Context: an optimization exercise on an open-source flow, tuned for a short achievable clock period and few clock cycles per item. The choices shown serve that exercise and are no tape-out recipe.
The RTL was checked by simulation tests, not by an equivalence proof against the original design.
The series may have gaps, and a smaller design here may also do less where the tests do not look.
Power figures rest on the tool's default switching activity, not on a simulated workload.

[design.v]
module mux2
    #(parameter N = 64) (
    input  logic [N-1:0] d0, d1,
    input  logic         s,
    output logic [N-1:0] y
);
    assign y = s ? d1 : d0;
endmodule
module adder 
    #(parameter N = 64) (
    input  logic [N-1:0] a, b,
    output logic [N-1:0] y
);
    assign y = a + b;
endmodule
module sl2
    #(parameter N = 64) (
    input  logic [N-1:0] a,
    output logic [N-1:0] y
);
    assign y = {a[N-3:0], 2'b00};
endmodule
module flopr
	#(parameter N = 64) (
	input  logic         clk, reset,
	input  logic [N-1:0] d,
	output logic [N-1:0] q
);
	always_ff @(posedge clk, posedge reset)
	begin
		if (reset) q <= '0;  
		else       q <= d;
	end
endmodule
module flopr_e
    #(parameter N = 64) (
    input  logic         clk, reset,
    input  logic [N-1:0] d,
    input  logic         enable,
    output logic [N-1:0] q
);
    always_ff @(posedge clk, posedge reset)
    begin
        if (reset)       q <= '0;
        else if (enable) q <= d;
    end
endmodule
module alu (
	input  logic [63:0] a, b,
	input  logic [3:0]  ALUControl,
	output logic [63:0] result,
	output logic        zero
);
	always_comb
	begin
		case(ALUControl)
			4'b0000     : result = a & b;
			4'b0001      : result = a | b;
			4'b0010    : result = a + b;
			4'b0110   : result = a - b;
			4'b0111: result = b;
			4'b1100     : result = ~(a | b);
			4'b1000    : result = b << (2'b00 * 16);
			4'b1001    : result = b << (2'b01 * 16);
			4'b1010    : result = b << (2'b10 * 16);
			4'b1011    : result = b << (2'b11 * 16);
			default      : result = 64'b0;
		endcase
		zero = result ? 1'b0 : 1'b1;
	end
endmodule
module signext (
	input  logic [31:0] a,
	output logic [63:0] y
);
	always_comb
	begin
		casez(a[31:21])  
			11'b111_1100_0010  : y = {{55{a[20]}}, a[20:12]};  
			11'b111_1100_0000  : y = {{55{a[20]}}, a[20:12]};  
			11'b101_1010_0???   : y = {{45{a[23]}}, a[23:5]};   
			11'b100_1000_100?  : y = {52'b0, a[21:10]};        
			11'b100_1001_000?  : y = {52'b0, a[21:10]};        
			11'b101_1001_000?  : y = {52'b0, a[21:10]};        
			11'b110_1000_100?  : y = {52'b0, a[21:10]};        
			11'b110_1001_01??  : y = {48'b0, a[20:5]};         
			default: y = 64'b0;                    
		endcase
	end
endmodule
module regfile (
    input  logic        clk, we3,
    input  logic [4:0]  ra1, ra2, wa3,
    input  logic [63:0] wd3,
    output logic [63:0] rd1, rd2
);
    logic [63:0] registers [0:30];
    logic [63:0] rf1, rf2;
    assign rf1 = (ra1 == 5'd31) ? 64'd0 : registers[ra1];
    assign rf2 = (ra2 == 5'd31) ? 64'd0 : registers[ra2];
    always_ff @(posedge clk)
    begin
        if (we3 & (wa3 != 5'd31)) registers[wa3] <= wd3;
    end
    mux2 #(64) R_DATA1(
        .d0(rf1),
        .d1(wd3),
        .s(we3 & (wa3 != 5'd31) & (ra1 == wa3)),
        .y(rd1)
    );
    mux2 #(64) R_DATA2(
        .d0(rf2),
        .d1(wd3),
        .s(we3 & (wa3 != 5'd31) & (ra2 == wa3)),
        .y(rd2)
    );
endmodule
module maindec (
    input  logic [10:0] Op,
    output logic        Reg2Loc,
    output logic        ALUSrc,
    output logic        MemtoReg,
    output logic        RegWrite,
    output logic        MemRead,
    output logic        MemWrite,
    output logic        Branch,
    output logic [1:0]  ALUOp
);
    always_comb
    begin
        casez(Op)
            11'b111_1100_0010: begin
                Reg2Loc  = 1'b0;
                ALUSrc   = 1'b1;
                MemtoReg = 1'b1;
                RegWrite = 1'b1;
                MemRead  = 1'b1;
                MemWrite = 1'b0;
                Branch   = 1'b0;
                ALUOp    = 2'b00;
            end
            11'b111_1100_0000: begin
                Reg2Loc  = 1'b1;
                ALUSrc   = 1'b1;
                MemtoReg = 1'b0;
                RegWrite = 1'b0;
                MemRead  = 1'b0;
                MemWrite = 1'b1;
                Branch   = 1'b0;
                ALUOp    = 2'b00;
            end
            11'b101_1010_0???: begin
                Reg2Loc  = 1'b1;
                ALUSrc   = 1'b0;
                MemtoReg = 1'b0;
                RegWrite = 1'b0;
                MemRead  = 1'b0;
                MemWrite = 1'b0;
                Branch   = 1'b1;
                ALUOp    = 2'b01;
            end
            11'b100_0101_1000: begin
                Reg2Loc  = 1'b0;
                ALUSrc   = 1'b0;
                MemtoReg = 1'b0;
                RegWrite = 1'b1;
                MemRead  = 1'b0;
                MemWrite = 1'b0;
                Branch   = 1'b0;
                ALUOp    = 2'b10;
            end
            11'b110_0101_1000: begin
                Reg2Loc  = 1'b0;
                ALUSrc   = 1'b0;
                MemtoReg = 1'b0;
                RegWrite = 1'b1;
                MemRead  = 1'b0;
                MemWrite = 1'b0;
                Branch   = 1'b0;
                ALUOp    = 2'b10;
            end
            11'b100_0101_0000: begin
                Reg2Loc  = 1'b0;
                ALUSrc   = 1'b0;
                MemtoReg = 1'b0;
                RegWrite = 1'b1;
                MemRead  = 1'b0;
                MemWrite = 1'b0;
                Branch   = 1'b0;
                ALUOp    = 2'b10;
            end
            11'b101_0101_0000: begin
                Reg2Loc  = 1'b0;
                ALUSrc   = 1'b0;
                MemtoReg = 1'b0;
                RegWrite = 1'b1;
                MemRead  = 1'b0;
                MemWrite = 1'b0;
                Branch   = 1'b0;
                ALUOp    = 2'b10;
            end
            11'b100_1000_100?: begin
                Reg2Loc  = 1'b0;
                ALUSrc   = 1'b1;
                MemtoReg = 1'b0;
                RegWrite = 1'b1;
                MemRead  = 1'b0;
                MemWrite = 1'b0;
                Branch   = 1'b0;
                ALUOp    = 2'b11;
            end
            11'b100_1001_000?: begin
                Reg2Loc  = 1'b0;
                ALUSrc   = 1'b1;
                MemtoReg = 1'b0;
                RegWrite = 1'b1;
                MemRead  = 1'b0;
                MemWrite = 1'b0;
                Branch   = 1'b0;
                ALUOp    = 2'b11;
            end
            11'b101_1001_000?: begin
                Reg2Loc  = 1'b0;
                ALUSrc   = 1'b1;
                MemtoReg = 1'b0;
                RegWrite = 1'b1;
                MemRead  = 1'b0;
                MemWrite = 1'b0;
                Branch   = 1'b0;
                ALUOp    = 2'b11;
            end
            11'b110_1000_100?: begin
                Reg2Loc  = 1'b0;
                ALUSrc   = 1'b1;
                MemtoReg = 1'b0;
                RegWrite = 1'b1;
                MemRead  = 1'b0;
                MemWrite = 1'b0;
                Branch   = 1'b0;
                ALUOp    = 2'b11;
            end
            11'b110_1001_01??: begin
                Reg2Loc  = 1'b0;
                ALUSrc   = 1'b1;
                MemtoReg = 1'b0;
                RegWrite = 1'b1;
                MemRead  = 1'b0;
                MemWrite = 1'b0;
                Branch   = 1'b0;
                ALUOp    = 2'b11;
            end
            default: begin            
                Reg2Loc  = 1'b0;
                ALUSrc   = 1'b0;
                MemtoReg = 1'b0;
                RegWrite = 1'b0;
                MemRead  = 1'b0;
                MemWrite = 1'b0;
                Branch   = 1'b0;
                ALUOp    = 2'b00;
            end
        endcase
    end
endmodule
module aludec (
    input  logic [10:0] funct,  
    input  logic [1:0]  aluop,  
    output logic [3:0]  alucontrol
);
    always_comb
        case(aluop)
            2'b00: alucontrol = 4'b0010;
            2'b01: alucontrol = 4'b0111;
            2'b10:
                case(funct)
                    11'b100_0101_1000   : alucontrol = 4'b0010;
                    11'b110_0101_1000   : alucontrol = 4'b0110;
                    11'b100_0101_0000   : alucontrol = 4'b0000;
                    11'b101_0101_0000   : alucontrol = 4'b0001;
                    default: alucontrol = 4'b0000;
                endcase
            2'b11:
                casez(funct)
                    11'b100_1000_100?:  alucontrol = 4'b0010;
                    11'b100_1001_000?:  alucontrol = 4'b0000;
                    11'b101_1001_000?:  alucontrol = 4'b0001;
                    11'b110_1000_100?:  alucontrol = 4'b0110;
                    11'b110_1001_01??:  case(funct[1:0])  
                                2'b00  : alucontrol = 4'b1000;
                                2'b01  : alucontrol = 4'b1001;
                                2'b10  : alucontrol = 4'b1010;
                                default: alucontrol = 4'b1011;
                            endcase
                    default: alucontrol = 4'b0000;
                endcase
            default: alucontrol = 4'b0000;
        endcase
endmodule
module controller(
    input  logic [10:0] instr,
    output logic [3:0]  AluControl,						
    output logic        reg2loc, regWrite, AluSrc, Branch, memtoReg, memRead, memWrite
);
    logic [1:0] AluOp_s;
    maindec decPpal(
        .Op(instr), 
        .Reg2Loc(reg2loc), 
        .ALUSrc(AluSrc), 
        .MemtoReg(memtoReg), 
        .RegWrite(regWrite), 
        .MemRead(memRead), 
        .MemWrite(memWrite), 
        .Branch(Branch), 
        .ALUOp(AluOp_s)
    );	
    aludec decAlu (
        .funct(instr), 
        .aluop(AluOp_s), 
        .alucontrol(AluControl)
    );
endmodule
module hazard_du (
    input  logic [4:0] Instr_Ra1, Instr_Ra2,
    input  logic [4:0] ID_EX_Rd, EX_MEM_Rd, MEM_WB_Rd,
    input  logic       MEM_WB_MemRead,
    input  logic       ID_EX_RegWrite,
    input  logic       EX_MEM_RegWrite,
    output logic       PCWrite,
    output logic       IF_ID_Write,
    output logic       stall
);
    always_comb
        if (ID_EX_RegWrite & (ID_EX_Rd !== 5'd31) & (ID_EX_Rd == Instr_Ra1 | ID_EX_Rd == Instr_Ra2)) begin
            IF_ID_Write = 1'b0;
            PCWrite     = 1'b0;
            stall       = 1'b1;
        end
        else if (EX_MEM_RegWrite & (EX_MEM_Rd !== 5'd31) & (EX_MEM_Rd == Instr_Ra1 | EX_MEM_Rd == Instr_Ra2)) begin
            IF_ID_Write = 1'b0;
            PCWrite     = 1'b0;
            stall       = 1'b1;
        end
        else begin
            IF_ID_Write = 1'b1;
            PCWrite     = 1'b1;
            stall       = 1'b0;
        end
endmodule
module fetch
    #(parameter N = 64) (
    input  logic         PCSrc_F,
    input  logic         clk, reset,
    input  logic [N-1:0] PCBranch_F,
    output logic [N-1:0] imem_addr_F,
    input  logic         enable
);
    logic [N-1:0] mux_out;
    logic [N-1:0] add_out;
    mux2 #(64) MUX(
        .d0(add_out),
        .d1(PCBranch_F),
        .s(PCSrc_F),
        .y(mux_out)
    );
    flopr_e #(64) PC(
        .clk(clk),
        .reset(reset),
        .d(mux_out),
        .q(imem_addr_F),
        .enable(enable)
    );
    adder #(64) Add(
        .a(imem_addr_F),
        .b(64'd4),
        .y(add_out)
    );
endmodule
module decode
    #(parameter N = 64) (
    input  logic         regWrite_D, reg2loc_D, clk,
    input  logic [N-1:0] writeData3_D,
    input  logic [31:0]  instr_D,
    output logic [N-1:0] signImm_D, readData1_D, readData2_D, 
    input  logic [4:0]   wa3_D,  
    output logic [4:0]   ra1_D, ra2_D
); 
    assign ra1_D = instr_D[9:5];
    mux2 #(5) ra2mux(
        .d0(instr_D[20:16]),
        .d1(instr_D[4:0]),
        .s(reg2loc_D),
        .y(ra2_D)
    );
    regfile registers(
        .clk(clk),
        .we3(regWrite_D),
        .ra1(ra1_D),
        .ra2(ra2_D),
        .wa3(wa3_D),            
        .wd3(writeData3_D),
        .rd1(readData1_D),
        .rd2(readData2_D)
    );
    signext ext(
        .a(instr_D),
        .y(signImm_D)
    );
endmodule
module execute
    #(parameter N = 64) (
    input  logic         AluSrc,
    input  logic [3:0]   AluControl,
    input  logic [N-1:0] PC_E,
    input  logic [N-1:0] signImm_E,
    input  logic [N-1:0] readData1_E,
    input  logic [N-1:0] readData2_E,
    output logic [N-1:0] PCBranch_E,
    output logic [N-1:0] aluResult_E,
    output logic [N-1:0] writeData_E,
    output logic         zero_E
);
    logic [N-1:0] mux_out;
    logic [N-1:0] shift_left_2_out;
    mux2 #(64) MUX(
        .d0(readData2_E),
        .d1(signImm_E),
        .s(AluSrc),
        .y(mux_out)
    );
    alu ALU(
        .a(readData1_E),
        .b(mux_out),
        .ALUControl(AluControl),
        .result(aluResult_E),
        .zero(zero_E)
    );
    sl2 #(64) Shift_left_2(
        .a(signImm_E),
        .y(shift_left_2_out)
    );
    adder #(64) Add(
        .a(PC_E),
        .b(shift_left_2_out),
        .y(PCBranch_E)
    );
    assign writeData_E = readData2_E;
endmodule
module memory(
    input  logic Branch_M, zero_M,					
    output logic PCSrc_M
);
    assign PCSrc_M = Branch_M & zero_M;
endmodule
module writeback
    #(parameter N = 64) (
    input  logic [N-1:0] aluResult_W, DM_readData_W,
    input  logic         memtoReg,
    output logic [N-1:0] writeData3_W
);
    mux2 #(64) MtoRmux(
        .d0(aluResult_W),
        .d1(DM_readData_W),
        .s(memtoReg),
        .y(writeData3_W)
    );
endmodule
module datapath 
    #(parameter N = 64) (
    input  logic         reset, clk,
    input  logic         reg2loc,									
    input  logic         AluSrc,
    input  logic [3:0]   AluControl,
    input  logic         Branch,
    input  logic         memRead,
    input  logic         memWrite,
    input  logic         regWrite,	
    input  logic         memtoReg,									
    input  logic [31:0]  IM_readData,
    input  logic [N-1:0] DM_readData,
    output logic [N-1:0] IM_addr, DM_addr, DM_writeData,
    output logic         DM_writeEnable, DM_readEnable,
    output logic         IF_ID_Write,  
    output logic         flush         
);					
    logic         PCSrc;
    logic [N-1:0] PCBranch_E, aluResult_E, writeData_E, writeData3; 
    logic [N-1:0] signImm_D, readData1_D, readData2_D;
    logic         zero_E;
    logic [95:0]  qIF_ID;
    logic [270:0] qID_EX;
    logic [202:0] qEX_MEM;
    logic [135:0] qMEM_WB;
    logic [4:0]   Reg_address1, Reg_address2;
    logic         PCWrite, stall;  
    logic [9:0]   Ctrl_signals;
    fetch #(64) FETCH(
        .PCSrc_F(PCSrc),
        .clk(clk),
        .reset(reset),
        .PCBranch_F(qEX_MEM[197:134]),
        .imem_addr_F(IM_addr),
        .enable(PCWrite | PCSrc)
    );
    flopr_e #(96) IF_ID(
        .clk(clk),
        .reset(reset), 
        .d(PCSrc ? 96'b0 : {IM_addr, IM_readData}),
        .q(qIF_ID),
        .enable(IF_ID_Write | PCSrc)
    );
    hazard_du HDU(
        .Instr_Ra1(Reg_address1),
        .Instr_Ra2(Reg_address2),
        .ID_EX_Rd(qID_EX[4:0]),
        .EX_MEM_Rd(qEX_MEM[4:0]),
        .MEM_WB_Rd(qMEM_WB[4:0]),
        .MEM_WB_MemRead(qMEM_WB[135]),
        .ID_EX_RegWrite(qID_EX[262]),
        .EX_MEM_RegWrite(qEX_MEM[199]),
        .PCWrite(PCWrite),
        .IF_ID_Write(IF_ID_Write),
        .stall(stall)
    );
    decode #(64) DECODE(
        .regWrite_D(qMEM_WB[134]),
        .reg2loc_D(reg2loc), 
        .clk(clk),
        .writeData3_D(writeData3),
        .instr_D(qIF_ID[31:0]), 
        .signImm_D(signImm_D), 
        .readData1_D(readData1_D),
        .readData2_D(readData2_D),
        .wa3_D(qMEM_WB[4:0]),
        .ra1_D(Reg_address1),
        .ra2_D(Reg_address2)
    );
    mux2 #(10) ID_CTRL_SIGNALS(
        .d0({AluSrc, AluControl, Branch, memRead, memWrite, regWrite, memtoReg}),
        .d1(10'b0),
        .s(stall | PCSrc),
        .y(Ctrl_signals)
    );
    flopr #(271) ID_EX(
        .clk(clk),
        .reset(reset), 
        .d({Ctrl_signals, qIF_ID[95:32], signImm_D, readData1_D, readData2_D, qIF_ID[4:0]}),
        .q(qID_EX)
    );
    execute #(64) EXECUTE(
        .AluSrc(qID_EX[270]),
        .AluControl(qID_EX[269:266]),
        .PC_E(qID_EX[260:197]), 
        .signImm_E(qID_EX[196:133]), 
        .readData1_E(qID_EX[132:69]), 
        .readData2_E(qID_EX[68:5]), 
        .PCBranch_E(PCBranch_E), 
        .aluResult_E(aluResult_E), 
        .writeData_E(writeData_E), 
        .zero_E(zero_E)
    );
    flopr #(203) EX_MEM(
        .clk(clk),
        .reset(reset), 
        .d({PCSrc ? 5'b0 : qID_EX[265:261], PCBranch_E, zero_E, aluResult_E, writeData_E, qID_EX[4:0]}),
        .q(qEX_MEM)
    );
    memory MEMORY(
        .Branch_M(qEX_MEM[202]), 
        .zero_M(qEX_MEM[133]), 
        .PCSrc_M(PCSrc)
    );
    assign flush = PCSrc;
    assign DM_writeData = qEX_MEM[68:5];
    assign DM_addr = qEX_MEM[132:69];
    assign DM_writeEnable = qEX_MEM[200];
    assign DM_readEnable = qEX_MEM[201];
    flopr #(136) MEM_WB(
        .clk(clk),
        .reset(reset), 
        .d({qEX_MEM[201], qEX_MEM[199:198], qEX_MEM[132:69], DM_readData, qEX_MEM[4:0]}),
        .q(qMEM_WB)
    );
    writeback #(64) WRITEBACK(
        .aluResult_W(qMEM_WB[132:69]), 
        .DM_readData_W(qMEM_WB[68:5]), 
        .memtoReg(qMEM_WB[133]), 
        .writeData3_W(writeData3)
    );		
endmodule
module processor_arm
    #(parameter N = 64) (
    input  logic         CLOCK_50, reset,
    output logic [N-1:0] IM_addr,
    input  logic [31:0]  IM_readData,
    output logic [N-1:0] DM_writeData, DM_addr,
    output logic         DM_writeEnable, DM_readEnable,
    input  logic [N-1:0] DM_readData
);
    logic [31:0]  q;		
    logic [3:0]   AluControl;
    logic         reg2loc, regWrite, AluSrc, Branch, memtoReg, memRead, memWrite;
    logic [10:0]  instr;
    logic         IF_ID_Write;    
    logic         flush;          
    controller c(
        .instr(instr), 
        .AluControl(AluControl), 
        .reg2loc(reg2loc), 
        .regWrite(regWrite), 
        .AluSrc(AluSrc), 
        .Branch(Branch),
        .memtoReg(memtoReg), 
        .memRead(memRead), 
        .memWrite(memWrite)
    );
    datapath #(64) dp(
        .reset(reset), 
        .clk(CLOCK_50), 
        .reg2loc(reg2loc), 
        .AluSrc(AluSrc), 
        .AluControl(AluControl), 
        .Branch(Branch), 
        .memRead(memRead),
        .memWrite(memWrite), 
        .regWrite(regWrite), 
        .memtoReg(memtoReg), 
        .IM_readData(q), 
        .DM_readData(DM_readData), 
        .IM_addr(IM_addr), 
        .DM_addr(DM_addr), 
        .DM_writeData(DM_writeData), 
        .DM_writeEnable(DM_writeEnable), 
        .DM_readEnable(DM_readEnable),
        .IF_ID_Write(IF_ID_Write),
        .flush(flush)
    );
    assign q = IM_readData;
    flopr_e #(11) IF_ID_TOP(
        .clk(CLOCK_50),
        .reset(reset), 
        .d(flush ? 11'b0 : q[31:21]), 
        .q(instr),
        .enable(IF_ID_Write | flush)
    );
endmodule
[run.sh]
#!/bin/bash
# synth_recipe.tcl (not shown) runs the flow's synth.tcl, then flattens the netlist and writes it again
# the make line also repeats each setting of config.mk as NAME=value (left out here)
make -C /OpenROAD-flow-scripts/flow DESIGN_CONFIG=/design/flow/config.mk WORK_HOME=/design/flow/orfs CLKGATE_MAP_FILE= SYNTH_SCRIPT=/design/flow/synth_recipe.tcl finish
[config.mk]
export PLATFORM = sky130hd
export DESIGN_NAME = processor_arm
export DESIGN_NICKNAME = processor_arm
export VERILOG_FILES = /design/flow/design.v
export SDC_FILE = /design/flow/constraint.sdc
export NUM_CORES = 4
export LEC_CHECK = 0
export CAP_MARGIN = 20
export CORE_MARGIN = 2
export CORE_UTILIZATION = 40
export SLEW_MARGIN = 20
[constraint.sdc]
create_clock -name core_clock -period 10.0 [get_ports {CLOCK_50}]
set_input_delay 2.0000 -clock core_clock [delete_from_list [all_inputs] [get_ports {CLOCK_50}]]
set_output_delay 2.0000 -clock core_clock [all_outputs]
set_load 0.01 [all_outputs]
Fig. 1: run 1, register map, names as in the netlist
Drawn at 1 px/µm. Other sequential cells in the stronger grey, the rest of the logic in the fainter grey.
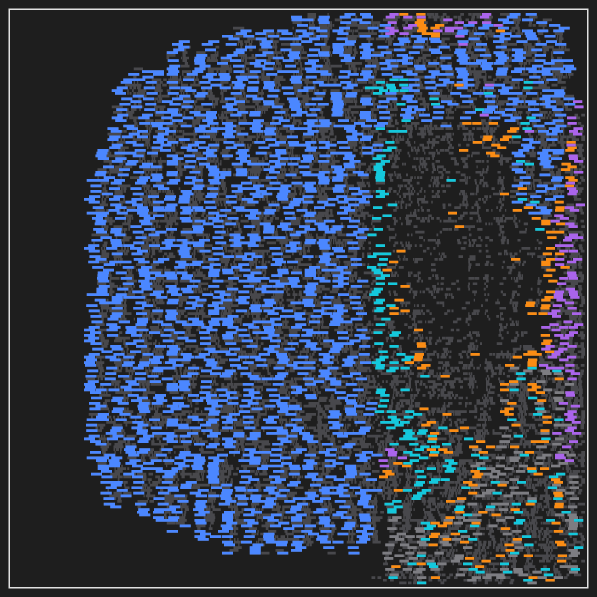
Key: dp.DECODE.registers.registers = blue [placed flops 1,984]; dp.ID_EX.q = cyan [placed flops 225]; dp.MEM_WB.q = purple [placed flops 135]; dp.EX_MEM.q = orange [placed flops 202, where a vertical strip on the right]
Another 160 sequential cells are not coloured.
Seq/total area: 0.5259
Util after Layout: 0.4515

Fig. 2: run 1, cell classes on the final placement
Drawn at 1 px/µm. Fill, decap, tap and diode cells in grey.
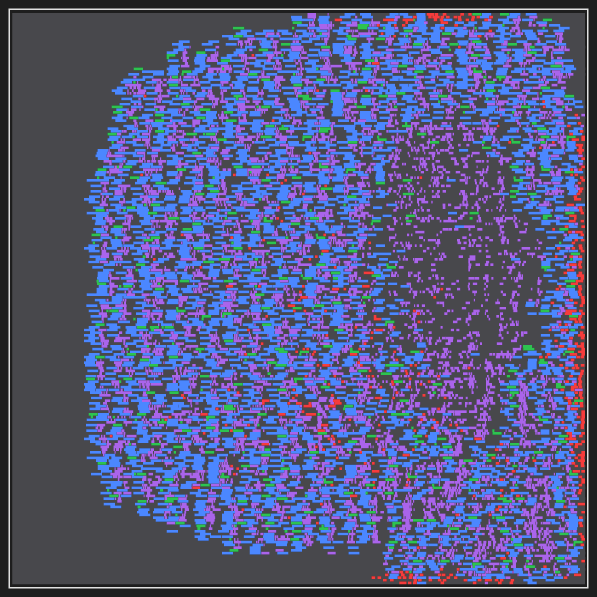
Key: remaining logic cells = purple [cells 7,234, share of their area 35%]; registers = blue [cells 2,706, share of their area 55%]; remaining buffers and delay cells = red [cells 523, share of their area 3.6%]; clock drivers and dummy loads = green [cells 521, share of their area 6.5%]

==> key figures, run 1 <==
Setup path
  – Crit path max-delay family: simple AND/OR/NAND/NOR gates
  – CP max-delay cell: nor4_1
  – Reg2reg start: dp.ID_EX.q[270]
  – CP most frequent cell: nor4_1
  – Max stage delay on crit path: 0.76 ns
  – Worst r2r dst: dp.EX_MEM.q[133]
  – R2R depth: 22
  – Worst R2R Setup Slack: 0.90 ns
  – CP Depth: 22
  – Crit path capture: dp.EX_MEM.q[133]
  – Crit end category: register
  – CP max FO: 49
  – CP arrival: 9.88 ns
  – CP Launch Type: register
  – Critical Path Start: dp.ID_EX.q[270]
  – Crit path buffers/inverters: 2

STA
  – Max Slew Vio Count: 0
  – RSZ-0062 raised after global routing: false
  – Clk_skew: 0.06755 ns
  – Final setup violating endpoints: 0
  – Min Hold Slack: 0.3390 ns
  – Period minus WS final: 9.096 ns
  – Slew @ Worst Pin: 1.241 ns
  – Final hold viol count: 0
  – Setup ws final: 0.9045 ns
  – Worst slew margin: 0.1563

Clock network
  – H-tree depth: 5
  – Clock latency on the worst-skew pair: 0.90 ns
  – Post-CTS Setup Bufs: 0
  – Post-CTS Hold Fix Bufs: 0
  – Clock Sinks: 2,706
  – CTS tree: yes
  – Clk slew on worst S/H paths: 0.06 ns
  – Post-cts repair resize count: 0
  – Total CTS buffers: 296
  – Max Root-Sink Buffers: 4

Placed design
  – Placed Cells incl. Taps: 14.81k
  – DP HPWL: 293.0 mm
  – Pre-CTS worst setup slack: 0.9189 ns
  – Cell Area, Placed: 138,400 µm²

Layout
  – Clock buffers: 394
  – Area Overhead vs Synth: 12.44%
  – Fin cells: 15.34k
  – Final Cell Area: 147,700 µm²
  – Share of post-route cells with drive strength above 1: 0.1247
  – Nonclk inv count: 117
  – Top cell category: registers
  – Nets: 10.99k
  – Multi-In Gates: 7,117
  – Most frequent cells in the layout: 2,268 x nand2_1, 1,984 x edfxtp_1, 1,001 x nand3_1
  – Commonest non-fill, non-tap cell in the layout: nand2_1
  – Layout clock area frac: 0.06252
  – Area of the multi-input gates: 49,810 µm²
  – Largest register by flop count: dp.DECODE.registers.registers
  – Filler cell count in the final layout: 29.20k
  – Largest register FFs: 1,984
  – Reg area: 77,670 µm²

Synthesis
  – FFs w/ async S/R, synth: 0.2668
  – Syn avg cell area: 12.10 µm²
  – Largest family of logic cells by synthesized area: simple AND/OR/NAND/NOR gates
  – Synth Area in XOR/XNOR: 0.01626
  – Commonest cells post-synth: 2,272 x nand2_1, 1,984 x edfxtp_1, 1,003 x nand3_1, 722 x dfrtp_1, 641 x clkbuf_1
  – Synth area leaders: edfxtp_1 45%, dfrtp_1 14%, mux4_2 9.9%, nand2_1 6.5%, nand3_1 3.8%
  – Most common cell in the netlist: nand2_1
  – Mapped cell area: 131,300 µm²
  – Sequential share of the synthesized area: 0.5911
  – Post-Syn Instances: 10.86k
  – Synth Flop Type: edfxtp_1
  – Distinct cell type count after synthesis: 92
  – Top-area cell type share of the netlist area: 0.4536
  – Synth warn: 12
  – Compound-Gate Fraction of Synth Area: 0.08351
  – Yosys reg bits: 2,706
  – Mux cell area share after synthesis: 0.1236
  – Simple-Gate Fraction of Synth Area: 0.1396

Routing
  – Overall routed net length: 473.3 mm
  – Met2 routed wirelength: 207.8 mm
  – Routed vias: 96.39k
  – DR pass1 iterations: 9
  – Routed Antenna Nets: 0
  – Wl on met1: 193.2 mm
  – WL met3: 54.15 mm
  – Top sig layer: met5
  – Detailed Route Iter0 Violations: 13.03k
  – WL/cell: 30.85 µm
  – DRC violation count after routing: 0

Die
  – Core area: 327,100 µm²
  – # rows: 210
  – I/O pins: 292
  – Initial core utilization: 0.4015
  – Die height: 577.0 µm
  – Die W: 577.0 µm
  – Die area: 333,000 µm²

Power and ir drop
  – Sequential share of power: 0.469
  – Pint: 0.02142 W
  – Pwr/cell area: 206.0 nW/µm²
  – Combinational share of power: 0.179
  – Clock share of power: 0.351
  – Worst IR Drop VDD: 131.6 µV
  – Comb pwr: 0.00545 W
  – Sequential Power: 0.0143 W
  – Leak Pwr: 53.21 nW
  – Switching power: 0.009000 W
  – Switch share: 0.2959

GRT
  – GRT Overall Usage: 0.2778
  – Vias in the first global route: 92.22k
  – Met1 Use GR: 0.3958
  – Largest net degree at the start of global routing: 148
  – Met2 Use GR: 0.4174
  – Gr ovfl total: 0
  – First-pass GRT wire length: 673.2 mm
  – GR peak layer: met2
  – M3 GR Usage: 0.06319

Hold path
  – Tightest Hold Check Type: register to register
  – Hold path depth: 0
  – Hold EP: dp.ID_EX.q[201]

Outcome
  – Outcome: no timing/DRC/antenna violations

Run
  – MaxCap Viol Count: 0
Testbench counts for the RTL of run 1, summed over its fixed seeds: cycles 86,871, instrs 48,617.
Fig. 3: run 1, wires at chosen ports, followed through buffers
Drawn at 1 px/µm.
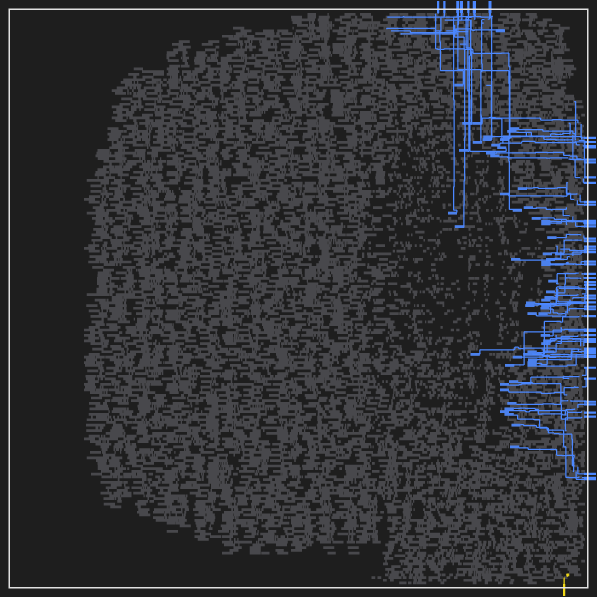
Key: DM_addr = blue [direction output, edge 53 right, 11 top, end cells 64, buffers 64, wire 6,000 µm]; reset = yellow [direction input, edge bottom, end cells 1, buffers 1, wire 11.5 µm]

==> run 2: a larger rewrite; changed files in full <==
removed: run.sh
==> design.v <==
module processor_arm
    #(parameter N = 64) (
    input  logic         CLOCK_50, reset,
    output logic [N-1:0] IM_addr,
    input  logic [31:0]  IM_readData,
    output logic [N-1:0] DM_writeData, DM_addr,
    output logic         DM_writeEnable, DM_readEnable,
    input  logic [N-1:0] DM_readData
);
    logic clk;
    assign clk = CLOCK_50;
    logic [9:0]  pc;             
    logic [31:0] ir_d;
    logic [9:0]  pc_d;
    logic        v_d;
    logic        pred_d;         
    logic [4:0]  r2_d;           
    logic [30:0] oh1, oh2;       
    logic [63:0] a_e, b_e, s_e;
    logic        sub_e, and_e, or_e, ekz_e;    
    logic [4:0]  rd_e;
    logic        we_e, ld_e, st_e;
    logic [63:0] res_m, sd_m;
    logic [4:0]  rd_m;
    logic        we_m, ld_m;
    logic [63:0] dma_q;
    logic        dre_q, dwe_q;
    logic [9:0]  ima_q;
    logic [63:0] regs [0:30];
    logic [30:0] zbit;
    logic [10:0] op;
    assign op = ir_d[31:21];
    logic is_ldur, is_stur, is_cbz, is_add, is_sub, is_and, is_orr;
    logic is_addi, is_subi, is_andi, is_orri, is_movz, is_r, is_i;
    logic [11:0] dec_d, dec_f;
    logic [10:0] fop;
    assign fop = IM_readData[31:21];
    assign dec_f = {(fop == 11'b111_1100_0010),
                    (fop == 11'b111_1100_0000),
                    (fop[10:3] == 8'b1011_0100),
                    (fop == 11'b100_0101_1000),
                    (fop == 11'b110_0101_1000),
                    (fop == 11'b100_0101_0000),
                    (fop == 11'b101_0101_0000),
                    (fop[10:1] == 10'b100_1000_100),
                    (fop[10:1] == 10'b110_1000_100),
                    (fop[10:1] == 10'b100_1001_000),
                    (fop[10:1] == 10'b101_1001_000),
                    (fop[10:2] == 9'b110_1001_01)};
    assign {is_ldur, is_stur, is_cbz, is_add, is_sub, is_and, is_orr,
            is_addi, is_subi, is_andi, is_orri, is_movz} = dec_d;
    assign is_r    = is_add | is_sub | is_and | is_orr;
    assign is_i    = is_addi | is_subi | is_andi | is_orri;
    logic [4:0] rn, r2, rt;
    assign rn = ir_d[9:5];
    assign rt = ir_d[4:0];
    assign r2 = r2_d;
    logic uses1, uses2, writes;
    assign uses1  = is_r | is_i | is_ldur | is_stur;
    assign uses2  = is_r | is_stur | is_cbz;
    assign writes = (is_r | is_i | is_movz | is_ldur) & (rt != 5'd31);
    logic [63:0] sum_e, suma_e, and_v, or_v, alu_e;
    logic        z_e, sub_d;
    ks_add64 ADD(.a(a_e), .b(b_e), .inv1(sub_e), .inv2(sub_e ^ sub_d), .s1(sum_e), .s2(suma_e));
    assign and_v = a_e & b_e;
    assign or_v  = a_e | b_e;
    assign alu_e = and_e ? and_v : or_e ? or_v : sum_e;
    logic zs_and, zs_or, zs_sub;
    zdet64 ZDET(.a(a_e), .b(b_e), .and_op(zs_and), .or_op(zs_or), .sub_op(zs_sub), .z(z_e));
    logic [63:0] rf1, rf2, mval;
    logic [1983:0] regs_flat;
    always_comb
        for (int i = 0; i < 31; i++)
            regs_flat[i*64 +: 64] = regs[i];
    rfread RF1(.oh(oh1), .regs(regs_flat), .y(rf1));
    rfread RF2(.oh(oh2), .regs(regs_flat), .y(rf2));
    logic e1, e2, m1, m2;
    assign e1 = we_e & (rd_e == rn);
    assign e2 = we_e & (rd_e == r2);
    assign m1 = we_m & (rd_m == rn);
    assign m2 = we_m & (rd_m == r2);
    assign mval = ld_m ? DM_readData : res_m;
    logic        e1m, e2r, sum_sel;
    logic [63:0] a_oth, b_oth, s_oth, a_next, b_next, s_next;
    assign sum_sel = ~and_e & ~or_e;
    assign e1m   = e1 & ~is_movz;
    assign e2r   = e2 & is_r;
    assign a_oth = (is_movz ? 64'd0 : m1 ? mval : rf1) ^ {64{sub_d}};
    assign s_oth = m2 ? mval : rf2;
    assign b_oth = is_r ? s_oth : bimm;
    fwd4 FA(.x_sum(suma_e), .x_and(and_v ^ {64{sub_d}}), .x_or(or_v ^ {64{sub_d}}), .x_oth(a_oth),
            .s_sum(e1m & sum_sel), .s_and(e1m & and_e), .s_or(e1m & or_e), .s_oth(~e1m), .y(a_next));
    fwd4 FB(.x_sum(sum_e), .x_and(and_v), .x_or(or_v), .x_oth(b_oth),
            .s_sum(e2r & sum_sel), .s_and(e2r & and_e), .s_or(e2r & or_e), .s_oth(~e2r), .y(b_next));
    fwd4 FS(.x_sum(sum_e), .x_and(and_v), .x_or(or_v), .x_oth(s_oth),
            .s_sum(e2 & sum_sel), .s_and(e2 & and_e), .s_or(e2 & or_e), .s_oth(~e2), .y(s_next));
    logic stall;
    assign stall = v_d & ( (uses1 & e1 & ld_e) | (uses2 & e2 & ld_e) |
                           (is_cbz & ~e2 & m2 & ld_m) );
    logic zc, taken, redirect_d;
    assign zc    = |(oh2 & zbit) | (r2 == 5'd31);
    logic cbz_ok;
    assign cbz_ok     = v_d & is_cbz & ~stall;
    logic rd_ne, rd_e1, rd_e0;
    assign rd_ne      = cbz_ok & ~e2 & (zc ^ pred_d);
    assign rd_e1      = cbz_ok & e2 & ~pred_d;    
    assign rd_e0      = cbz_ok & e2 & pred_d;     
    assign redirect_d = rd_ne | (z_e ? rd_e1 : rd_e0);
    logic [9:0] target, fix_pc;
    assign target = pc_d + ir_d[14:5];
    logic [9:0] pc_d1, pc1;
    always_comb
        for (int i = 0; i < 10; i++) begin
            pc_d1[i] = pc_d[i] ^ (&(pc_d | ~((10'd1 << i) - 10'd1)));
            pc1[i]   = pc[i]   ^ (&(pc   | ~((10'd1 << i) - 10'd1)));
        end
    assign fix_pc = pred_d ? pc_d1 : target;
    logic [31:0] fi;
    logic [4:0]  frt;
    logic        f_cbz, fd, fe, fm, dkz, dknz, fz, pred_f;
    assign fi    = IM_readData;
    assign frt   = fi[4:0];
    assign f_cbz = (fi[31:24] == 8'b1011_0100);
    assign fd    = v_d & writes & (rt == frt);
    assign fe    = we_e & (rd_e == frt);
    assign fm    = we_m & (rd_m == frt);
    assign dkz   = (is_sub & (rn == ir_d[20:16])) |
                   (is_andi & (ir_d[21:10] == 12'd0)) |
                   (is_and & ((rn == 5'd31) | (ir_d[20:16] == 5'd31))) |
                   (is_movz & (ir_d[20:5] == 16'd0));
    assign dknz  = (is_movz & (ir_d[20:5] != 16'd0)) |
                   (is_orri & (ir_d[21:10] != 12'd0));
    logic [31:0] zvo;
    assign zvo = {1'b1, zbit};
    fpred FP(.frt(frt), .zvo(zvo), .d_en(v_d & writes), .d_rd(rt), .dkz(dkz),
             .e_en(we_e), .e_rd(rd_e), .ze(ekz_e), .fz(fz));
    assign pred_f = f_cbz & fz;
    logic [9:0] target_f;
    assign target_f = pc + fi[14:5];
    logic [4:0]  f_r2;
    logic [30:0] f_oh1, f_oh2;
    assign f_r2 = fi[28] ? fi[4:0] : fi[20:16];
    always_comb
        for (int i = 0; i < 31; i++) begin
            f_oh1[i] = (fi[9:5] == i);
            f_oh2[i] = (f_r2 == i);
        end
    logic [63:0] bimm;
    always_comb begin
        if (is_ldur | is_stur)  bimm = {{55{ir_d[20]}}, ir_d[20:12]};
        else if (is_movz)       bimm = {48'd0, ir_d[20:5]} << {ir_d[22:21], 4'd0};
        else                    bimm = {52'd0, ir_d[21:10]};
    end
    logic        go;
    assign sub_d = is_sub | is_subi;
    assign go    = v_d & ~stall;
    logic [9:0] pc_base, pc_next, ima_next;
    logic [9:0] pa, pa_r, pcb_r, fix_r, x1, x0, x1r, x0r;
    logic       red1, red0;
    assign pc_base = stall ? pc : pc1;
    assign pa      = (f_cbz & ~stall) ? target_f : pc_base;
    assign pa_r    = reset ? 10'd0 : pa;
    assign pcb_r   = reset ? 10'd0 : pc_base;
    assign fix_r   = reset ? 10'd0 : fix_pc;
    assign red1    = rd_ne | rd_e1;
    assign red0    = rd_ne | rd_e0;
    pcsel2 P1(.red(red1), .fz(fz), .fix(fix_pc), .pa(pa), .pb(pc_base), .y(x1));
    pcsel2 P0(.red(red0), .fz(fz), .fix(fix_pc), .pa(pa), .pb(pc_base), .y(x0));
    pcsel2 R1(.red(red1), .fz(fz), .fix(fix_r), .pa(pa_r), .pb(pcb_r), .y(x1r));
    pcsel2 R0(.red(red0), .fz(fz), .fix(fix_r), .pa(pa_r), .pb(pcb_r), .y(x0r));
    zsel ZS1(.z(z_e), .x1(x1), .x0(x0), .y(pc_next));
    zsel ZS2(.z(z_e), .x1(x1r), .x0(x0r), .y(ima_next));
    always_ff @(posedge clk, posedge reset) begin
        if (reset) begin
            pc  <= 10'd0;
            v_d <= 1'b0;
        end else begin
            pc <= pc_next;
            if (~stall)      v_d <= ~redirect_d;
        end
    end
    always_ff @(posedge clk) begin
        if (~stall) begin
            ir_d   <= IM_readData;
            pc_d   <= pc;
            pred_d <= pred_f;
            dec_d  <= dec_f;
            r2_d   <= f_r2;
            oh1    <= f_oh1;
            oh2    <= f_oh2;
        end
    end
    always_ff @(posedge clk, posedge reset) begin
        if (reset) begin
            we_e <= 1'b0;
            zs_and <= 1'b0;
            zs_or  <= 1'b0;
            zs_sub <= 1'b0;
            ld_e <= 1'b0;
            st_e <= 1'b0;
            we_m <= 1'b0;
            res_m <= 64'd0;      
            dre_q <= 1'b0;
            dwe_q <= 1'b0;
        end else begin
            we_e <= go & writes;
            zs_and <= is_and | is_andi;
            zs_or  <= is_orr | is_orri;
            zs_sub <= sub_d;
            ld_e <= go & is_ldur;
            st_e <= go & is_stur;
            we_m <= we_e;
            res_m <= alu_e;
            dre_q <= ld_e;
            dwe_q <= st_e;
        end
    end
    always_ff @(posedge clk) begin
        a_e   <= a_next;
        b_e   <= b_next;
        sub_e <= sub_d;
        ekz_e <= dkz;
        and_e <= is_and | is_andi;
        or_e  <= is_orr | is_orri;
        s_e   <= s_next;
        rd_e  <= rt;
        ld_m  <= ld_e;
        dma_q <= alu_e;
        ima_q <= ima_next;
        sd_m  <= s_e;
        rd_m  <= rd_e;
    end
    always_ff @(posedge clk) begin
        if (we_m) regs[rd_m] <= mval;
        if (we_m & ld_m) zbit[rd_m] <= ~|DM_readData;
        if (we_e & ~ld_e) zbit[rd_e] <= z_e;
    end
    assign IM_addr        = {52'd0, ima_q, 2'b00};
    assign DM_addr        = dma_q;
    assign DM_writeData   = sd_m;
    assign DM_writeEnable = dwe_q;
    assign DM_readEnable  = dre_q;
endmodule
module ks_add64 (
    input  logic [63:0] a, b,
    input  logic        inv1, inv2,
    output logic [63:0] s1, s2
);
    logic [63:0]    p0, g0, c;
    logic [447:0]   G, P;
    assign p0 = a ^ b;
    assign g0 = a & b;
    assign G[63:0] = g0;
    assign P[63:0] = p0;
    genvar l, i;
    generate
        for (l = 1; l < 7; l = l + 1) begin : lvl
            for (i = 0; i < 64; i = i + 1) begin : bt
                if (i >= (1 << (l - 1))) begin : op
                    assign G[l*64+i] = G[(l-1)*64+i] | (P[(l-1)*64+i] & G[(l-1)*64+i-(1 << (l-1))]);
                    assign P[l*64+i] = P[(l-1)*64+i] & P[(l-1)*64+i-(1 << (l-1))];
                end else begin : pass
                    assign G[l*64+i] = G[(l-1)*64+i];
                    assign P[l*64+i] = P[(l-1)*64+i];
                end
            end
        end
    endgenerate
    assign c  = {G[6*64+62:6*64], 1'b0};
    assign s1 = (p0 ^ {64{inv1}}) ^ c;
    assign s2 = (p0 ^ {64{inv2}}) ^ c;
endmodule
module zdet64 (
    input  logic [63:0] a, b,
    input  logic        and_op, or_op, sub_op,
    output logic        z
);
    logic [63:0] p, o, t;
    assign p = a ^ b;
    assign o = a | b;
    always_comb
        for (int i = 0; i < 64; i++)
            t[i] = and_op ? (a[i] & b[i]) : or_op ? o[i] :
                   sub_op ? ~p[i] : (p[i] ^ ((i == 0) ? 1'b0 : o[i-1]));
    assign z = ~|t;
endmodule
module fwd4 (
    input  logic [63:0] x_sum, x_and, x_or, x_oth,
    input  logic        s_sum, s_and, s_or, s_oth,
    output logic [63:0] y
);
    assign y = ({64{s_sum}} & x_sum) | ({64{s_and}} & x_and) |
               ({64{s_or}} & x_or) | ({64{s_oth}} & x_oth);
endmodule
module rfread (
    input  logic [30:0]   oh,
    input  logic [1983:0] regs,
    output logic [63:0]   y
);
    always_comb begin
        y = 64'd0;
        for (int i = 0; i < 31; i++)
            y = y | ({64{oh[i]}} & regs[i*64 +: 64]);
    end
endmodule
module fpred (
    input  logic [4:0]  frt,
    input  logic [31:0] zvo,
    input  logic        d_en, dkz, e_en, ze,
    input  logic [4:0]  d_rd, e_rd,
    output logic        fz
);
    assign fz = (d_en & (d_rd == frt)) ? dkz :
                (e_en & (e_rd == frt)) ? ze : zvo[frt];
endmodule
module zsel (
    input  logic       z,
    input  logic [9:0] x1, x0,
    output logic [9:0] y
);
    assign y = z ? x1 : x0;
endmodule
module pcsel2 (
    input  logic       red, fz,
    input  logic [9:0] fix, pa, pb,
    output logic [9:0] y
);
    assign y = red ? fix : fz ? pa : pb;
endmodule
==> flow/run.sh <==
#!/bin/bash
# Standard layout (standard.sh, standard synthesis unchanged), with the
# timing repair asked to aim well below the clock period, and the port buffers
# made plain buffers (the default picks a delay cell, which the footprint-
# matching repair then cannot swap for a faster buffer).
set -euo pipefail
bash standard.sh SETUP_SLACK_MARGIN=7 "BUFFER_PORTS_ARGS=-buffer_cell sky130_fd_sc_hd__buf_6" finish > flow_make.log 2>&1
==> standard.sh <==
#!/bin/bash
# synth_recipe.tcl (not shown) runs the flow's synth.tcl, then flattens the netlist and writes it again
# the make line also repeats each setting of config.mk as NAME=value (left out here)
make -C /OpenROAD-flow-scripts/flow DESIGN_CONFIG=/design/flow/config.mk WORK_HOME=/design/flow/orfs CLKGATE_MAP_FILE= SYNTH_SCRIPT=/design/flow/synth_recipe.tcl "${@:-finish}"
==> config.mk <==
export PLATFORM = sky130hd
export DESIGN_NAME = processor_arm
export DESIGN_NICKNAME = processor_arm
export VERILOG_FILES = /design/flow/design.v
export SDC_FILE = /design/flow/constraint.sdc
export NUM_CORES = 4
export LEC_CHECK = 0
export CAP_MARGIN = 20
export CORE_MARGIN = 2
export CORE_UTILIZATION = 40
export SLEW_MARGIN = 20
export SYNTH_HIERARCHICAL = 1
export SYNTH_MINIMUM_KEEP_SIZE = 0
==> run 2 against run 1 <==
The layout now fails its checks (slew limit). Register-to-register slack better by 5.5 ns. Via count is 10% higher. Non-clock buffer count up 388. Clock power about the same. Critical path depth decreased by 8.
==> key figures, run 2 <==
STA
  – Period minus WS final: 3.594 ns (-5.501 ns)
  – Max Fclk: 0.2782 GHz
  – Max Slew Vio Count: 29 (+29)
  – Min Hold Slack: 0.3055 ns (-0.03353 ns)
  – Final setup violating endpoints: 0 (unchanged)
  – Clk_skew: 0.07041 ns (+0.002861 ns)
  – Worst slew margin: -0.1025 (-0.2588)
  – Setup ws final: 6.406 ns (+5.501 ns)
  – Final hold viol count: 0 (unchanged)
  – Crit share post-route: 0.3594
  – RSZ-0062 raised after global routing: true
  – Slew @ Worst Pin: 1.654 ns (+0.4127 ns)
  – Setup TNS: 0 ns

Clock network
  – Max Root-Sink Buffers: 4 (unchanged)
  – Post-CTS Hold Fix Bufs: 0 (unchanged)
  – Root buffer cell: clkbuf_16
  – CTS tree: yes
  – H-tree depth: 5 (unchanged)
  – Clk slew on worst S/H paths: 0.06 ns (about the same)
  – Post-CTS Setup Bufs: 186 (+186)
  – Post-cts repair resize count: 1,292 (+1,292)

Hold path
  – Hold EP: sd_m[15]
  – Worst Min Path Start: s_e[15]
  – Hold path depth: 0 (unchanged)
  – Tightest Hold Check Type: register to register

Setup path
  – CP arrival: 4.38 ns (-5.50 ns)
  – Worst path required time: 10.79 ns
  – Cell breakdown of the critical path: buf_12 > xor2_2 > nor4_2 > buf_4 > nand4bb_1 > mux2i_2 > a31oi_4 > buf_6 > buf_6 > buf_12 > buf_16 > mux2i_2 > o21ai_1 > mux2_4
  – Crit path buffers/inverters: 6 (+4)
  – CP Launch Type: input port
  – Crit Path Class: input port to register
  – Critical Path Start: IM_readData[2]
  – Crit path capture: pc[3]
  – Max stage delay on crit path: 0.34 ns (-0.42 ns)
  – CP Depth: 14 (-36%)
  – Crit path max-delay family: buffers and inverters
  – R2R depth: 9 (-59%)
  – Reg2reg start: oh1[7]
  – Worst R2R Setup Slack: 6.41 ns (+5.50 ns)
  – CP max FO: 5 (-90%)
  – CP max-delay cell: nor4_2
  – Worst r2r dst: a_e[19]
  – Crit end category: register

Layout
  – Largest register by flop count: regs
  – Area of the multi-input gates: 53,670 µm² (+7.7%)
  – Commonest non-fill, non-tap cell in the layout: edfxtp_1
  – Filler cell count in the final layout: 26.21k (-10%)
  – Nets: 10.70k (-2.6%)
  – Top cell category: registers
  – Largest register FFs: 1,984 (unchanged)
  – Area Overhead vs Synth: 23.65%
  – Most frequent cells in the layout: 2,097 x edfxtp_1, 1,803 x a22oi_1, 472 x nand2_1
  – Multi-In Gates: 6,426 (-9.7%)
  – Fin cells: 14.74k (-3.9%)
  – Nonclk inv count: 196 (+68%)
  – Clock buffers: 341 (-13%)
  – Nonclk buf count: 911
  – Diode count: 32
  – Multi-input combinational area share: 0.3492
  – Share of post-route cells with drive strength above 1: 0.2919 (+0.1671)
  – Layout clock area frac: 0.05900 (-0.003523)
  – Final Cell Area: 153,700 µm² (+4.1%)
  – Flip-flop and latch count: 2,557
  – Non-clock buffers, area share: 0.07764

GRT
  – Initial antenna violation count: 49
  – First-pass GRT wire length: 783.6 mm (+16%)
  – Met2 Use GR: 0.5167 (+0.09934)
  – M3 GR Usage: 0.1382 (+0.07499)
  – Met1 Use GR: 0.4324 (+0.03663)
  – Largest net degree at the start of global routing: 65 (-56%)
  – GR peak layer: met2
  – Gr ovfl total: 0 (unchanged)
  – GRT Overall Usage: 0.3532 (+0.07542)
  – Vias in the first global route: 98.32k (+6.6%)

Synthesis
  – Synth Flop Type: edfxtp_1
  – Most common cell in the netlist: edfxtp_1
  – Commonest cells post-synth: 2,097 x edfxtp_1, 1,881 x a22oi_1, 526 x nand2_1, 420 x clkbuf_1, 381 x nor2_1
  – Post-synth EDFFs: 2,097
  – Sequential share of the synthesized area: 0.5841 (-0.006992)
  – Distinct cell type count after synthesis: 119 (+29%)
  – Compound-Gate Fraction of Synth Area: 0.1996 (+0.1161)
  – Syn avg cell area: 12.52 µm² (+3.5%)
  – Mux cell area share after synthesis: 0.02347 (-0.1001)
  – Simple-Gate Fraction of Synth Area: 0.09226 (-0.04736)
  – Yosys reg bits: 2,557 (-5.5%)
  – Synth Area in Adders: 0.02287
  – Synth area leaders: edfxtp_1 51%, a22oi_1 11%, dfxtp_1 6.1%, ha_1 2.3%, xnor2_1 2.1%
  – Cell type with the largest total area after synthesis: edfxtp_1
  – Top-area cell type share of the netlist area: 0.5067 (+0.05308)
  – Synth warn: 9 (-3)
  – Post-Syn Instances: 9,930 (-8.5%)
  – Mapped cell area: 124,300 µm² (-5.4%)
  – Largest family of logic cells by synthesized area: compound AO/OA/AOI/OAI gates
  – Synth Area in XOR/XNOR: 0.03574 (+0.01948)
  – FFs w/ async S/R, synth: 0.03285 (-0.2340)

Run
  – MaxCap Viol Count: 0 (unchanged)

Routing
  – Wl on met1: 204.3 mm (+5.7%)
  – Top sig layer: met5
  – DR pass1 iterations: 15 (+6)
  – Detailed Route Iter0 Violations: 19.66k (+51%)
  – Routed Antenna Nets: 0 (unchanged)
  – Routed vias: 106.0k (+10%)
  – Overall routed net length: 605.5 mm (+28%)
  – DRC violation count after routing: 0 (unchanged)
  – WL met3: 98.33 mm (+82%)
  – WL/cell: 41.07 µm (+33%)
  – DR vias/cell: 7.192
  – Met2 routed wirelength: 250.2 mm (+20%)

Die
  – Die area: 315,200 µm² (-5.3%)
  – I/O pins: 292 (unchanged)
  – Die W: 561.4 µm (-2.7%)
  – # rows: 204 (-2.9%)
  – Core area: 309,100 µm² (-5.5%)
  – Initial core utilization: 0.4021 (+0.0005602)
  – # Taps: 4,120
  – Die height: 561.4 µm (-2.7%)

Power and ir drop
  – Switching power: 0.008271 W (-8.1%)
  – Clock share of power: 0.369 (+0.018)
  – Leak Pwr: 53.16 nW (about the same)
  – Pwr/cell area: 186.2 nW/µm² (-9.6%)
  – PnR Total Power: 0.02861 W
  – Combinational share of power: 0.186 (+0.007)
  – Switch share: 0.2891 (-0.006798)
  – Sequential share of power: 0.445 (-0.024)
  – Pint: 0.02034 W (-5.0%)
  – Comb pwr: 0.00533 W (-2%)
  – Worst IR Drop VDD: 126.1 µV (-4.2%)
  – Top Consumer: sequential cells

Outcome
  – Outcome: failed layout checks
  – SO Faults: slew limit

Placed design
  – Pre-CTS worst setup slack: 5.051 ns (+4.132 ns)
  – GPL Wtd Cong: 1.011
  – Cell Area, Placed: 131,100 µm² (-5.2%)
  – Placed Cells incl. Taps: 13.77k (-7.0%)
  – IO Port Bufs: 237
  – DP HPWL: 334.3 mm (+14%)
Testbench counts for the RTL of run 2, summed over its fixed seeds: cycles 51,340, instrs 48,617.
Fig. 4: run 2, register map, names as in the netlist
Drawn at 1 px/µm. Other sequential cells in the stronger grey, the rest of the logic in the fainter grey.
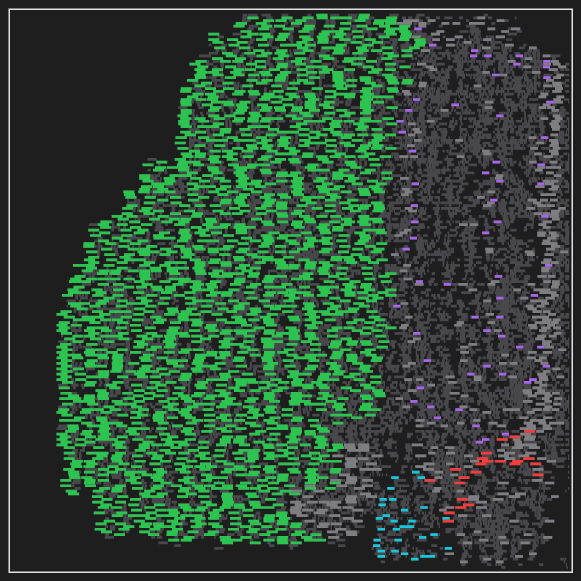
Key: regs = green [placed flops 1,984]; s_e = purple [placed flops 64, where a vertical strip on the right]; zbit = cyan [placed flops 31]; ir_d = red [placed flops 23, where bottom right]
Another 455 sequential cells are not coloured.
Reg area: 73,030 µm²
Sequential Power: 0.0127 W
Seq/total area: 0.4752
Util after Layout: 0.4972

Fig. 5: run 2, the clock network
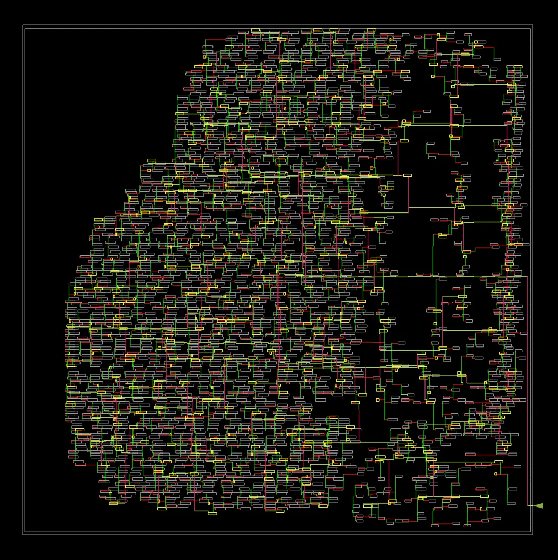
Clock Power: 0.0105 W
Clock Sinks: 2,557
clock latency on the worst-skew pair: 0.92 ns
total CTS buffers: 284

==> run 2 -> run 3 <==
--- a/design.v
+++ b/design.v
@@ -135,4 +135,7 @@
     fpred FP(.frt(frt), .zvo(zvo), .d_en(v_d & writes), .d_rd(rt), .dkz(dkz),
              .e_en(we_e), .e_rd(rd_e), .ze(ekz_e), .fz(fz));
+    logic fzn;
+    fpredn FPN(.frt(frt), .zvo(zvo), .d_en(v_d & writes), .d_rd(rt), .dkz(dkz),
+               .e_en(we_e), .e_rd(rd_e), .ze(ekz_e), .fzn(fzn));
     assign pred_f = f_cbz & fz;
     logic [9:0] target_f;
@@ -167,6 +170,6 @@
     pcsel2 P1(.red(red1), .fz(fz), .fix(fix_pc), .pa(pa), .pb(pc_base), .y(x1));
     pcsel2 P0(.red(red0), .fz(fz), .fix(fix_pc), .pa(pa), .pb(pc_base), .y(x0));
-    pcsel2 R1(.red(red1), .fz(fz), .fix(fix_r), .pa(pa_r), .pb(pcb_r), .y(x1r));
-    pcsel2 R0(.red(red0), .fz(fz), .fix(fix_r), .pa(pa_r), .pb(pcb_r), .y(x0r));
+    pcsel2n R1(.red(red1), .fzn(fzn), .fix(fix_r), .pa(pa_r), .pb(pcb_r), .y(x1r));
+    pcsel2n R0(.red(red0), .fzn(fzn), .fix(fix_r), .pa(pa_r), .pb(pcb_r), .y(x0r));
     zsel ZS1(.z(z_e), .x1(x1), .x0(x0), .y(pc_next));
     zsel ZS2(.z(z_e), .x1(x1r), .x0(x0r), .y(ima_next));
@@ -328,2 +331,19 @@
     assign y = red ? fix : fz ? pa : pb;
 endmodule
+module fpredn (
+    input  logic [4:0]  frt,
+    input  logic [31:0] zvo,
+    input  logic        d_en, dkz, e_en, ze,
+    input  logic [4:0]  d_rd, e_rd,
+    output logic        fzn
+);
+    assign fzn = (d_en & (d_rd == frt)) ? ~dkz :
+                 (e_en & (e_rd == frt)) ? ~ze : ~zvo[frt];
+endmodule
+module pcsel2n (
+    input  logic       red, fzn,
+    input  logic [9:0] fix, pa, pb,
+    output logic [9:0] y
+);
+    assign y = red ? fix : fzn ? pb : pa;
+endmodule
--- a/config.mk
+++ b/config.mk
@@ -8,5 +8,6 @@
 export CAP_MARGIN = 20
 export CORE_MARGIN = 2
-export CORE_UTILIZATION = 40
+export CORE_UTILIZATION = 35
+export PLACE_DENSITY = 0.45
 export SLEW_MARGIN = 20
 export SYNTH_HIERARCHICAL = 1
==> run 3 against run 2 <==
Now clean on timing, DRC and antenna. Die area rose by 14%. Worst hold slack improved by 0.0076 ns. Routed wire length increased by 7.1%. Register-to-register slack improved by 0.26 ns. Setup slack worse by 0.026 ns. Clock skew down 0.024 ns. Global-route usage is 1.8 points lower. Sequential share of layout area shrank 0.70 points. Non-clock buffer count up 43. Combinational power grew 3%. Critical path depth is 5 lower. Clock power is 5% higher. Largest cell class unchanged.
==> key figures, run 3 <==
Outcome
  – Outcome: no timing/DRC/antenna violations

Layout
  – Most frequent cells in the layout: 2,097 x edfxtp_1, 1,819 x a22oi_1, 392 x nand2_1
  – Nonclk buf count: 954 (+4.7%)
  – Fin cells: 15.55k (+5.4%)
  – Clock buffers: 372 (+9.1%)
  – Multi-input combinational area share: 0.3459 (-0.003305)
  – Seq/total area: 0.4682 (-0.007026)
  – Commonest non-fill, non-tap cell in the layout: edfxtp_1
  – Util after Layout: 0.4419 (-0.05527)
  – Reg area: 73,080 µm² (about the same)
  – Largest register by flop count: regs
  – Final Cell Area: 156,100 µm² (+1.6%)
  – Area Overhead vs Synth: 25.47%
  – Diode count: 33 (+3.1%)
  – Flip-flop and latch count: 2,557 (unchanged)
  – Filler cell count in the final layout: 31.92k (+22%)
  – Nets: 10.87k (+1.6%)
  – Multi-In Gates: 6,444 (+0.28%)
  – Largest register FFs: 1,984 (unchanged)
  – Top cell category: registers
  – Nonclk inv count: 288 (+47%)
  – Layout clock area frac: 0.06170 (+0.002702)
  – Share of post-route cells with drive strength above 1: 0.2941 (+0.002222)
  – Area of the multi-input gates: 54,000 µm² (+0.61%)
  – Non-clock buffers, area share: 0.07760 (about the same)

Clock network
  – Post-CTS Hold Fix Bufs: 0 (unchanged)
  – Total CTS buffers: 298 (+4.9%)
  – Post-cts repair resize count: 1,325 (+2.6%)
  – H-tree depth: 5 (unchanged)
  – CTS tree: yes
  – Clock Sinks: 2,557 (unchanged)
  – Clock latency on the worst-skew pair: 0.94 ns (+0.02 ns)
  – Max Root-Sink Buffers: 4 (unchanged)
  – Post-CTS Setup Bufs: 222 (+19%)
  – Clk slew on worst S/H paths: 0.06 ns (about the same)
  – Root buffer cell: clkbuf_16

Routing
  – WL met3: 77.10 mm (-22%)
  – WL/cell: 41.71 µm (+1.6%)
  – DRC violation count after routing: 0 (unchanged)
  – Met2 routed wirelength: 287.3 mm (+15%)
  – Top sig layer: met5
  – DR vias/cell: 6.649 (-7.6%)
  – DR pass1 iterations: 7 (-8)
  – Routed Antenna Nets: 0 (unchanged)
  – Wl on met1: 241.1 mm (+18%)
  – Routed vias: 103.4k (-2.5%)
  – Detailed Route Iter0 Violations: 16.17k (-18%)
  – Overall routed net length: 648.4 mm (+7.1%)

STA
  – Final hold viol count: 0 (unchanged)
  – Min Hold Slack: 0.3131 ns (+0.007600 ns)
  – RSZ-0062 raised after global routing: true
  – Clk_skew: 0.04663 ns (-0.02378 ns)
  – Final setup violating endpoints: 0 (unchanged)
  – Setup ws final: 6.380 ns (-0.02625 ns)
  – Setup TNS: 0 ns (unchanged)
  – Crit share post-route: 0.3621 (+0.002625)
  – Max Slew Vio Count: 0 (-100%)
  – Period minus WS final: 3.621 ns (+0.02625 ns)
  – Max Fclk: 0.2762 GHz (-0.72%)
  – Slew @ Worst Pin: 1.074 ns (-0.5792 ns)
  – Worst slew margin: 0.2771 (+0.3795)

Run
  – MaxCap Viol Count: 0 (unchanged)

GRT
  – M3 GR Usage: 0.1010 (-0.03718)
  – First-pass GRT wire length: 830.2 mm (+5.9%)
  – Gr ovfl total: 0 (unchanged)
  – GR peak layer: met2
  – Met1 Use GR: 0.4172 (-0.01521)
  – Initial antenna violation count: 39 (-20%)
  – Met2 Use GR: 0.5201 (+0.003329)
  – GRT Overall Usage: 0.3356 (-0.01760)
  – Largest net degree at the start of global routing: 102 (+57%)
  – Vias in the first global route: 97.14k (-1.2%)

Synthesis
  – Distinct cell type count after synthesis: 112 (-5.9%)
  – Synth Area in Adders: 0.02285 (-0.00002323)
  – Synth warn: 9 (unchanged)
  – Yosys reg bits: 2,557 (unchanged)
  – Synth Flop Type: edfxtp_1
  – Sequential share of the synthesized area: 0.5835 (-0.0005933)
  – Most common cell in the netlist: edfxtp_1
  – Compound-Gate Fraction of Synth Area: 0.2039 (+0.004323)
  – Post-synth EDFFs: 2,097 (unchanged)
  – Mux cell area share after synthesis: 0.01712 (-0.006350)
  – Mapped cell area: 124,400 µm² (+0.10%)
  – FFs w/ async S/R, synth: 0.03285 (unchanged)
  – Commonest cells post-synth: 2,097 x edfxtp_1, 1,891 x a22oi_1, 495 x nor2_1, 443 x clkbuf_1, 423 x nand2_1
  – Top-area cell type share of the netlist area: 0.5061 (-0.0005146)
  – Simple-Gate Fraction of Synth Area: 0.09191 (-0.0003451)
  – Largest family of logic cells by synthesized area: compound AO/OA/AOI/OAI gates
  – Syn avg cell area: 12.40 µm² (-0.90%)
  – Synth Area in XOR/XNOR: 0.03673 (+0.0009895)
  – Synth area leaders: edfxtp_1 51%, a22oi_1 11%, dfxtp_1 6.1%, ha_1 2.3%, xnor2_1 2.1%
  – Post-Syn Instances: 10.03k (+1.0%)
  – Cell type with the largest total area after synthesis: edfxtp_1

Power and ir drop
  – Switching power: 0.008568 W (+3.6%)
  – Sequential share of power: 0.436 (-0.009)
  – Leak Pwr: 54.01 nW (+1.6%)
  – Combinational share of power: 0.187 (about the same)
  – Switch share: 0.2926 (+0.003529)
  – Top Consumer: sequential cells
  – Sequential Power: 0.0128 W (about the same)
  – Clock share of power: 0.377 (+0.008)
  – Pint: 0.02071 W (+1.8%)
  – Pwr/cell area: 187.6 nW/µm² (+0.75%)
  – PnR Total Power: 0.02928 W (+2.3%)
  – Comb pwr: 0.00548 W (+3%)
  – Worst IR Drop VDD: 151.3 µV (+20%)
  – Clock Power: 0.0110 W (+5%)

Setup path
  – CP arrival: 4.48 ns (+0.10 ns)
  – Worst path required time: 10.86 ns (+0.07 ns)
  – CP max FO: 8 (+3)
  – Worst r2r dst: pc[0]
  – Cell breakdown of the critical path: buf_6 > nor4_4 > nand4_1 > nor4_4 > buf_6 > and3_4 > inv_2 > o21a_1 > o22ai_1
  – Max stage delay on crit path: 0.61 ns (+0.27 ns)
  – Critical Path Start: DM_readData[21]
  – Worst R2R Setup Slack: 6.67 ns (+0.26 ns)
  – CP max-delay cell: nor4_4
  – CP Launch Type: input port
  – CP Depth: 9 (-5)
  – Crit end category: register
  – Crit path max-delay family: simple AND/OR/NAND/NOR gates
  – R2R depth: 14 (+5)
  – Reg2reg start: a_e[38]
  – Crit path capture: zbit[1]
  – Crit Path Class: input port to register
  – Crit path buffers/inverters: 3 (-3)

Hold path
  – Hold EP: sd_m[9]
  – Worst Min Path Start: s_e[9]
  – Hold path depth: 0 (unchanged)
  – Tightest Hold Check Type: register to register

Die
  – Initial core utilization: 0.3522 (-0.04987)
  – Die W: 600.2 µm (+6.9%)
  – Die height: 600.2 µm (+6.9%)
  – I/O pins: 292 (unchanged)
  – Die area: 360,200 µm² (+14%)
  – # Taps: 4,730 (+15%)

Placed design
  – Pre-CTS worst setup slack: 4.984 ns (-0.06724 ns)
  – Placed Cells incl. Taps: 14.52k (+5.5%)
  – Cell Area, Placed: 132,100 µm² (+0.73%)
  – DP HPWL: 362.9 mm (+8.6%)
  – GPL Wtd Cong: 0.9623 (-4.8%)
  – IO Port Bufs: 237 (unchanged)
Testbench counts for the RTL of run 3, summed over its fixed seeds: cycles 51,340, instrs 48,617.
Fig. 6: run 3, cell classes on the final placement
Drawn at 1 px/µm. Fill, decap, tap and diode cells in grey.
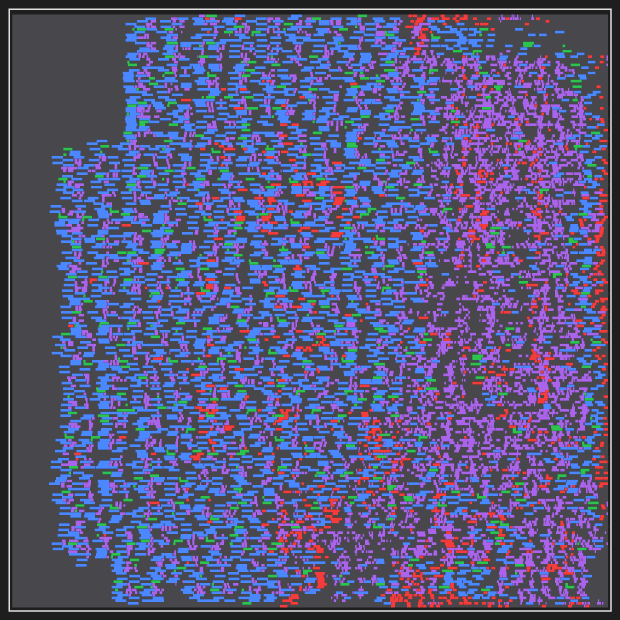
Key: registers = blue [cells 2,557, share of their area 49%]; clock drivers and dummy loads = green [cells 540, share of their area 6.4%]; remaining logic cells = purple [cells 6,732, share of their area 37%]; remaining buffers and delay cells = red [cells 954, share of their area 8.1%]
# rows: 218
core area: 353,200 µm²

Fig. 7: run 3, wires at chosen ports, followed through buffers
Drawn at 1 px/µm.
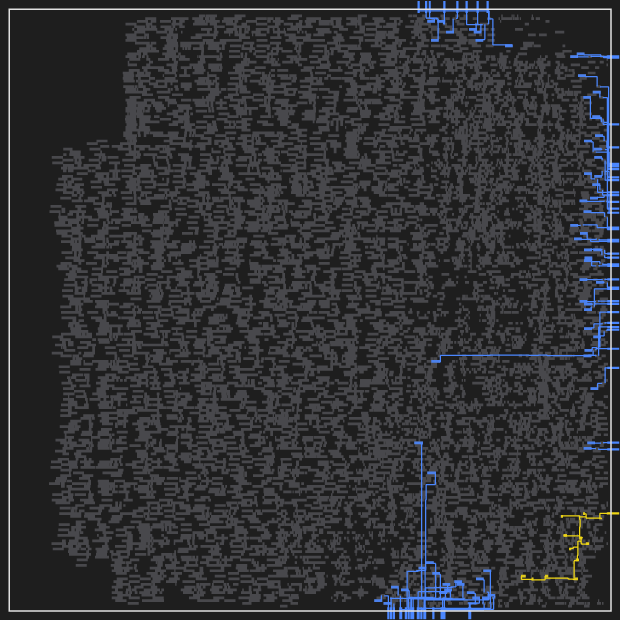
Key: DM_addr = blue [direction output, edge 36 right, 20 bottom, 8 top, end cells 64, buffers 64, wire 2,880 µm]; reset = yellow [direction input, edge right, end cells 11, buffers 1, wire 239 µm]

==> run 3 -> run 4 <==
--- a/design.v
+++ b/design.v
@@ -29,4 +29,6 @@
     logic [63:0] regs [0:30];
     logic [30:0] zbit;
+    logic        wl_v, wl_z;
+    logic [4:0]  wl_r;
     logic [10:0] op;
     assign op = ir_d[31:21];
@@ -99,5 +101,7 @@
                            (is_cbz & ~e2 & m2 & ld_m) );
     logic zc, taken, redirect_d;
-    assign zc    = |(oh2 & zbit) | (r2 == 5'd31);
+    logic w2;
+    assign w2    = wl_v & (wl_r == r2);
+    assign zc    = w2 ? wl_z : |(oh2 & zbit) | (r2 == 5'd31);
     logic cbz_ok;
     assign cbz_ok     = v_d & is_cbz & ~stall;
@@ -175,4 +179,8 @@
     zsel ZS2(.z(z_e), .x1(x1r), .x0(x0r), .y(ima_next));
     always_ff @(posedge clk, posedge reset) begin
+        if (reset) wl_v <= 1'b0;
+        else       wl_v <= we_m & ld_m & ~(we_e & ~ld_e & (rd_e == rd_m));
+    end
+    always_ff @(posedge clk, posedge reset) begin
         if (reset) begin
             pc  <= 10'd0;
@@ -236,5 +244,7 @@
     always_ff @(posedge clk) begin
         if (we_m) regs[rd_m] <= mval;
-        if (we_m & ld_m) zbit[rd_m] <= ~|DM_readData;
+        wl_r <= rd_m;
+        wl_z <= ~|DM_readData;
+        if (wl_v) zbit[wl_r] <= wl_z;
         if (we_e & ~ld_e) zbit[rd_e] <= z_e;
     end
--- a/config.mk
+++ b/config.mk
@@ -6,9 +6,9 @@
 export NUM_CORES = 4
 export LEC_CHECK = 0
-export CAP_MARGIN = 20
+export CAP_MARGIN = 30
 export CORE_MARGIN = 2
 export CORE_UTILIZATION = 35
 export PLACE_DENSITY = 0.45
-export SLEW_MARGIN = 20
+export SLEW_MARGIN = 50
 export SYNTH_HIERARCHICAL = 1
 export SYNTH_MINIMUM_KEEP_SIZE = 0
==> run 4 against run 3 <==
Still clean on timing, DRC and antenna. Setup slack gained 0.12 ns. Global-route usage is essentially flat. Flip-flop and latch count grew 7. Die area is essentially flat. Combinational power shrank 4.7%. Cell area shrank 0.25%. Critical path depth shrank 8. Register-to-register slack lost 0.10 ns. Total power shrank 0.34%. Clock skew grew 0.035 ns. Critical path type is now register to primary output. Highest routed layer unchanged.
==> key figures, run 4 <==
Synthesis
  – Yosys reg bits: 2,564 (+0.27%)
  – Synth area leaders: edfxtp_1 51%, a22oi_1 11%, dfxtp_1 6.2%, ha_1 2.2%, xnor2_1 2.2%
  – Mapped cell area: 124,300 µm² (about the same)
  – Commonest cells post-synth: 2,097 x edfxtp_1, 1,891 x a22oi_1, 568 x nand2_1, 424 x clkbuf_1, 391 x nor2_1
  – Sequential share of the synthesized area: 0.5851 (+0.001602)
  – Mux cell area share after synthesis: 0.01561 (-0.001507)
  – Synth warn: 9 (unchanged)
  – Most common cell in the netlist: edfxtp_1
  – Distinct cell type count after synthesis: 108 (-3.6%)
  – Largest family of logic cells by synthesized area: compound AO/OA/AOI/OAI gates
  – Top-area cell type share of the netlist area: 0.5065 (about the same)
  – Simple-Gate Fraction of Synth Area: 0.09282 (+0.0009139)
  – Syn avg cell area: 12.37 µm² (-0.26%)
  – Synth Area in Adders: 0.02277 (-0.00008363)
  – FFs w/ async S/R, synth: 0.03315 (+0.0003003)
  – Post-Syn Instances: 10.05k (+0.19%)
  – Cell type with the largest total area after synthesis: edfxtp_1
  – Post-synth EDFFs: 2,097 (unchanged)
  – Synth Flop Type: edfxtp_1
  – Compound-Gate Fraction of Synth Area: 0.2020 (-0.001871)
  – Synth Area in XOR/XNOR: 0.03774 (+0.001014)

Layout
  – Nets: 10.85k (-0.17%)
  – Multi-In Gates: 6,461 (+0.26%)
  – Reg area: 73,200 µm² (+0.17%)
  – Commonest non-fill, non-tap cell in the layout: edfxtp_1
  – Filler cell count in the final layout: 31.98k (+0.17%)
  – Nonclk buf count: 935 (-2.0%)
  – Largest register FFs: 1,984 (unchanged)
  – Top cell category: registers
  – Diode count: 23 (-30%)
  – Final Cell Area: 155,700 µm² (-0.25%)
  – Share of post-route cells with drive strength above 1: 0.2938 (about the same)
  – Fin cells: 15.53k (-0.11%)
  – Most frequent cells in the layout: 2,097 x edfxtp_1, 1,825 x a22oi_1, 478 x nand2_1
  – Nonclk inv count: 259 (-10%)
  – Area Overhead vs Synth: 25.26%
  – Non-clock buffers, area share: 0.07901 (+0.001412)
  – Util after Layout: 0.4412 (-0.0007470)
  – Largest register by flop count: regs
  – Seq/total area: 0.4701 (+0.001958)
  – Multi-input combinational area share: 0.3426 (-0.003285)
  – Layout clock area frac: 0.06322 (+0.001518)
  – Area of the multi-input gates: 53,350 µm² (-1.2%)

Power and ir drop
  – Worst IR Drop VDD: 143.8 µV (-4.9%)
  – Pint: 0.02068 W (-0.15%)
  – PnR Total Power: 0.02918 W (-0.34%)
  – Switch share: 0.2913 (-0.001327)
  – Pwr/cell area: 187.4 nW/µm² (about the same)
  – Leak Pwr: 53.15 nW (-1.6%)
  – Switching power: 0.008500 W (-0.79%)
  – Clock Power: 0.0112 W (about the same)
  – Combinational share of power: 0.179 (-0.008)
  – Comb pwr: 0.00522 W (-4.7%)
  – Sequential Power: 0.0127 W (about the same)
  – Top Consumer: sequential cells
  – Clock share of power: 0.385 (+0.008)
  – Sequential share of power: 0.436 (about the same)

Placed design
  – Cell Area, Placed: 133,000 µm² (+0.69%)
  – Placed Cells incl. Taps: 14.56k (+0.25%)
  – IO Port Bufs: 237 (unchanged)
  – GPL Wtd Cong: 0.9678 (+0.57%)
  – Pre-CTS worst setup slack: 5.372 ns (+0.3876 ns)
  – DP HPWL: 359.1 mm (-1.1%)

Setup path
  – Worst r2r dst: pc[4]
  – Critical Path Start: sd_m[61]
  – CP max FO: 1 (-7)
  – Crit path max-delay family: flip-flops
  – Crit path capture: DM_writeData[61]
  – Max stage delay on crit path: 0.42 ns (-0.19 ns)
  – Crit path buffers/inverters: 1 (-2)
  – CP Depth: 1 (-8)
  – CP arrival: 1.50 ns (-2.98 ns)
  – Cell breakdown of the critical path: buf_6
  – CP max-delay cell: dfxtp_4
  – Crit Path Class: register to primary output
  – Crit end category: primary output
  – Worst path required time: 8.00 ns (-2.86 ns)
  – CP Launch Type: register
  – Reg2reg start: dec_d[0]
  – Worst R2R Setup Slack: 6.57 ns (-0.10 ns)
  – R2R depth: 13 (-1)

STA
  – Crit share post-route: 0.3497 (-0.01238)
  – Final setup violating endpoints: 0 (unchanged)
  – Max Fclk: 0.2860 GHz (+3.5%)
  – RSZ-0062 raised after global routing: true
  – Period minus WS final: 3.497 ns (-0.1238 ns)
  – Setup ws final: 6.503 ns (+0.1238 ns)
  – Min Hold Slack: 0.3167 ns (+0.003646 ns)
  – Slew @ Worst Pin: 1.204 ns (+0.1290 ns)
  – Max Slew Vio Count: 0 (unchanged)
  – Worst slew margin: 0.1976 (-0.07942)
  – Setup TNS: 0 ns (unchanged)
  – Final hold viol count: 0 (unchanged)

Routing
  – Detailed Route Iter0 Violations: 16.19k (+0.13%)
  – Met2 routed wirelength: 276.3 mm (-3.8%)
  – DR vias/cell: 6.626 (-0.34%)
  – DRC violation count after routing: 0 (unchanged)
  – Routed Antenna Nets: 0 (unchanged)
  – Wl on met1: 236.3 mm (-2.0%)
  – WL/cell: 40.83 µm (-2.1%)
  – WL met3: 80.27 mm (+4.1%)
  – DR pass1 iterations: 9 (+2)
  – Top sig layer: met5

Hold path
  – Worst Min Path Start: s_e[2]
  – Tightest Hold Check Type: register to register
  – Hold path depth: 0 (unchanged)
  – Hold EP: sd_m[2]

Die
  – Core area: 353,000 µm² (about the same)
  – # rows: 218 (unchanged)
  – Die W: 600.0 µm (about the same)
  – I/O pins: 292 (unchanged)
  – # Taps: 4,730 (unchanged)
  – Die height: 600.0 µm (about the same)
  – Die area: 360,000 µm² (about the same)
  – Initial core utilization: 0.3522 (about the same)

Clock network
  – Max Root-Sink Buffers: 4 (unchanged)
  – CTS tree: yes
  – H-tree depth: 5 (unchanged)
  – Clock Sinks: 2,564 (+0.27%)
  – Post-CTS Hold Fix Bufs: 0 (unchanged)
  – Clk slew on worst S/H paths: 0.06 ns (about the same)
  – Root buffer cell: clkbuf_16
  – Post-cts repair resize count: 1,291 (-2.6%)
  – Total CTS buffers: 305 (+2.3%)
  – Post-CTS Setup Bufs: 214 (-3.6%)

GRT
  – Largest net degree at the start of global routing: 78 (-24%)
  – GR peak layer: met2
  – Vias in the first global route: 97.55k (+0.43%)
  – Met1 Use GR: 0.4270 (+0.009832)
  – GRT Overall Usage: 0.3361 (+0.0004447)
  – Initial antenna violation count: 35 (-10%)
  – Gr ovfl total: 0 (unchanged)
  – Met2 Use GR: 0.5103 (-0.009772)
  – First-pass GRT wire length: 833.9 mm (+0.45%)

Outcome
  – Outcome: no timing/DRC/antenna violations

Run
  – MaxCap Viol Count: 0 (unchanged)
Testbench counts for the RTL of run 4, summed over its fixed seeds: cycles 51,357, instrs 48,617.
Fig. 8: run 4, the metal 3 layer
Drawn at 1 px/µm. Cells faint in the background.
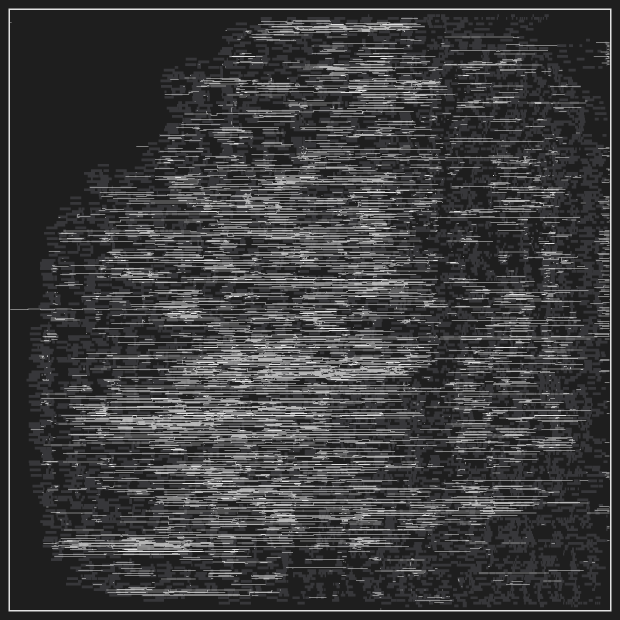
The wires run mostly horizontal. 1,591 nets have wire on it. The layer carries 80.3 mm of wire.
M3 GR Usage: 0.1053
overall routed net length: 634.1 mm
routed vias: 102.9k

Fig. 9: run 4, the clock network
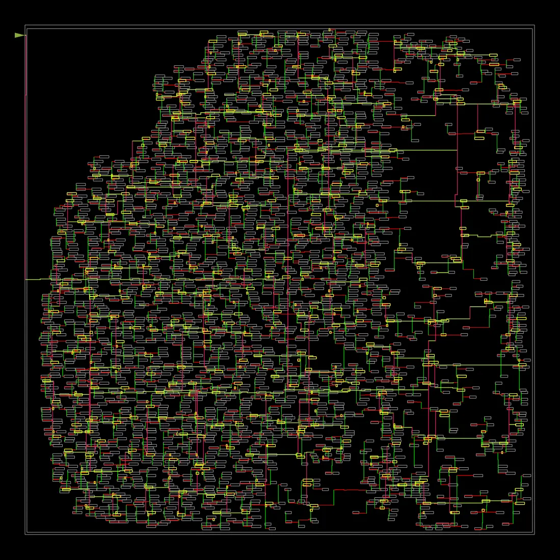
flip-flop and latch count: 2,564
clk_skew: 0.08134 ns
clock latency on the worst-skew pair: 0.96 ns
clock buffers: 389

==> run 4 -> run 5 <==
--- a/design.v
+++ b/design.v
@@ -144,5 +144,5 @@
     assign pred_f = f_cbz & fz;
     logic [9:0] target_f;
-    assign target_f = pc + fi[14:5];
+    ks_add10 TADD(.a(pc), .b(fi[14:5]), .s(target_f));
     logic [4:0]  f_r2;
     logic [30:0] f_oh1, f_oh2;
@@ -167,5 +167,5 @@
     assign pc_base = stall ? pc : pc1;
     assign pa      = (f_cbz & ~stall) ? target_f : pc_base;
-    assign pa_r    = reset ? 10'd0 : pa;
+    assign pa_r    = (f_cbz & ~stall & ~reset) ? target_f : reset ? 10'd0 : pc_base;
     assign pcb_r   = reset ? 10'd0 : pc_base;
     assign fix_r   = reset ? 10'd0 : fix_pc;
@@ -358,2 +358,28 @@
     assign y = red ? fix : fzn ? pb : pa;
 endmodule
+module ks_add10 (
+    input  logic [9:0] a, b,
+    output logic [9:0] s
+);
+    logic [9:0]  p0, c;
+    logic [49:0] G, P;
+    assign p0 = a ^ b;
+    assign G[9:0] = a & b;
+    assign P[9:0] = p0;
+    genvar l, i;
+    generate
+        for (l = 1; l < 5; l = l + 1) begin : lvl
+            for (i = 0; i < 10; i = i + 1) begin : bt
+                if (i >= (1 << (l - 1))) begin : op
+                    assign G[l*10+i] = G[(l-1)*10+i] | (P[(l-1)*10+i] & G[(l-1)*10+i-(1 << (l-1))]);
+                    assign P[l*10+i] = P[(l-1)*10+i] & P[(l-1)*10+i-(1 << (l-1))];
+                end else begin : pass
+                    assign G[l*10+i] = G[(l-1)*10+i];
+                    assign P[l*10+i] = P[(l-1)*10+i];
+                end
+            end
+        end
+    endgenerate
+    assign c = {G[4*10+8:4*10], 1'b0};
+    assign s = p0 ^ c;
+endmodule
==> run 5 against run 4 <==
Synthesized cell count about the same. Sequential power about the same. Die area up 0.37%. Fmax up 1.0%. Area after synthesis up 0.37%. Critical path depth unchanged. Cell area up 2.4%. Total power up 0.22%. Register-to-register slack better by 0.10 ns. Routed wire length up 2.5%. Largest cell class unchanged.
==> key figures, run 5 <==
Setup path
  – CP max-delay cell: dfrtp_1
  – CP Launch Type: register
  – CP Depth: 1 (unchanged)
  – CP arrival: 1.46 ns (-0.04 ns)
  – Crit path capture: DM_readEnable
  – R2R depth: 12 (-1)
  – Crit Path Class: register to primary output
  – Critical Path Start: dre_q
  – Crit path max-delay family: flip-flops
  – Max stage delay on crit path: 0.40 ns (-0.02 ns)
  – Worst R2R Setup Slack: 6.67 ns (+0.10 ns)
  – Crit path buffers/inverters: 1 (unchanged)
  – Crit end category: primary output
  – Worst path required time: 8.00 ns (about the same)

Synthesis
  – Most common cell in the netlist: edfxtp_1
  – Commonest cells post-synth: 2,097 x edfxtp_1, 1,882 x a22oi_1, 455 x nor2_1, 443 x nand2_1, 441 x clkbuf_1
  – Mux cell area share after synthesis: 0.01801 (+0.002399)
  – Compound-Gate Fraction of Synth Area: 0.2047 (+0.002612)
  – Sequential share of the synthesized area: 0.5830 (-0.002165)
  – Post-Syn Instances: 10.04k (-0.090%)
  – Mapped cell area: 124,800 µm² (+0.37%)
  – Synth area leaders: edfxtp_1 50%, a22oi_1 11%, dfxtp_1 6.1%, ha_1 2.2%, xnor2_1 2.1%
  – Distinct cell type count after synthesis: 114 (+5.6%)
  – Cell type with the largest total area after synthesis: edfxtp_1
  – Top-area cell type share of the netlist area: 0.5046 (-0.001874)
  – Synth Flop Type: edfxtp_1
  – Synth Area in XOR/XNOR: 0.03697 (-0.0007714)
  – Largest family of logic cells by synthesized area: compound AO/OA/AOI/OAI gates
  – Synth warn: 9 (unchanged)

STA
  – Setup TNS: 0 ns (unchanged)
  – Crit share post-route: 0.3462 (-0.003473)
  – Slew @ Worst Pin: 0.9086 ns (-0.2950 ns)
  – Final setup violating endpoints: 0 (unchanged)
  – Clk_skew: 0.04309 ns (-0.03825 ns)
  – Worst slew margin: 0.3823 (+0.1847)
  – Max Fclk: 0.2889 GHz (+1.0%)
  – Period minus WS final: 3.462 ns (-0.03473 ns)
  – Setup ws final: 6.538 ns (+0.03473 ns)
  – Max Slew Vio Count: 0 (unchanged)

Layout
  – Multi-input combinational area share: 0.3448 (+0.002158)
  – Flip-flop and latch count: 2,564 (unchanged)
  – Non-clock buffers, area share: 0.09155 (+0.01254)
  – Largest register by flop count: regs
  – Top cell category: registers
  – Commonest non-fill, non-tap cell in the layout: edfxtp_1
  – Area Overhead vs Synth: 27.77%
  – Nonclk buf count: 1,074 (+15%)
  – Clock buffers: 373 (-4.1%)
  – Layout clock area frac: 0.06035 (-0.002872)
  – Nets: 10.98k (+1.2%)
  – Diode count: 23 (unchanged)
  – Share of post-route cells with drive strength above 1: 0.3189 (+0.02514)
  – Filler cell count in the final layout: 32.08k (+0.31%)

Power and ir drop
  – Clock Power: 0.0111 W (about the same)
  – Top Consumer: sequential cells
  – Comb pwr: 0.00540 W (+3%)
  – Pwr/cell area: 183.4 nW/µm² (-2.1%)
  – Pint: 0.02066 W (-0.13%)
  – Worst IR Drop VDD: 145.8 µV (+1.4%)
  – Leak Pwr: 55.08 nW (+3.6%)
  – Sequential share of power: 0.436 (about the same)
  – PnR Total Power: 0.02925 W (+0.22%)
  – Sequential Power: 0.0128 W (about the same)
  – Combinational share of power: 0.185 (+0.006)
  – Switching power: 0.008592 W (+1.1%)

Routing
  – Overall routed net length: 650.0 mm (+2.5%)
  – DR pass1 iterations: 7 (-2)
  – Top sig layer: met5
  – Detailed Route Iter0 Violations: 16.00k (-1.1%)
  – WL/cell: 41.50 µm (+1.6%)
  – Wl on met1: 239.0 mm (+1.1%)
  – Routed Antenna Nets: 0 (unchanged)
  – DR vias/cell: 6.630 (about the same)
  – DRC violation count after routing: 0 (unchanged)

Outcome
  – Outcome: no timing/DRC/antenna violations

Placed design
  – GPL Wtd Cong: 0.9459 (-2.3%)
  – Cell Area, Placed: 133,500 µm² (+0.37%)
  – Pre-CTS worst setup slack: 5.322 ns (-0.04937 ns)
  – DP HPWL: 361.3 mm (+0.62%)
  – Placed Cells incl. Taps: 14.56k (+0.048%)

Die
  – Die area: 361,300 µm² (+0.37%)
  – I/O pins: 292 (unchanged)
  – Die height: 601.1 µm (+0.18%)
  – # Taps: 4,751 (+0.44%)

Clock network
  – Post-cts repair resize count: 1,274 (-1.3%)
  – H-tree depth: 5 (unchanged)
  – Root buffer cell: clkbuf_16
  – Total CTS buffers: 300 (-1.6%)
  – Max Root-Sink Buffers: 4 (unchanged)
  – Post-CTS Setup Bufs: 249 (+16%)
  – CTS tree: yes
  – Post-CTS Hold Fix Bufs: 0 (unchanged)

GRT
  – GRT Overall Usage: 0.3342 (-0.001905)
  – First-pass GRT wire length: 841.7 mm (+0.93%)
  – Largest net degree at the start of global routing: 73 (-6.4%)
  – Met2 Use GR: 0.5076 (-0.002690)
  – Met1 Use GR: 0.4217 (-0.005379)
  – Initial antenna violation count: 26 (-26%)
  – GR peak layer: met2

Hold path
  – Hold EP: sd_m[55]
  – Worst Min Path Start: s_e[55]

Run
  – MaxCap Viol Count: 0 (unchanged)
Testbench counts for the RTL of run 5, summed over its fixed seeds: cycles 51,357, instrs 48,617.
Fig. 10: run 5, the metal 3 layer
Drawn at 1 px/µm. Cells faint in the background.
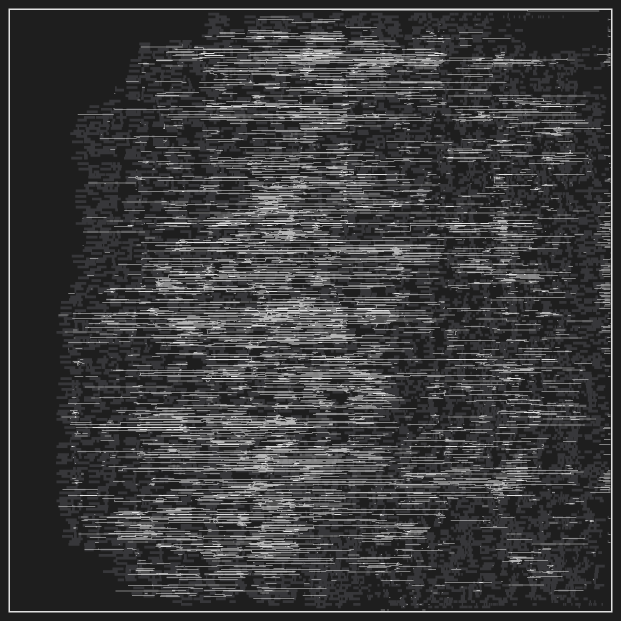
The longest straight run is 275 µm. The layer holds 11% of the routed length. The wires run mostly horizontal.
M3 GR Usage: 0.08745
routed vias: 103.8k

Fig. 11: run 5, cell classes on the final placement
Drawn at 1 px/µm. Fill, decap, tap and diode cells in grey.
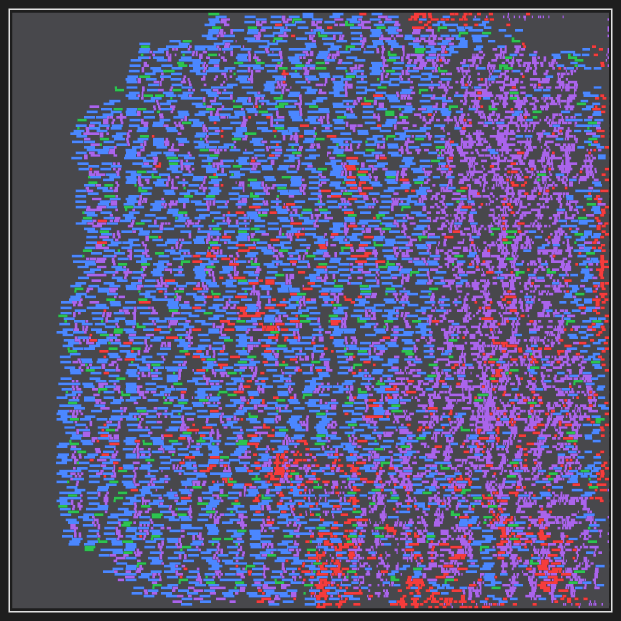
Key: registers = blue [cells 2,564, share of their area 48%]; remaining logic cells = purple [cells 6,714, share of their area 37%]; remaining buffers and delay cells = red [cells 1,074, share of their area 9.5%]; clock drivers and dummy loads = green [cells 537, share of their area 6.3%]
core area: 355,400 µm²
# rows: 219
Util after Layout: 0.4486

==> run 5 -> run 6 <==
--- a/design.v
+++ b/design.v
@@ -139,7 +139,4 @@
     fpred FP(.frt(frt), .zvo(zvo), .d_en(v_d & writes), .d_rd(rt), .dkz(dkz),
              .e_en(we_e), .e_rd(rd_e), .ze(ekz_e), .fz(fz));
-    logic fzn;
-    fpredn FPN(.frt(frt), .zvo(zvo), .d_en(v_d & writes), .d_rd(rt), .dkz(dkz),
-               .e_en(we_e), .e_rd(rd_e), .ze(ekz_e), .fzn(fzn));
     assign pred_f = f_cbz & fz;
     logic [9:0] target_f;
@@ -163,19 +160,11 @@
     assign go    = v_d & ~stall;
     logic [9:0] pc_base, pc_next, ima_next;
-    logic [9:0] pa, pa_r, pcb_r, fix_r, x1, x0, x1r, x0r;
-    logic       red1, red0;
+    logic sf, st, sb, sfr, str_, sbr;
     assign pc_base = stall ? pc : pc1;
-    assign pa      = (f_cbz & ~stall) ? target_f : pc_base;
-    assign pa_r    = (f_cbz & ~stall & ~reset) ? target_f : reset ? 10'd0 : pc_base;
-    assign pcb_r   = reset ? 10'd0 : pc_base;
-    assign fix_r   = reset ? 10'd0 : fix_pc;
-    assign red1    = rd_ne | rd_e1;
-    assign red0    = rd_ne | rd_e0;
-    pcsel2 P1(.red(red1), .fz(fz), .fix(fix_pc), .pa(pa), .pb(pc_base), .y(x1));
-    pcsel2 P0(.red(red0), .fz(fz), .fix(fix_pc), .pa(pa), .pb(pc_base), .y(x0));
-    pcsel2n R1(.red(red1), .fzn(fzn), .fix(fix_r), .pa(pa_r), .pb(pcb_r), .y(x1r));
-    pcsel2n R0(.red(red0), .fzn(fzn), .fix(fix_r), .pa(pa_r), .pb(pcb_r), .y(x0r));
-    zsel ZS1(.z(z_e), .x1(x1), .x0(x0), .y(pc_next));
-    zsel ZS2(.z(z_e), .x1(x1r), .x0(x0r), .y(ima_next));
+    pcsel3 PS(.z(z_e), .rd_ne(rd_ne), .rd_e1(rd_e1), .rd_e0(rd_e0), .fz(fz),
+              .t(f_cbz & ~stall), .reset(reset),
+              .sf(sf), .st(st), .sb(sb), .sfr(sfr), .str_(str_), .sbr(sbr));
+    ao3 A1(.s0(sf), .x0(fix_pc), .s1(st), .x1(target_f), .s2(sb), .x2(pc_base), .y(pc_next));
+    ao3 A2(.s0(sfr), .x0(fix_pc), .s1(str_), .x1(target_f), .s2(sbr), .x2(pc_base), .y(ima_next));
     always_ff @(posedge clk, posedge reset) begin
         if (reset) wl_v <= 1'b0;
@@ -327,35 +316,4 @@
                 (e_en & (e_rd == frt)) ? ze : zvo[frt];
 endmodule
-module zsel (
-    input  logic       z,
-    input  logic [9:0] x1, x0,
-    output logic [9:0] y
-);
-    assign y = z ? x1 : x0;
-endmodule
-module pcsel2 (
-    input  logic       red, fz,
-    input  logic [9:0] fix, pa, pb,
-    output logic [9:0] y
-);
-    assign y = red ? fix : fz ? pa : pb;
-endmodule
-module fpredn (
-    input  logic [4:0]  frt,
-    input  logic [31:0] zvo,
-    input  logic        d_en, dkz, e_en, ze,
-    input  logic [4:0]  d_rd, e_rd,
-    output logic        fzn
-);
-    assign fzn = (d_en & (d_rd == frt)) ? ~dkz :
-                 (e_en & (e_rd == frt)) ? ~ze : ~zvo[frt];
-endmodule
-module pcsel2n (
-    input  logic       red, fzn,
-    input  logic [9:0] fix, pa, pb,
-    output logic [9:0] y
-);
-    assign y = red ? fix : fzn ? pb : pa;
-endmodule
 module ks_add10 (
     input  logic [9:0] a, b,
@@ -384,2 +342,23 @@
     assign s = p0 ^ c;
 endmodule
+module pcsel3 (
+    input  logic z, rd_ne, rd_e1, rd_e0, fz, t, reset,
+    output logic sf, st, sb, sfr, str_, sbr
+);
+    logic red, tk;
+    assign red  = rd_ne | (z ? rd_e1 : rd_e0);
+    assign tk   = fz & t;
+    assign sf   = red;
+    assign st   = ~red & tk;
+    assign sb   = ~red & ~tk;
+    assign sfr  = red & ~reset;
+    assign str_ = ~red & tk & ~reset;
+    assign sbr  = ~red & ~tk & ~reset;
+endmodule
+module ao3 (
+    input  logic       s0, s1, s2,
+    input  logic [9:0] x0, x1, x2,
+    output logic [9:0] y
+);
+    assign y = ({10{s0}} & x0) | ({10{s1}} & x1) | ({10{s2}} & x2);
+endmodule
==> run 6 against run 5 <==
Still clean on timing, DRC and antenna. First-iteration DRC count shrank 7.1%. Cell area shrank 3.8%. Cell count shrank 3.7%. Clock power is essentially flat. Core utilization shrank 0.99 points. Combinational power shrank 8.5%. Total power shrank 2.4%. Flip-flop and latch count is the same. Routed wire length shrank 4.7%. Global-route usage shrank 0.14 points. Largest cell class unchanged. Largest power group unchanged. Highest routed layer unchanged.
==> key figures, run 6 <==
GRT
  – Met1 Use GR: 0.4175 (-0.004132)
  – M3 GR Usage: 0.08575 (-0.001701)
  – Met2 Use GR: 0.5245 (+0.01689)
  – Largest net degree at the start of global routing: 72 (-1.4%)
  – First-pass GRT wire length: 819.8 mm (-2.6%)
  – GRT Overall Usage: 0.3327 (-0.001432)

STA
  – Max Slew Vio Count: 0 (unchanged)
  – Setup TNS: 0 ns (unchanged)
  – Crit share post-route: 0.3615 (+0.01533)
  – Worst slew margin: 0.3873 (+0.004982)

Layout
  – Nonclk buf count: 941 (-12%)
  – Largest register by flop count: regs
  – Area Overhead vs Synth: 24.80%
  – Diode count: 7 (-70%)
  – Nets: 10.57k (-3.7%)
  – Layout clock area frac: 0.06180 (+0.001449)
  – Share of post-route cells with drive strength above 1: 0.3007 (-0.01829)
  – Clock buffers: 361 (-3.2%)
  – Filler cell count in the final layout: 31.51k (-1.8%)

Setup path
  – Crit path capture: ima_q[6]
  – Critical Path Start: b_e[26]
  – Max stage delay on crit path: 0.61 ns (+0.21 ns)
  – R2R depth: 13 (+1)
  – Crit end category: register
  – CP Depth: 13 (+12)
  – CP Launch Type: register
  – Crit path buffers/inverters: 3 (+2)

Run
  – MaxCap Viol Count: 0 (unchanged)

Power and ir drop
  – Combinational share of power: 0.173 (-0.012)
  – Clock Power: 0.0109 W (about the same)
  – Comb pwr: 0.00494 W (-8.5%)
  – Pwr/cell area: 186.1 nW/µm² (+1.5%)
  – Leak Pwr: 52.90 nW (-3.9%)

Synthesis
  – Commonest cells post-synth: 2,097 x edfxtp_1, 1,892 x a22oi_1, 436 x nor2_1, 430 x clkbuf_1, 382 x dfxtp_1
  – Post-Syn Instances: 9,755 (-2.8%)
  – Synth area leaders: edfxtp_1 51%, a22oi_1 12%, dfxtp_1 6.2%, ha_1 2.3%, xnor2_1 2.1%
  – Sequential share of the synthesized area: 0.5922 (+0.009210)
  – Top-area cell type share of the netlist area: 0.5126 (+0.007972)
  – Synth warn: 9 (unchanged)
  – Mux cell area share after synthesis: 0.01054 (-0.007467)
  – Synth Area in XOR/XNOR: 0.03720 (+0.0002276)
  – Compound-Gate Fraction of Synth Area: 0.2047 (about the same)
  – Distinct cell type count after synthesis: 113 (-0.88%)

Routing
  – DR pass1 iterations: 8 (+1)
  – Overall routed net length: 619.3 mm (-4.7%)
  – Wl on met1: 233.1 mm (-2.5%)
  – WL/cell: 41.06 µm (-1.1%)
  – DR vias/cell: 6.639 (+0.15%)

Outcome
  – Outcome: no timing/DRC/antenna violations

Clock network
  – Root buffer cell: clkbuf_16
  – Max Root-Sink Buffers: 4 (unchanged)
  – Total CTS buffers: 297 (-1.0%)
  – Post-cts repair resize count: 1,168 (-8.3%)
  – Post-CTS Setup Bufs: 215 (-14%)
  – H-tree depth: 5 (unchanged)

Placed design
  – DP HPWL: 370.7 mm (+2.6%)
  – Cell Area, Placed: 131,600 µm² (-1.4%)

Die
  – # Taps: 4,599 (-3.2%)
  – Die height: 596.4 µm (-0.78%)

Hold path
  – Worst Min Path Start: s_e[51]
Testbench counts for the RTL of run 6, summed over its fixed seeds: cycles 51,357, instrs 48,617.
Fig. 12: run 6, cell classes on the final placement
Drawn at 1 px/µm. Fill, decap, tap and diode cells in grey.
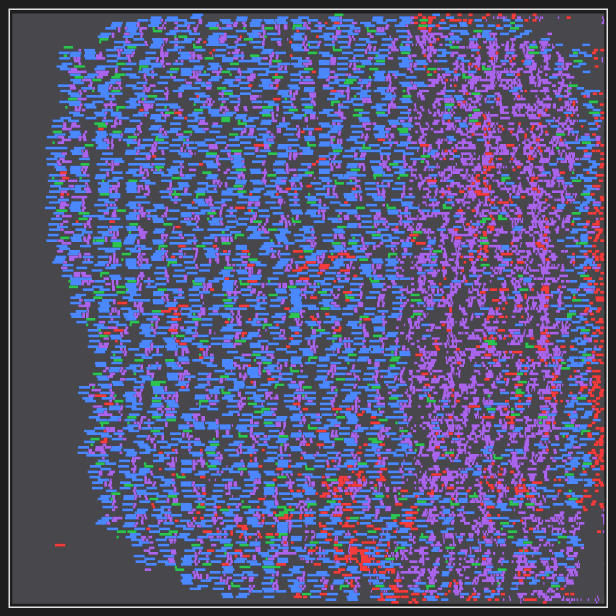
Key: clock drivers and dummy loads = green [cells 531, share of their area 6.4%]; registers = blue [cells 2,564, share of their area 50%]; remaining logic cells = purple [cells 6,441, share of their area 36%]; remaining buffers and delay cells = red [cells 941, share of their area 7.6%]

Fig. 13: run 6, register map, names as in the netlist
Drawn at 1 px/µm. Other sequential cells in the stronger grey, the rest of the logic in the fainter grey.
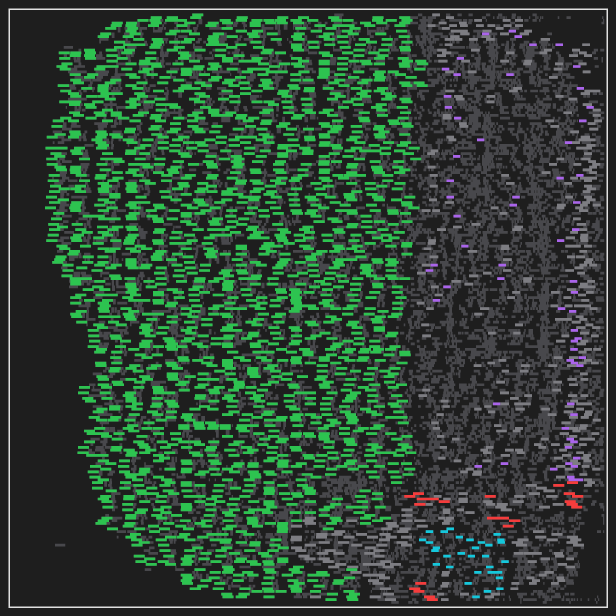
Key: regs = green [placed flops 1,984]; ir_d = red [placed flops 23, where bottom right]; s_e = purple [placed flops 64, where a vertical strip on the right]; zbit = cyan [placed flops 31, where bottom right]
Another 462 sequential cells are not coloured.

-- afterwards: timing with drivers on the ports --
How much do the figures lean on ideal ports? The routed layouts below were timed once more, with nothing changed but the port constraints.
Step 1 (the two cells are an assumption about what drives the block):
set clk [get_ports {CLOCK_50}]
set_driving_cell -lib_cell sky130_fd_sc_hd__clkbuf_16 $clk
set_driving_cell -lib_cell sky130_fd_sc_hd__buf_2 [delete_from_list [all_inputs] $clk]
Step 2 also shifts input and output timing later by t, the mid clock arrival at the registers, as if the neighbouring blocks saw the same clock.
Slacks: no drivers / after step 1 / after step 2; pairs: no drivers / after step 1.
run | shift t [ns] | setup slack, ns | worst slew at a driven data input, ns | cell pins on the clock port's net
run 1 | 0.975 | 0.904 / 0.904 / 0.904 | 0.10 | 1
run 2 | 0.996 | 6.406 / 6.383 / 5.387 | 0.21 | 1
run 3 | 1.022 | 6.380 / 6.447 / 5.424 | 0.17 | 1
run 4 | 1.042 | 6.503 / 6.395 / 5.541 | 0.22 | 1
run 5 | 1.025 | 6.538 / 6.432 / 5.513 | 0.31 | 1
run 6 | 1.025 | 6.385 / 6.385 / 5.606 | 0.13 | 1
For run 5, which loses most, drivers alone change the setup slack by -0.106 ns; drivers and shift together by -1.025 ns.
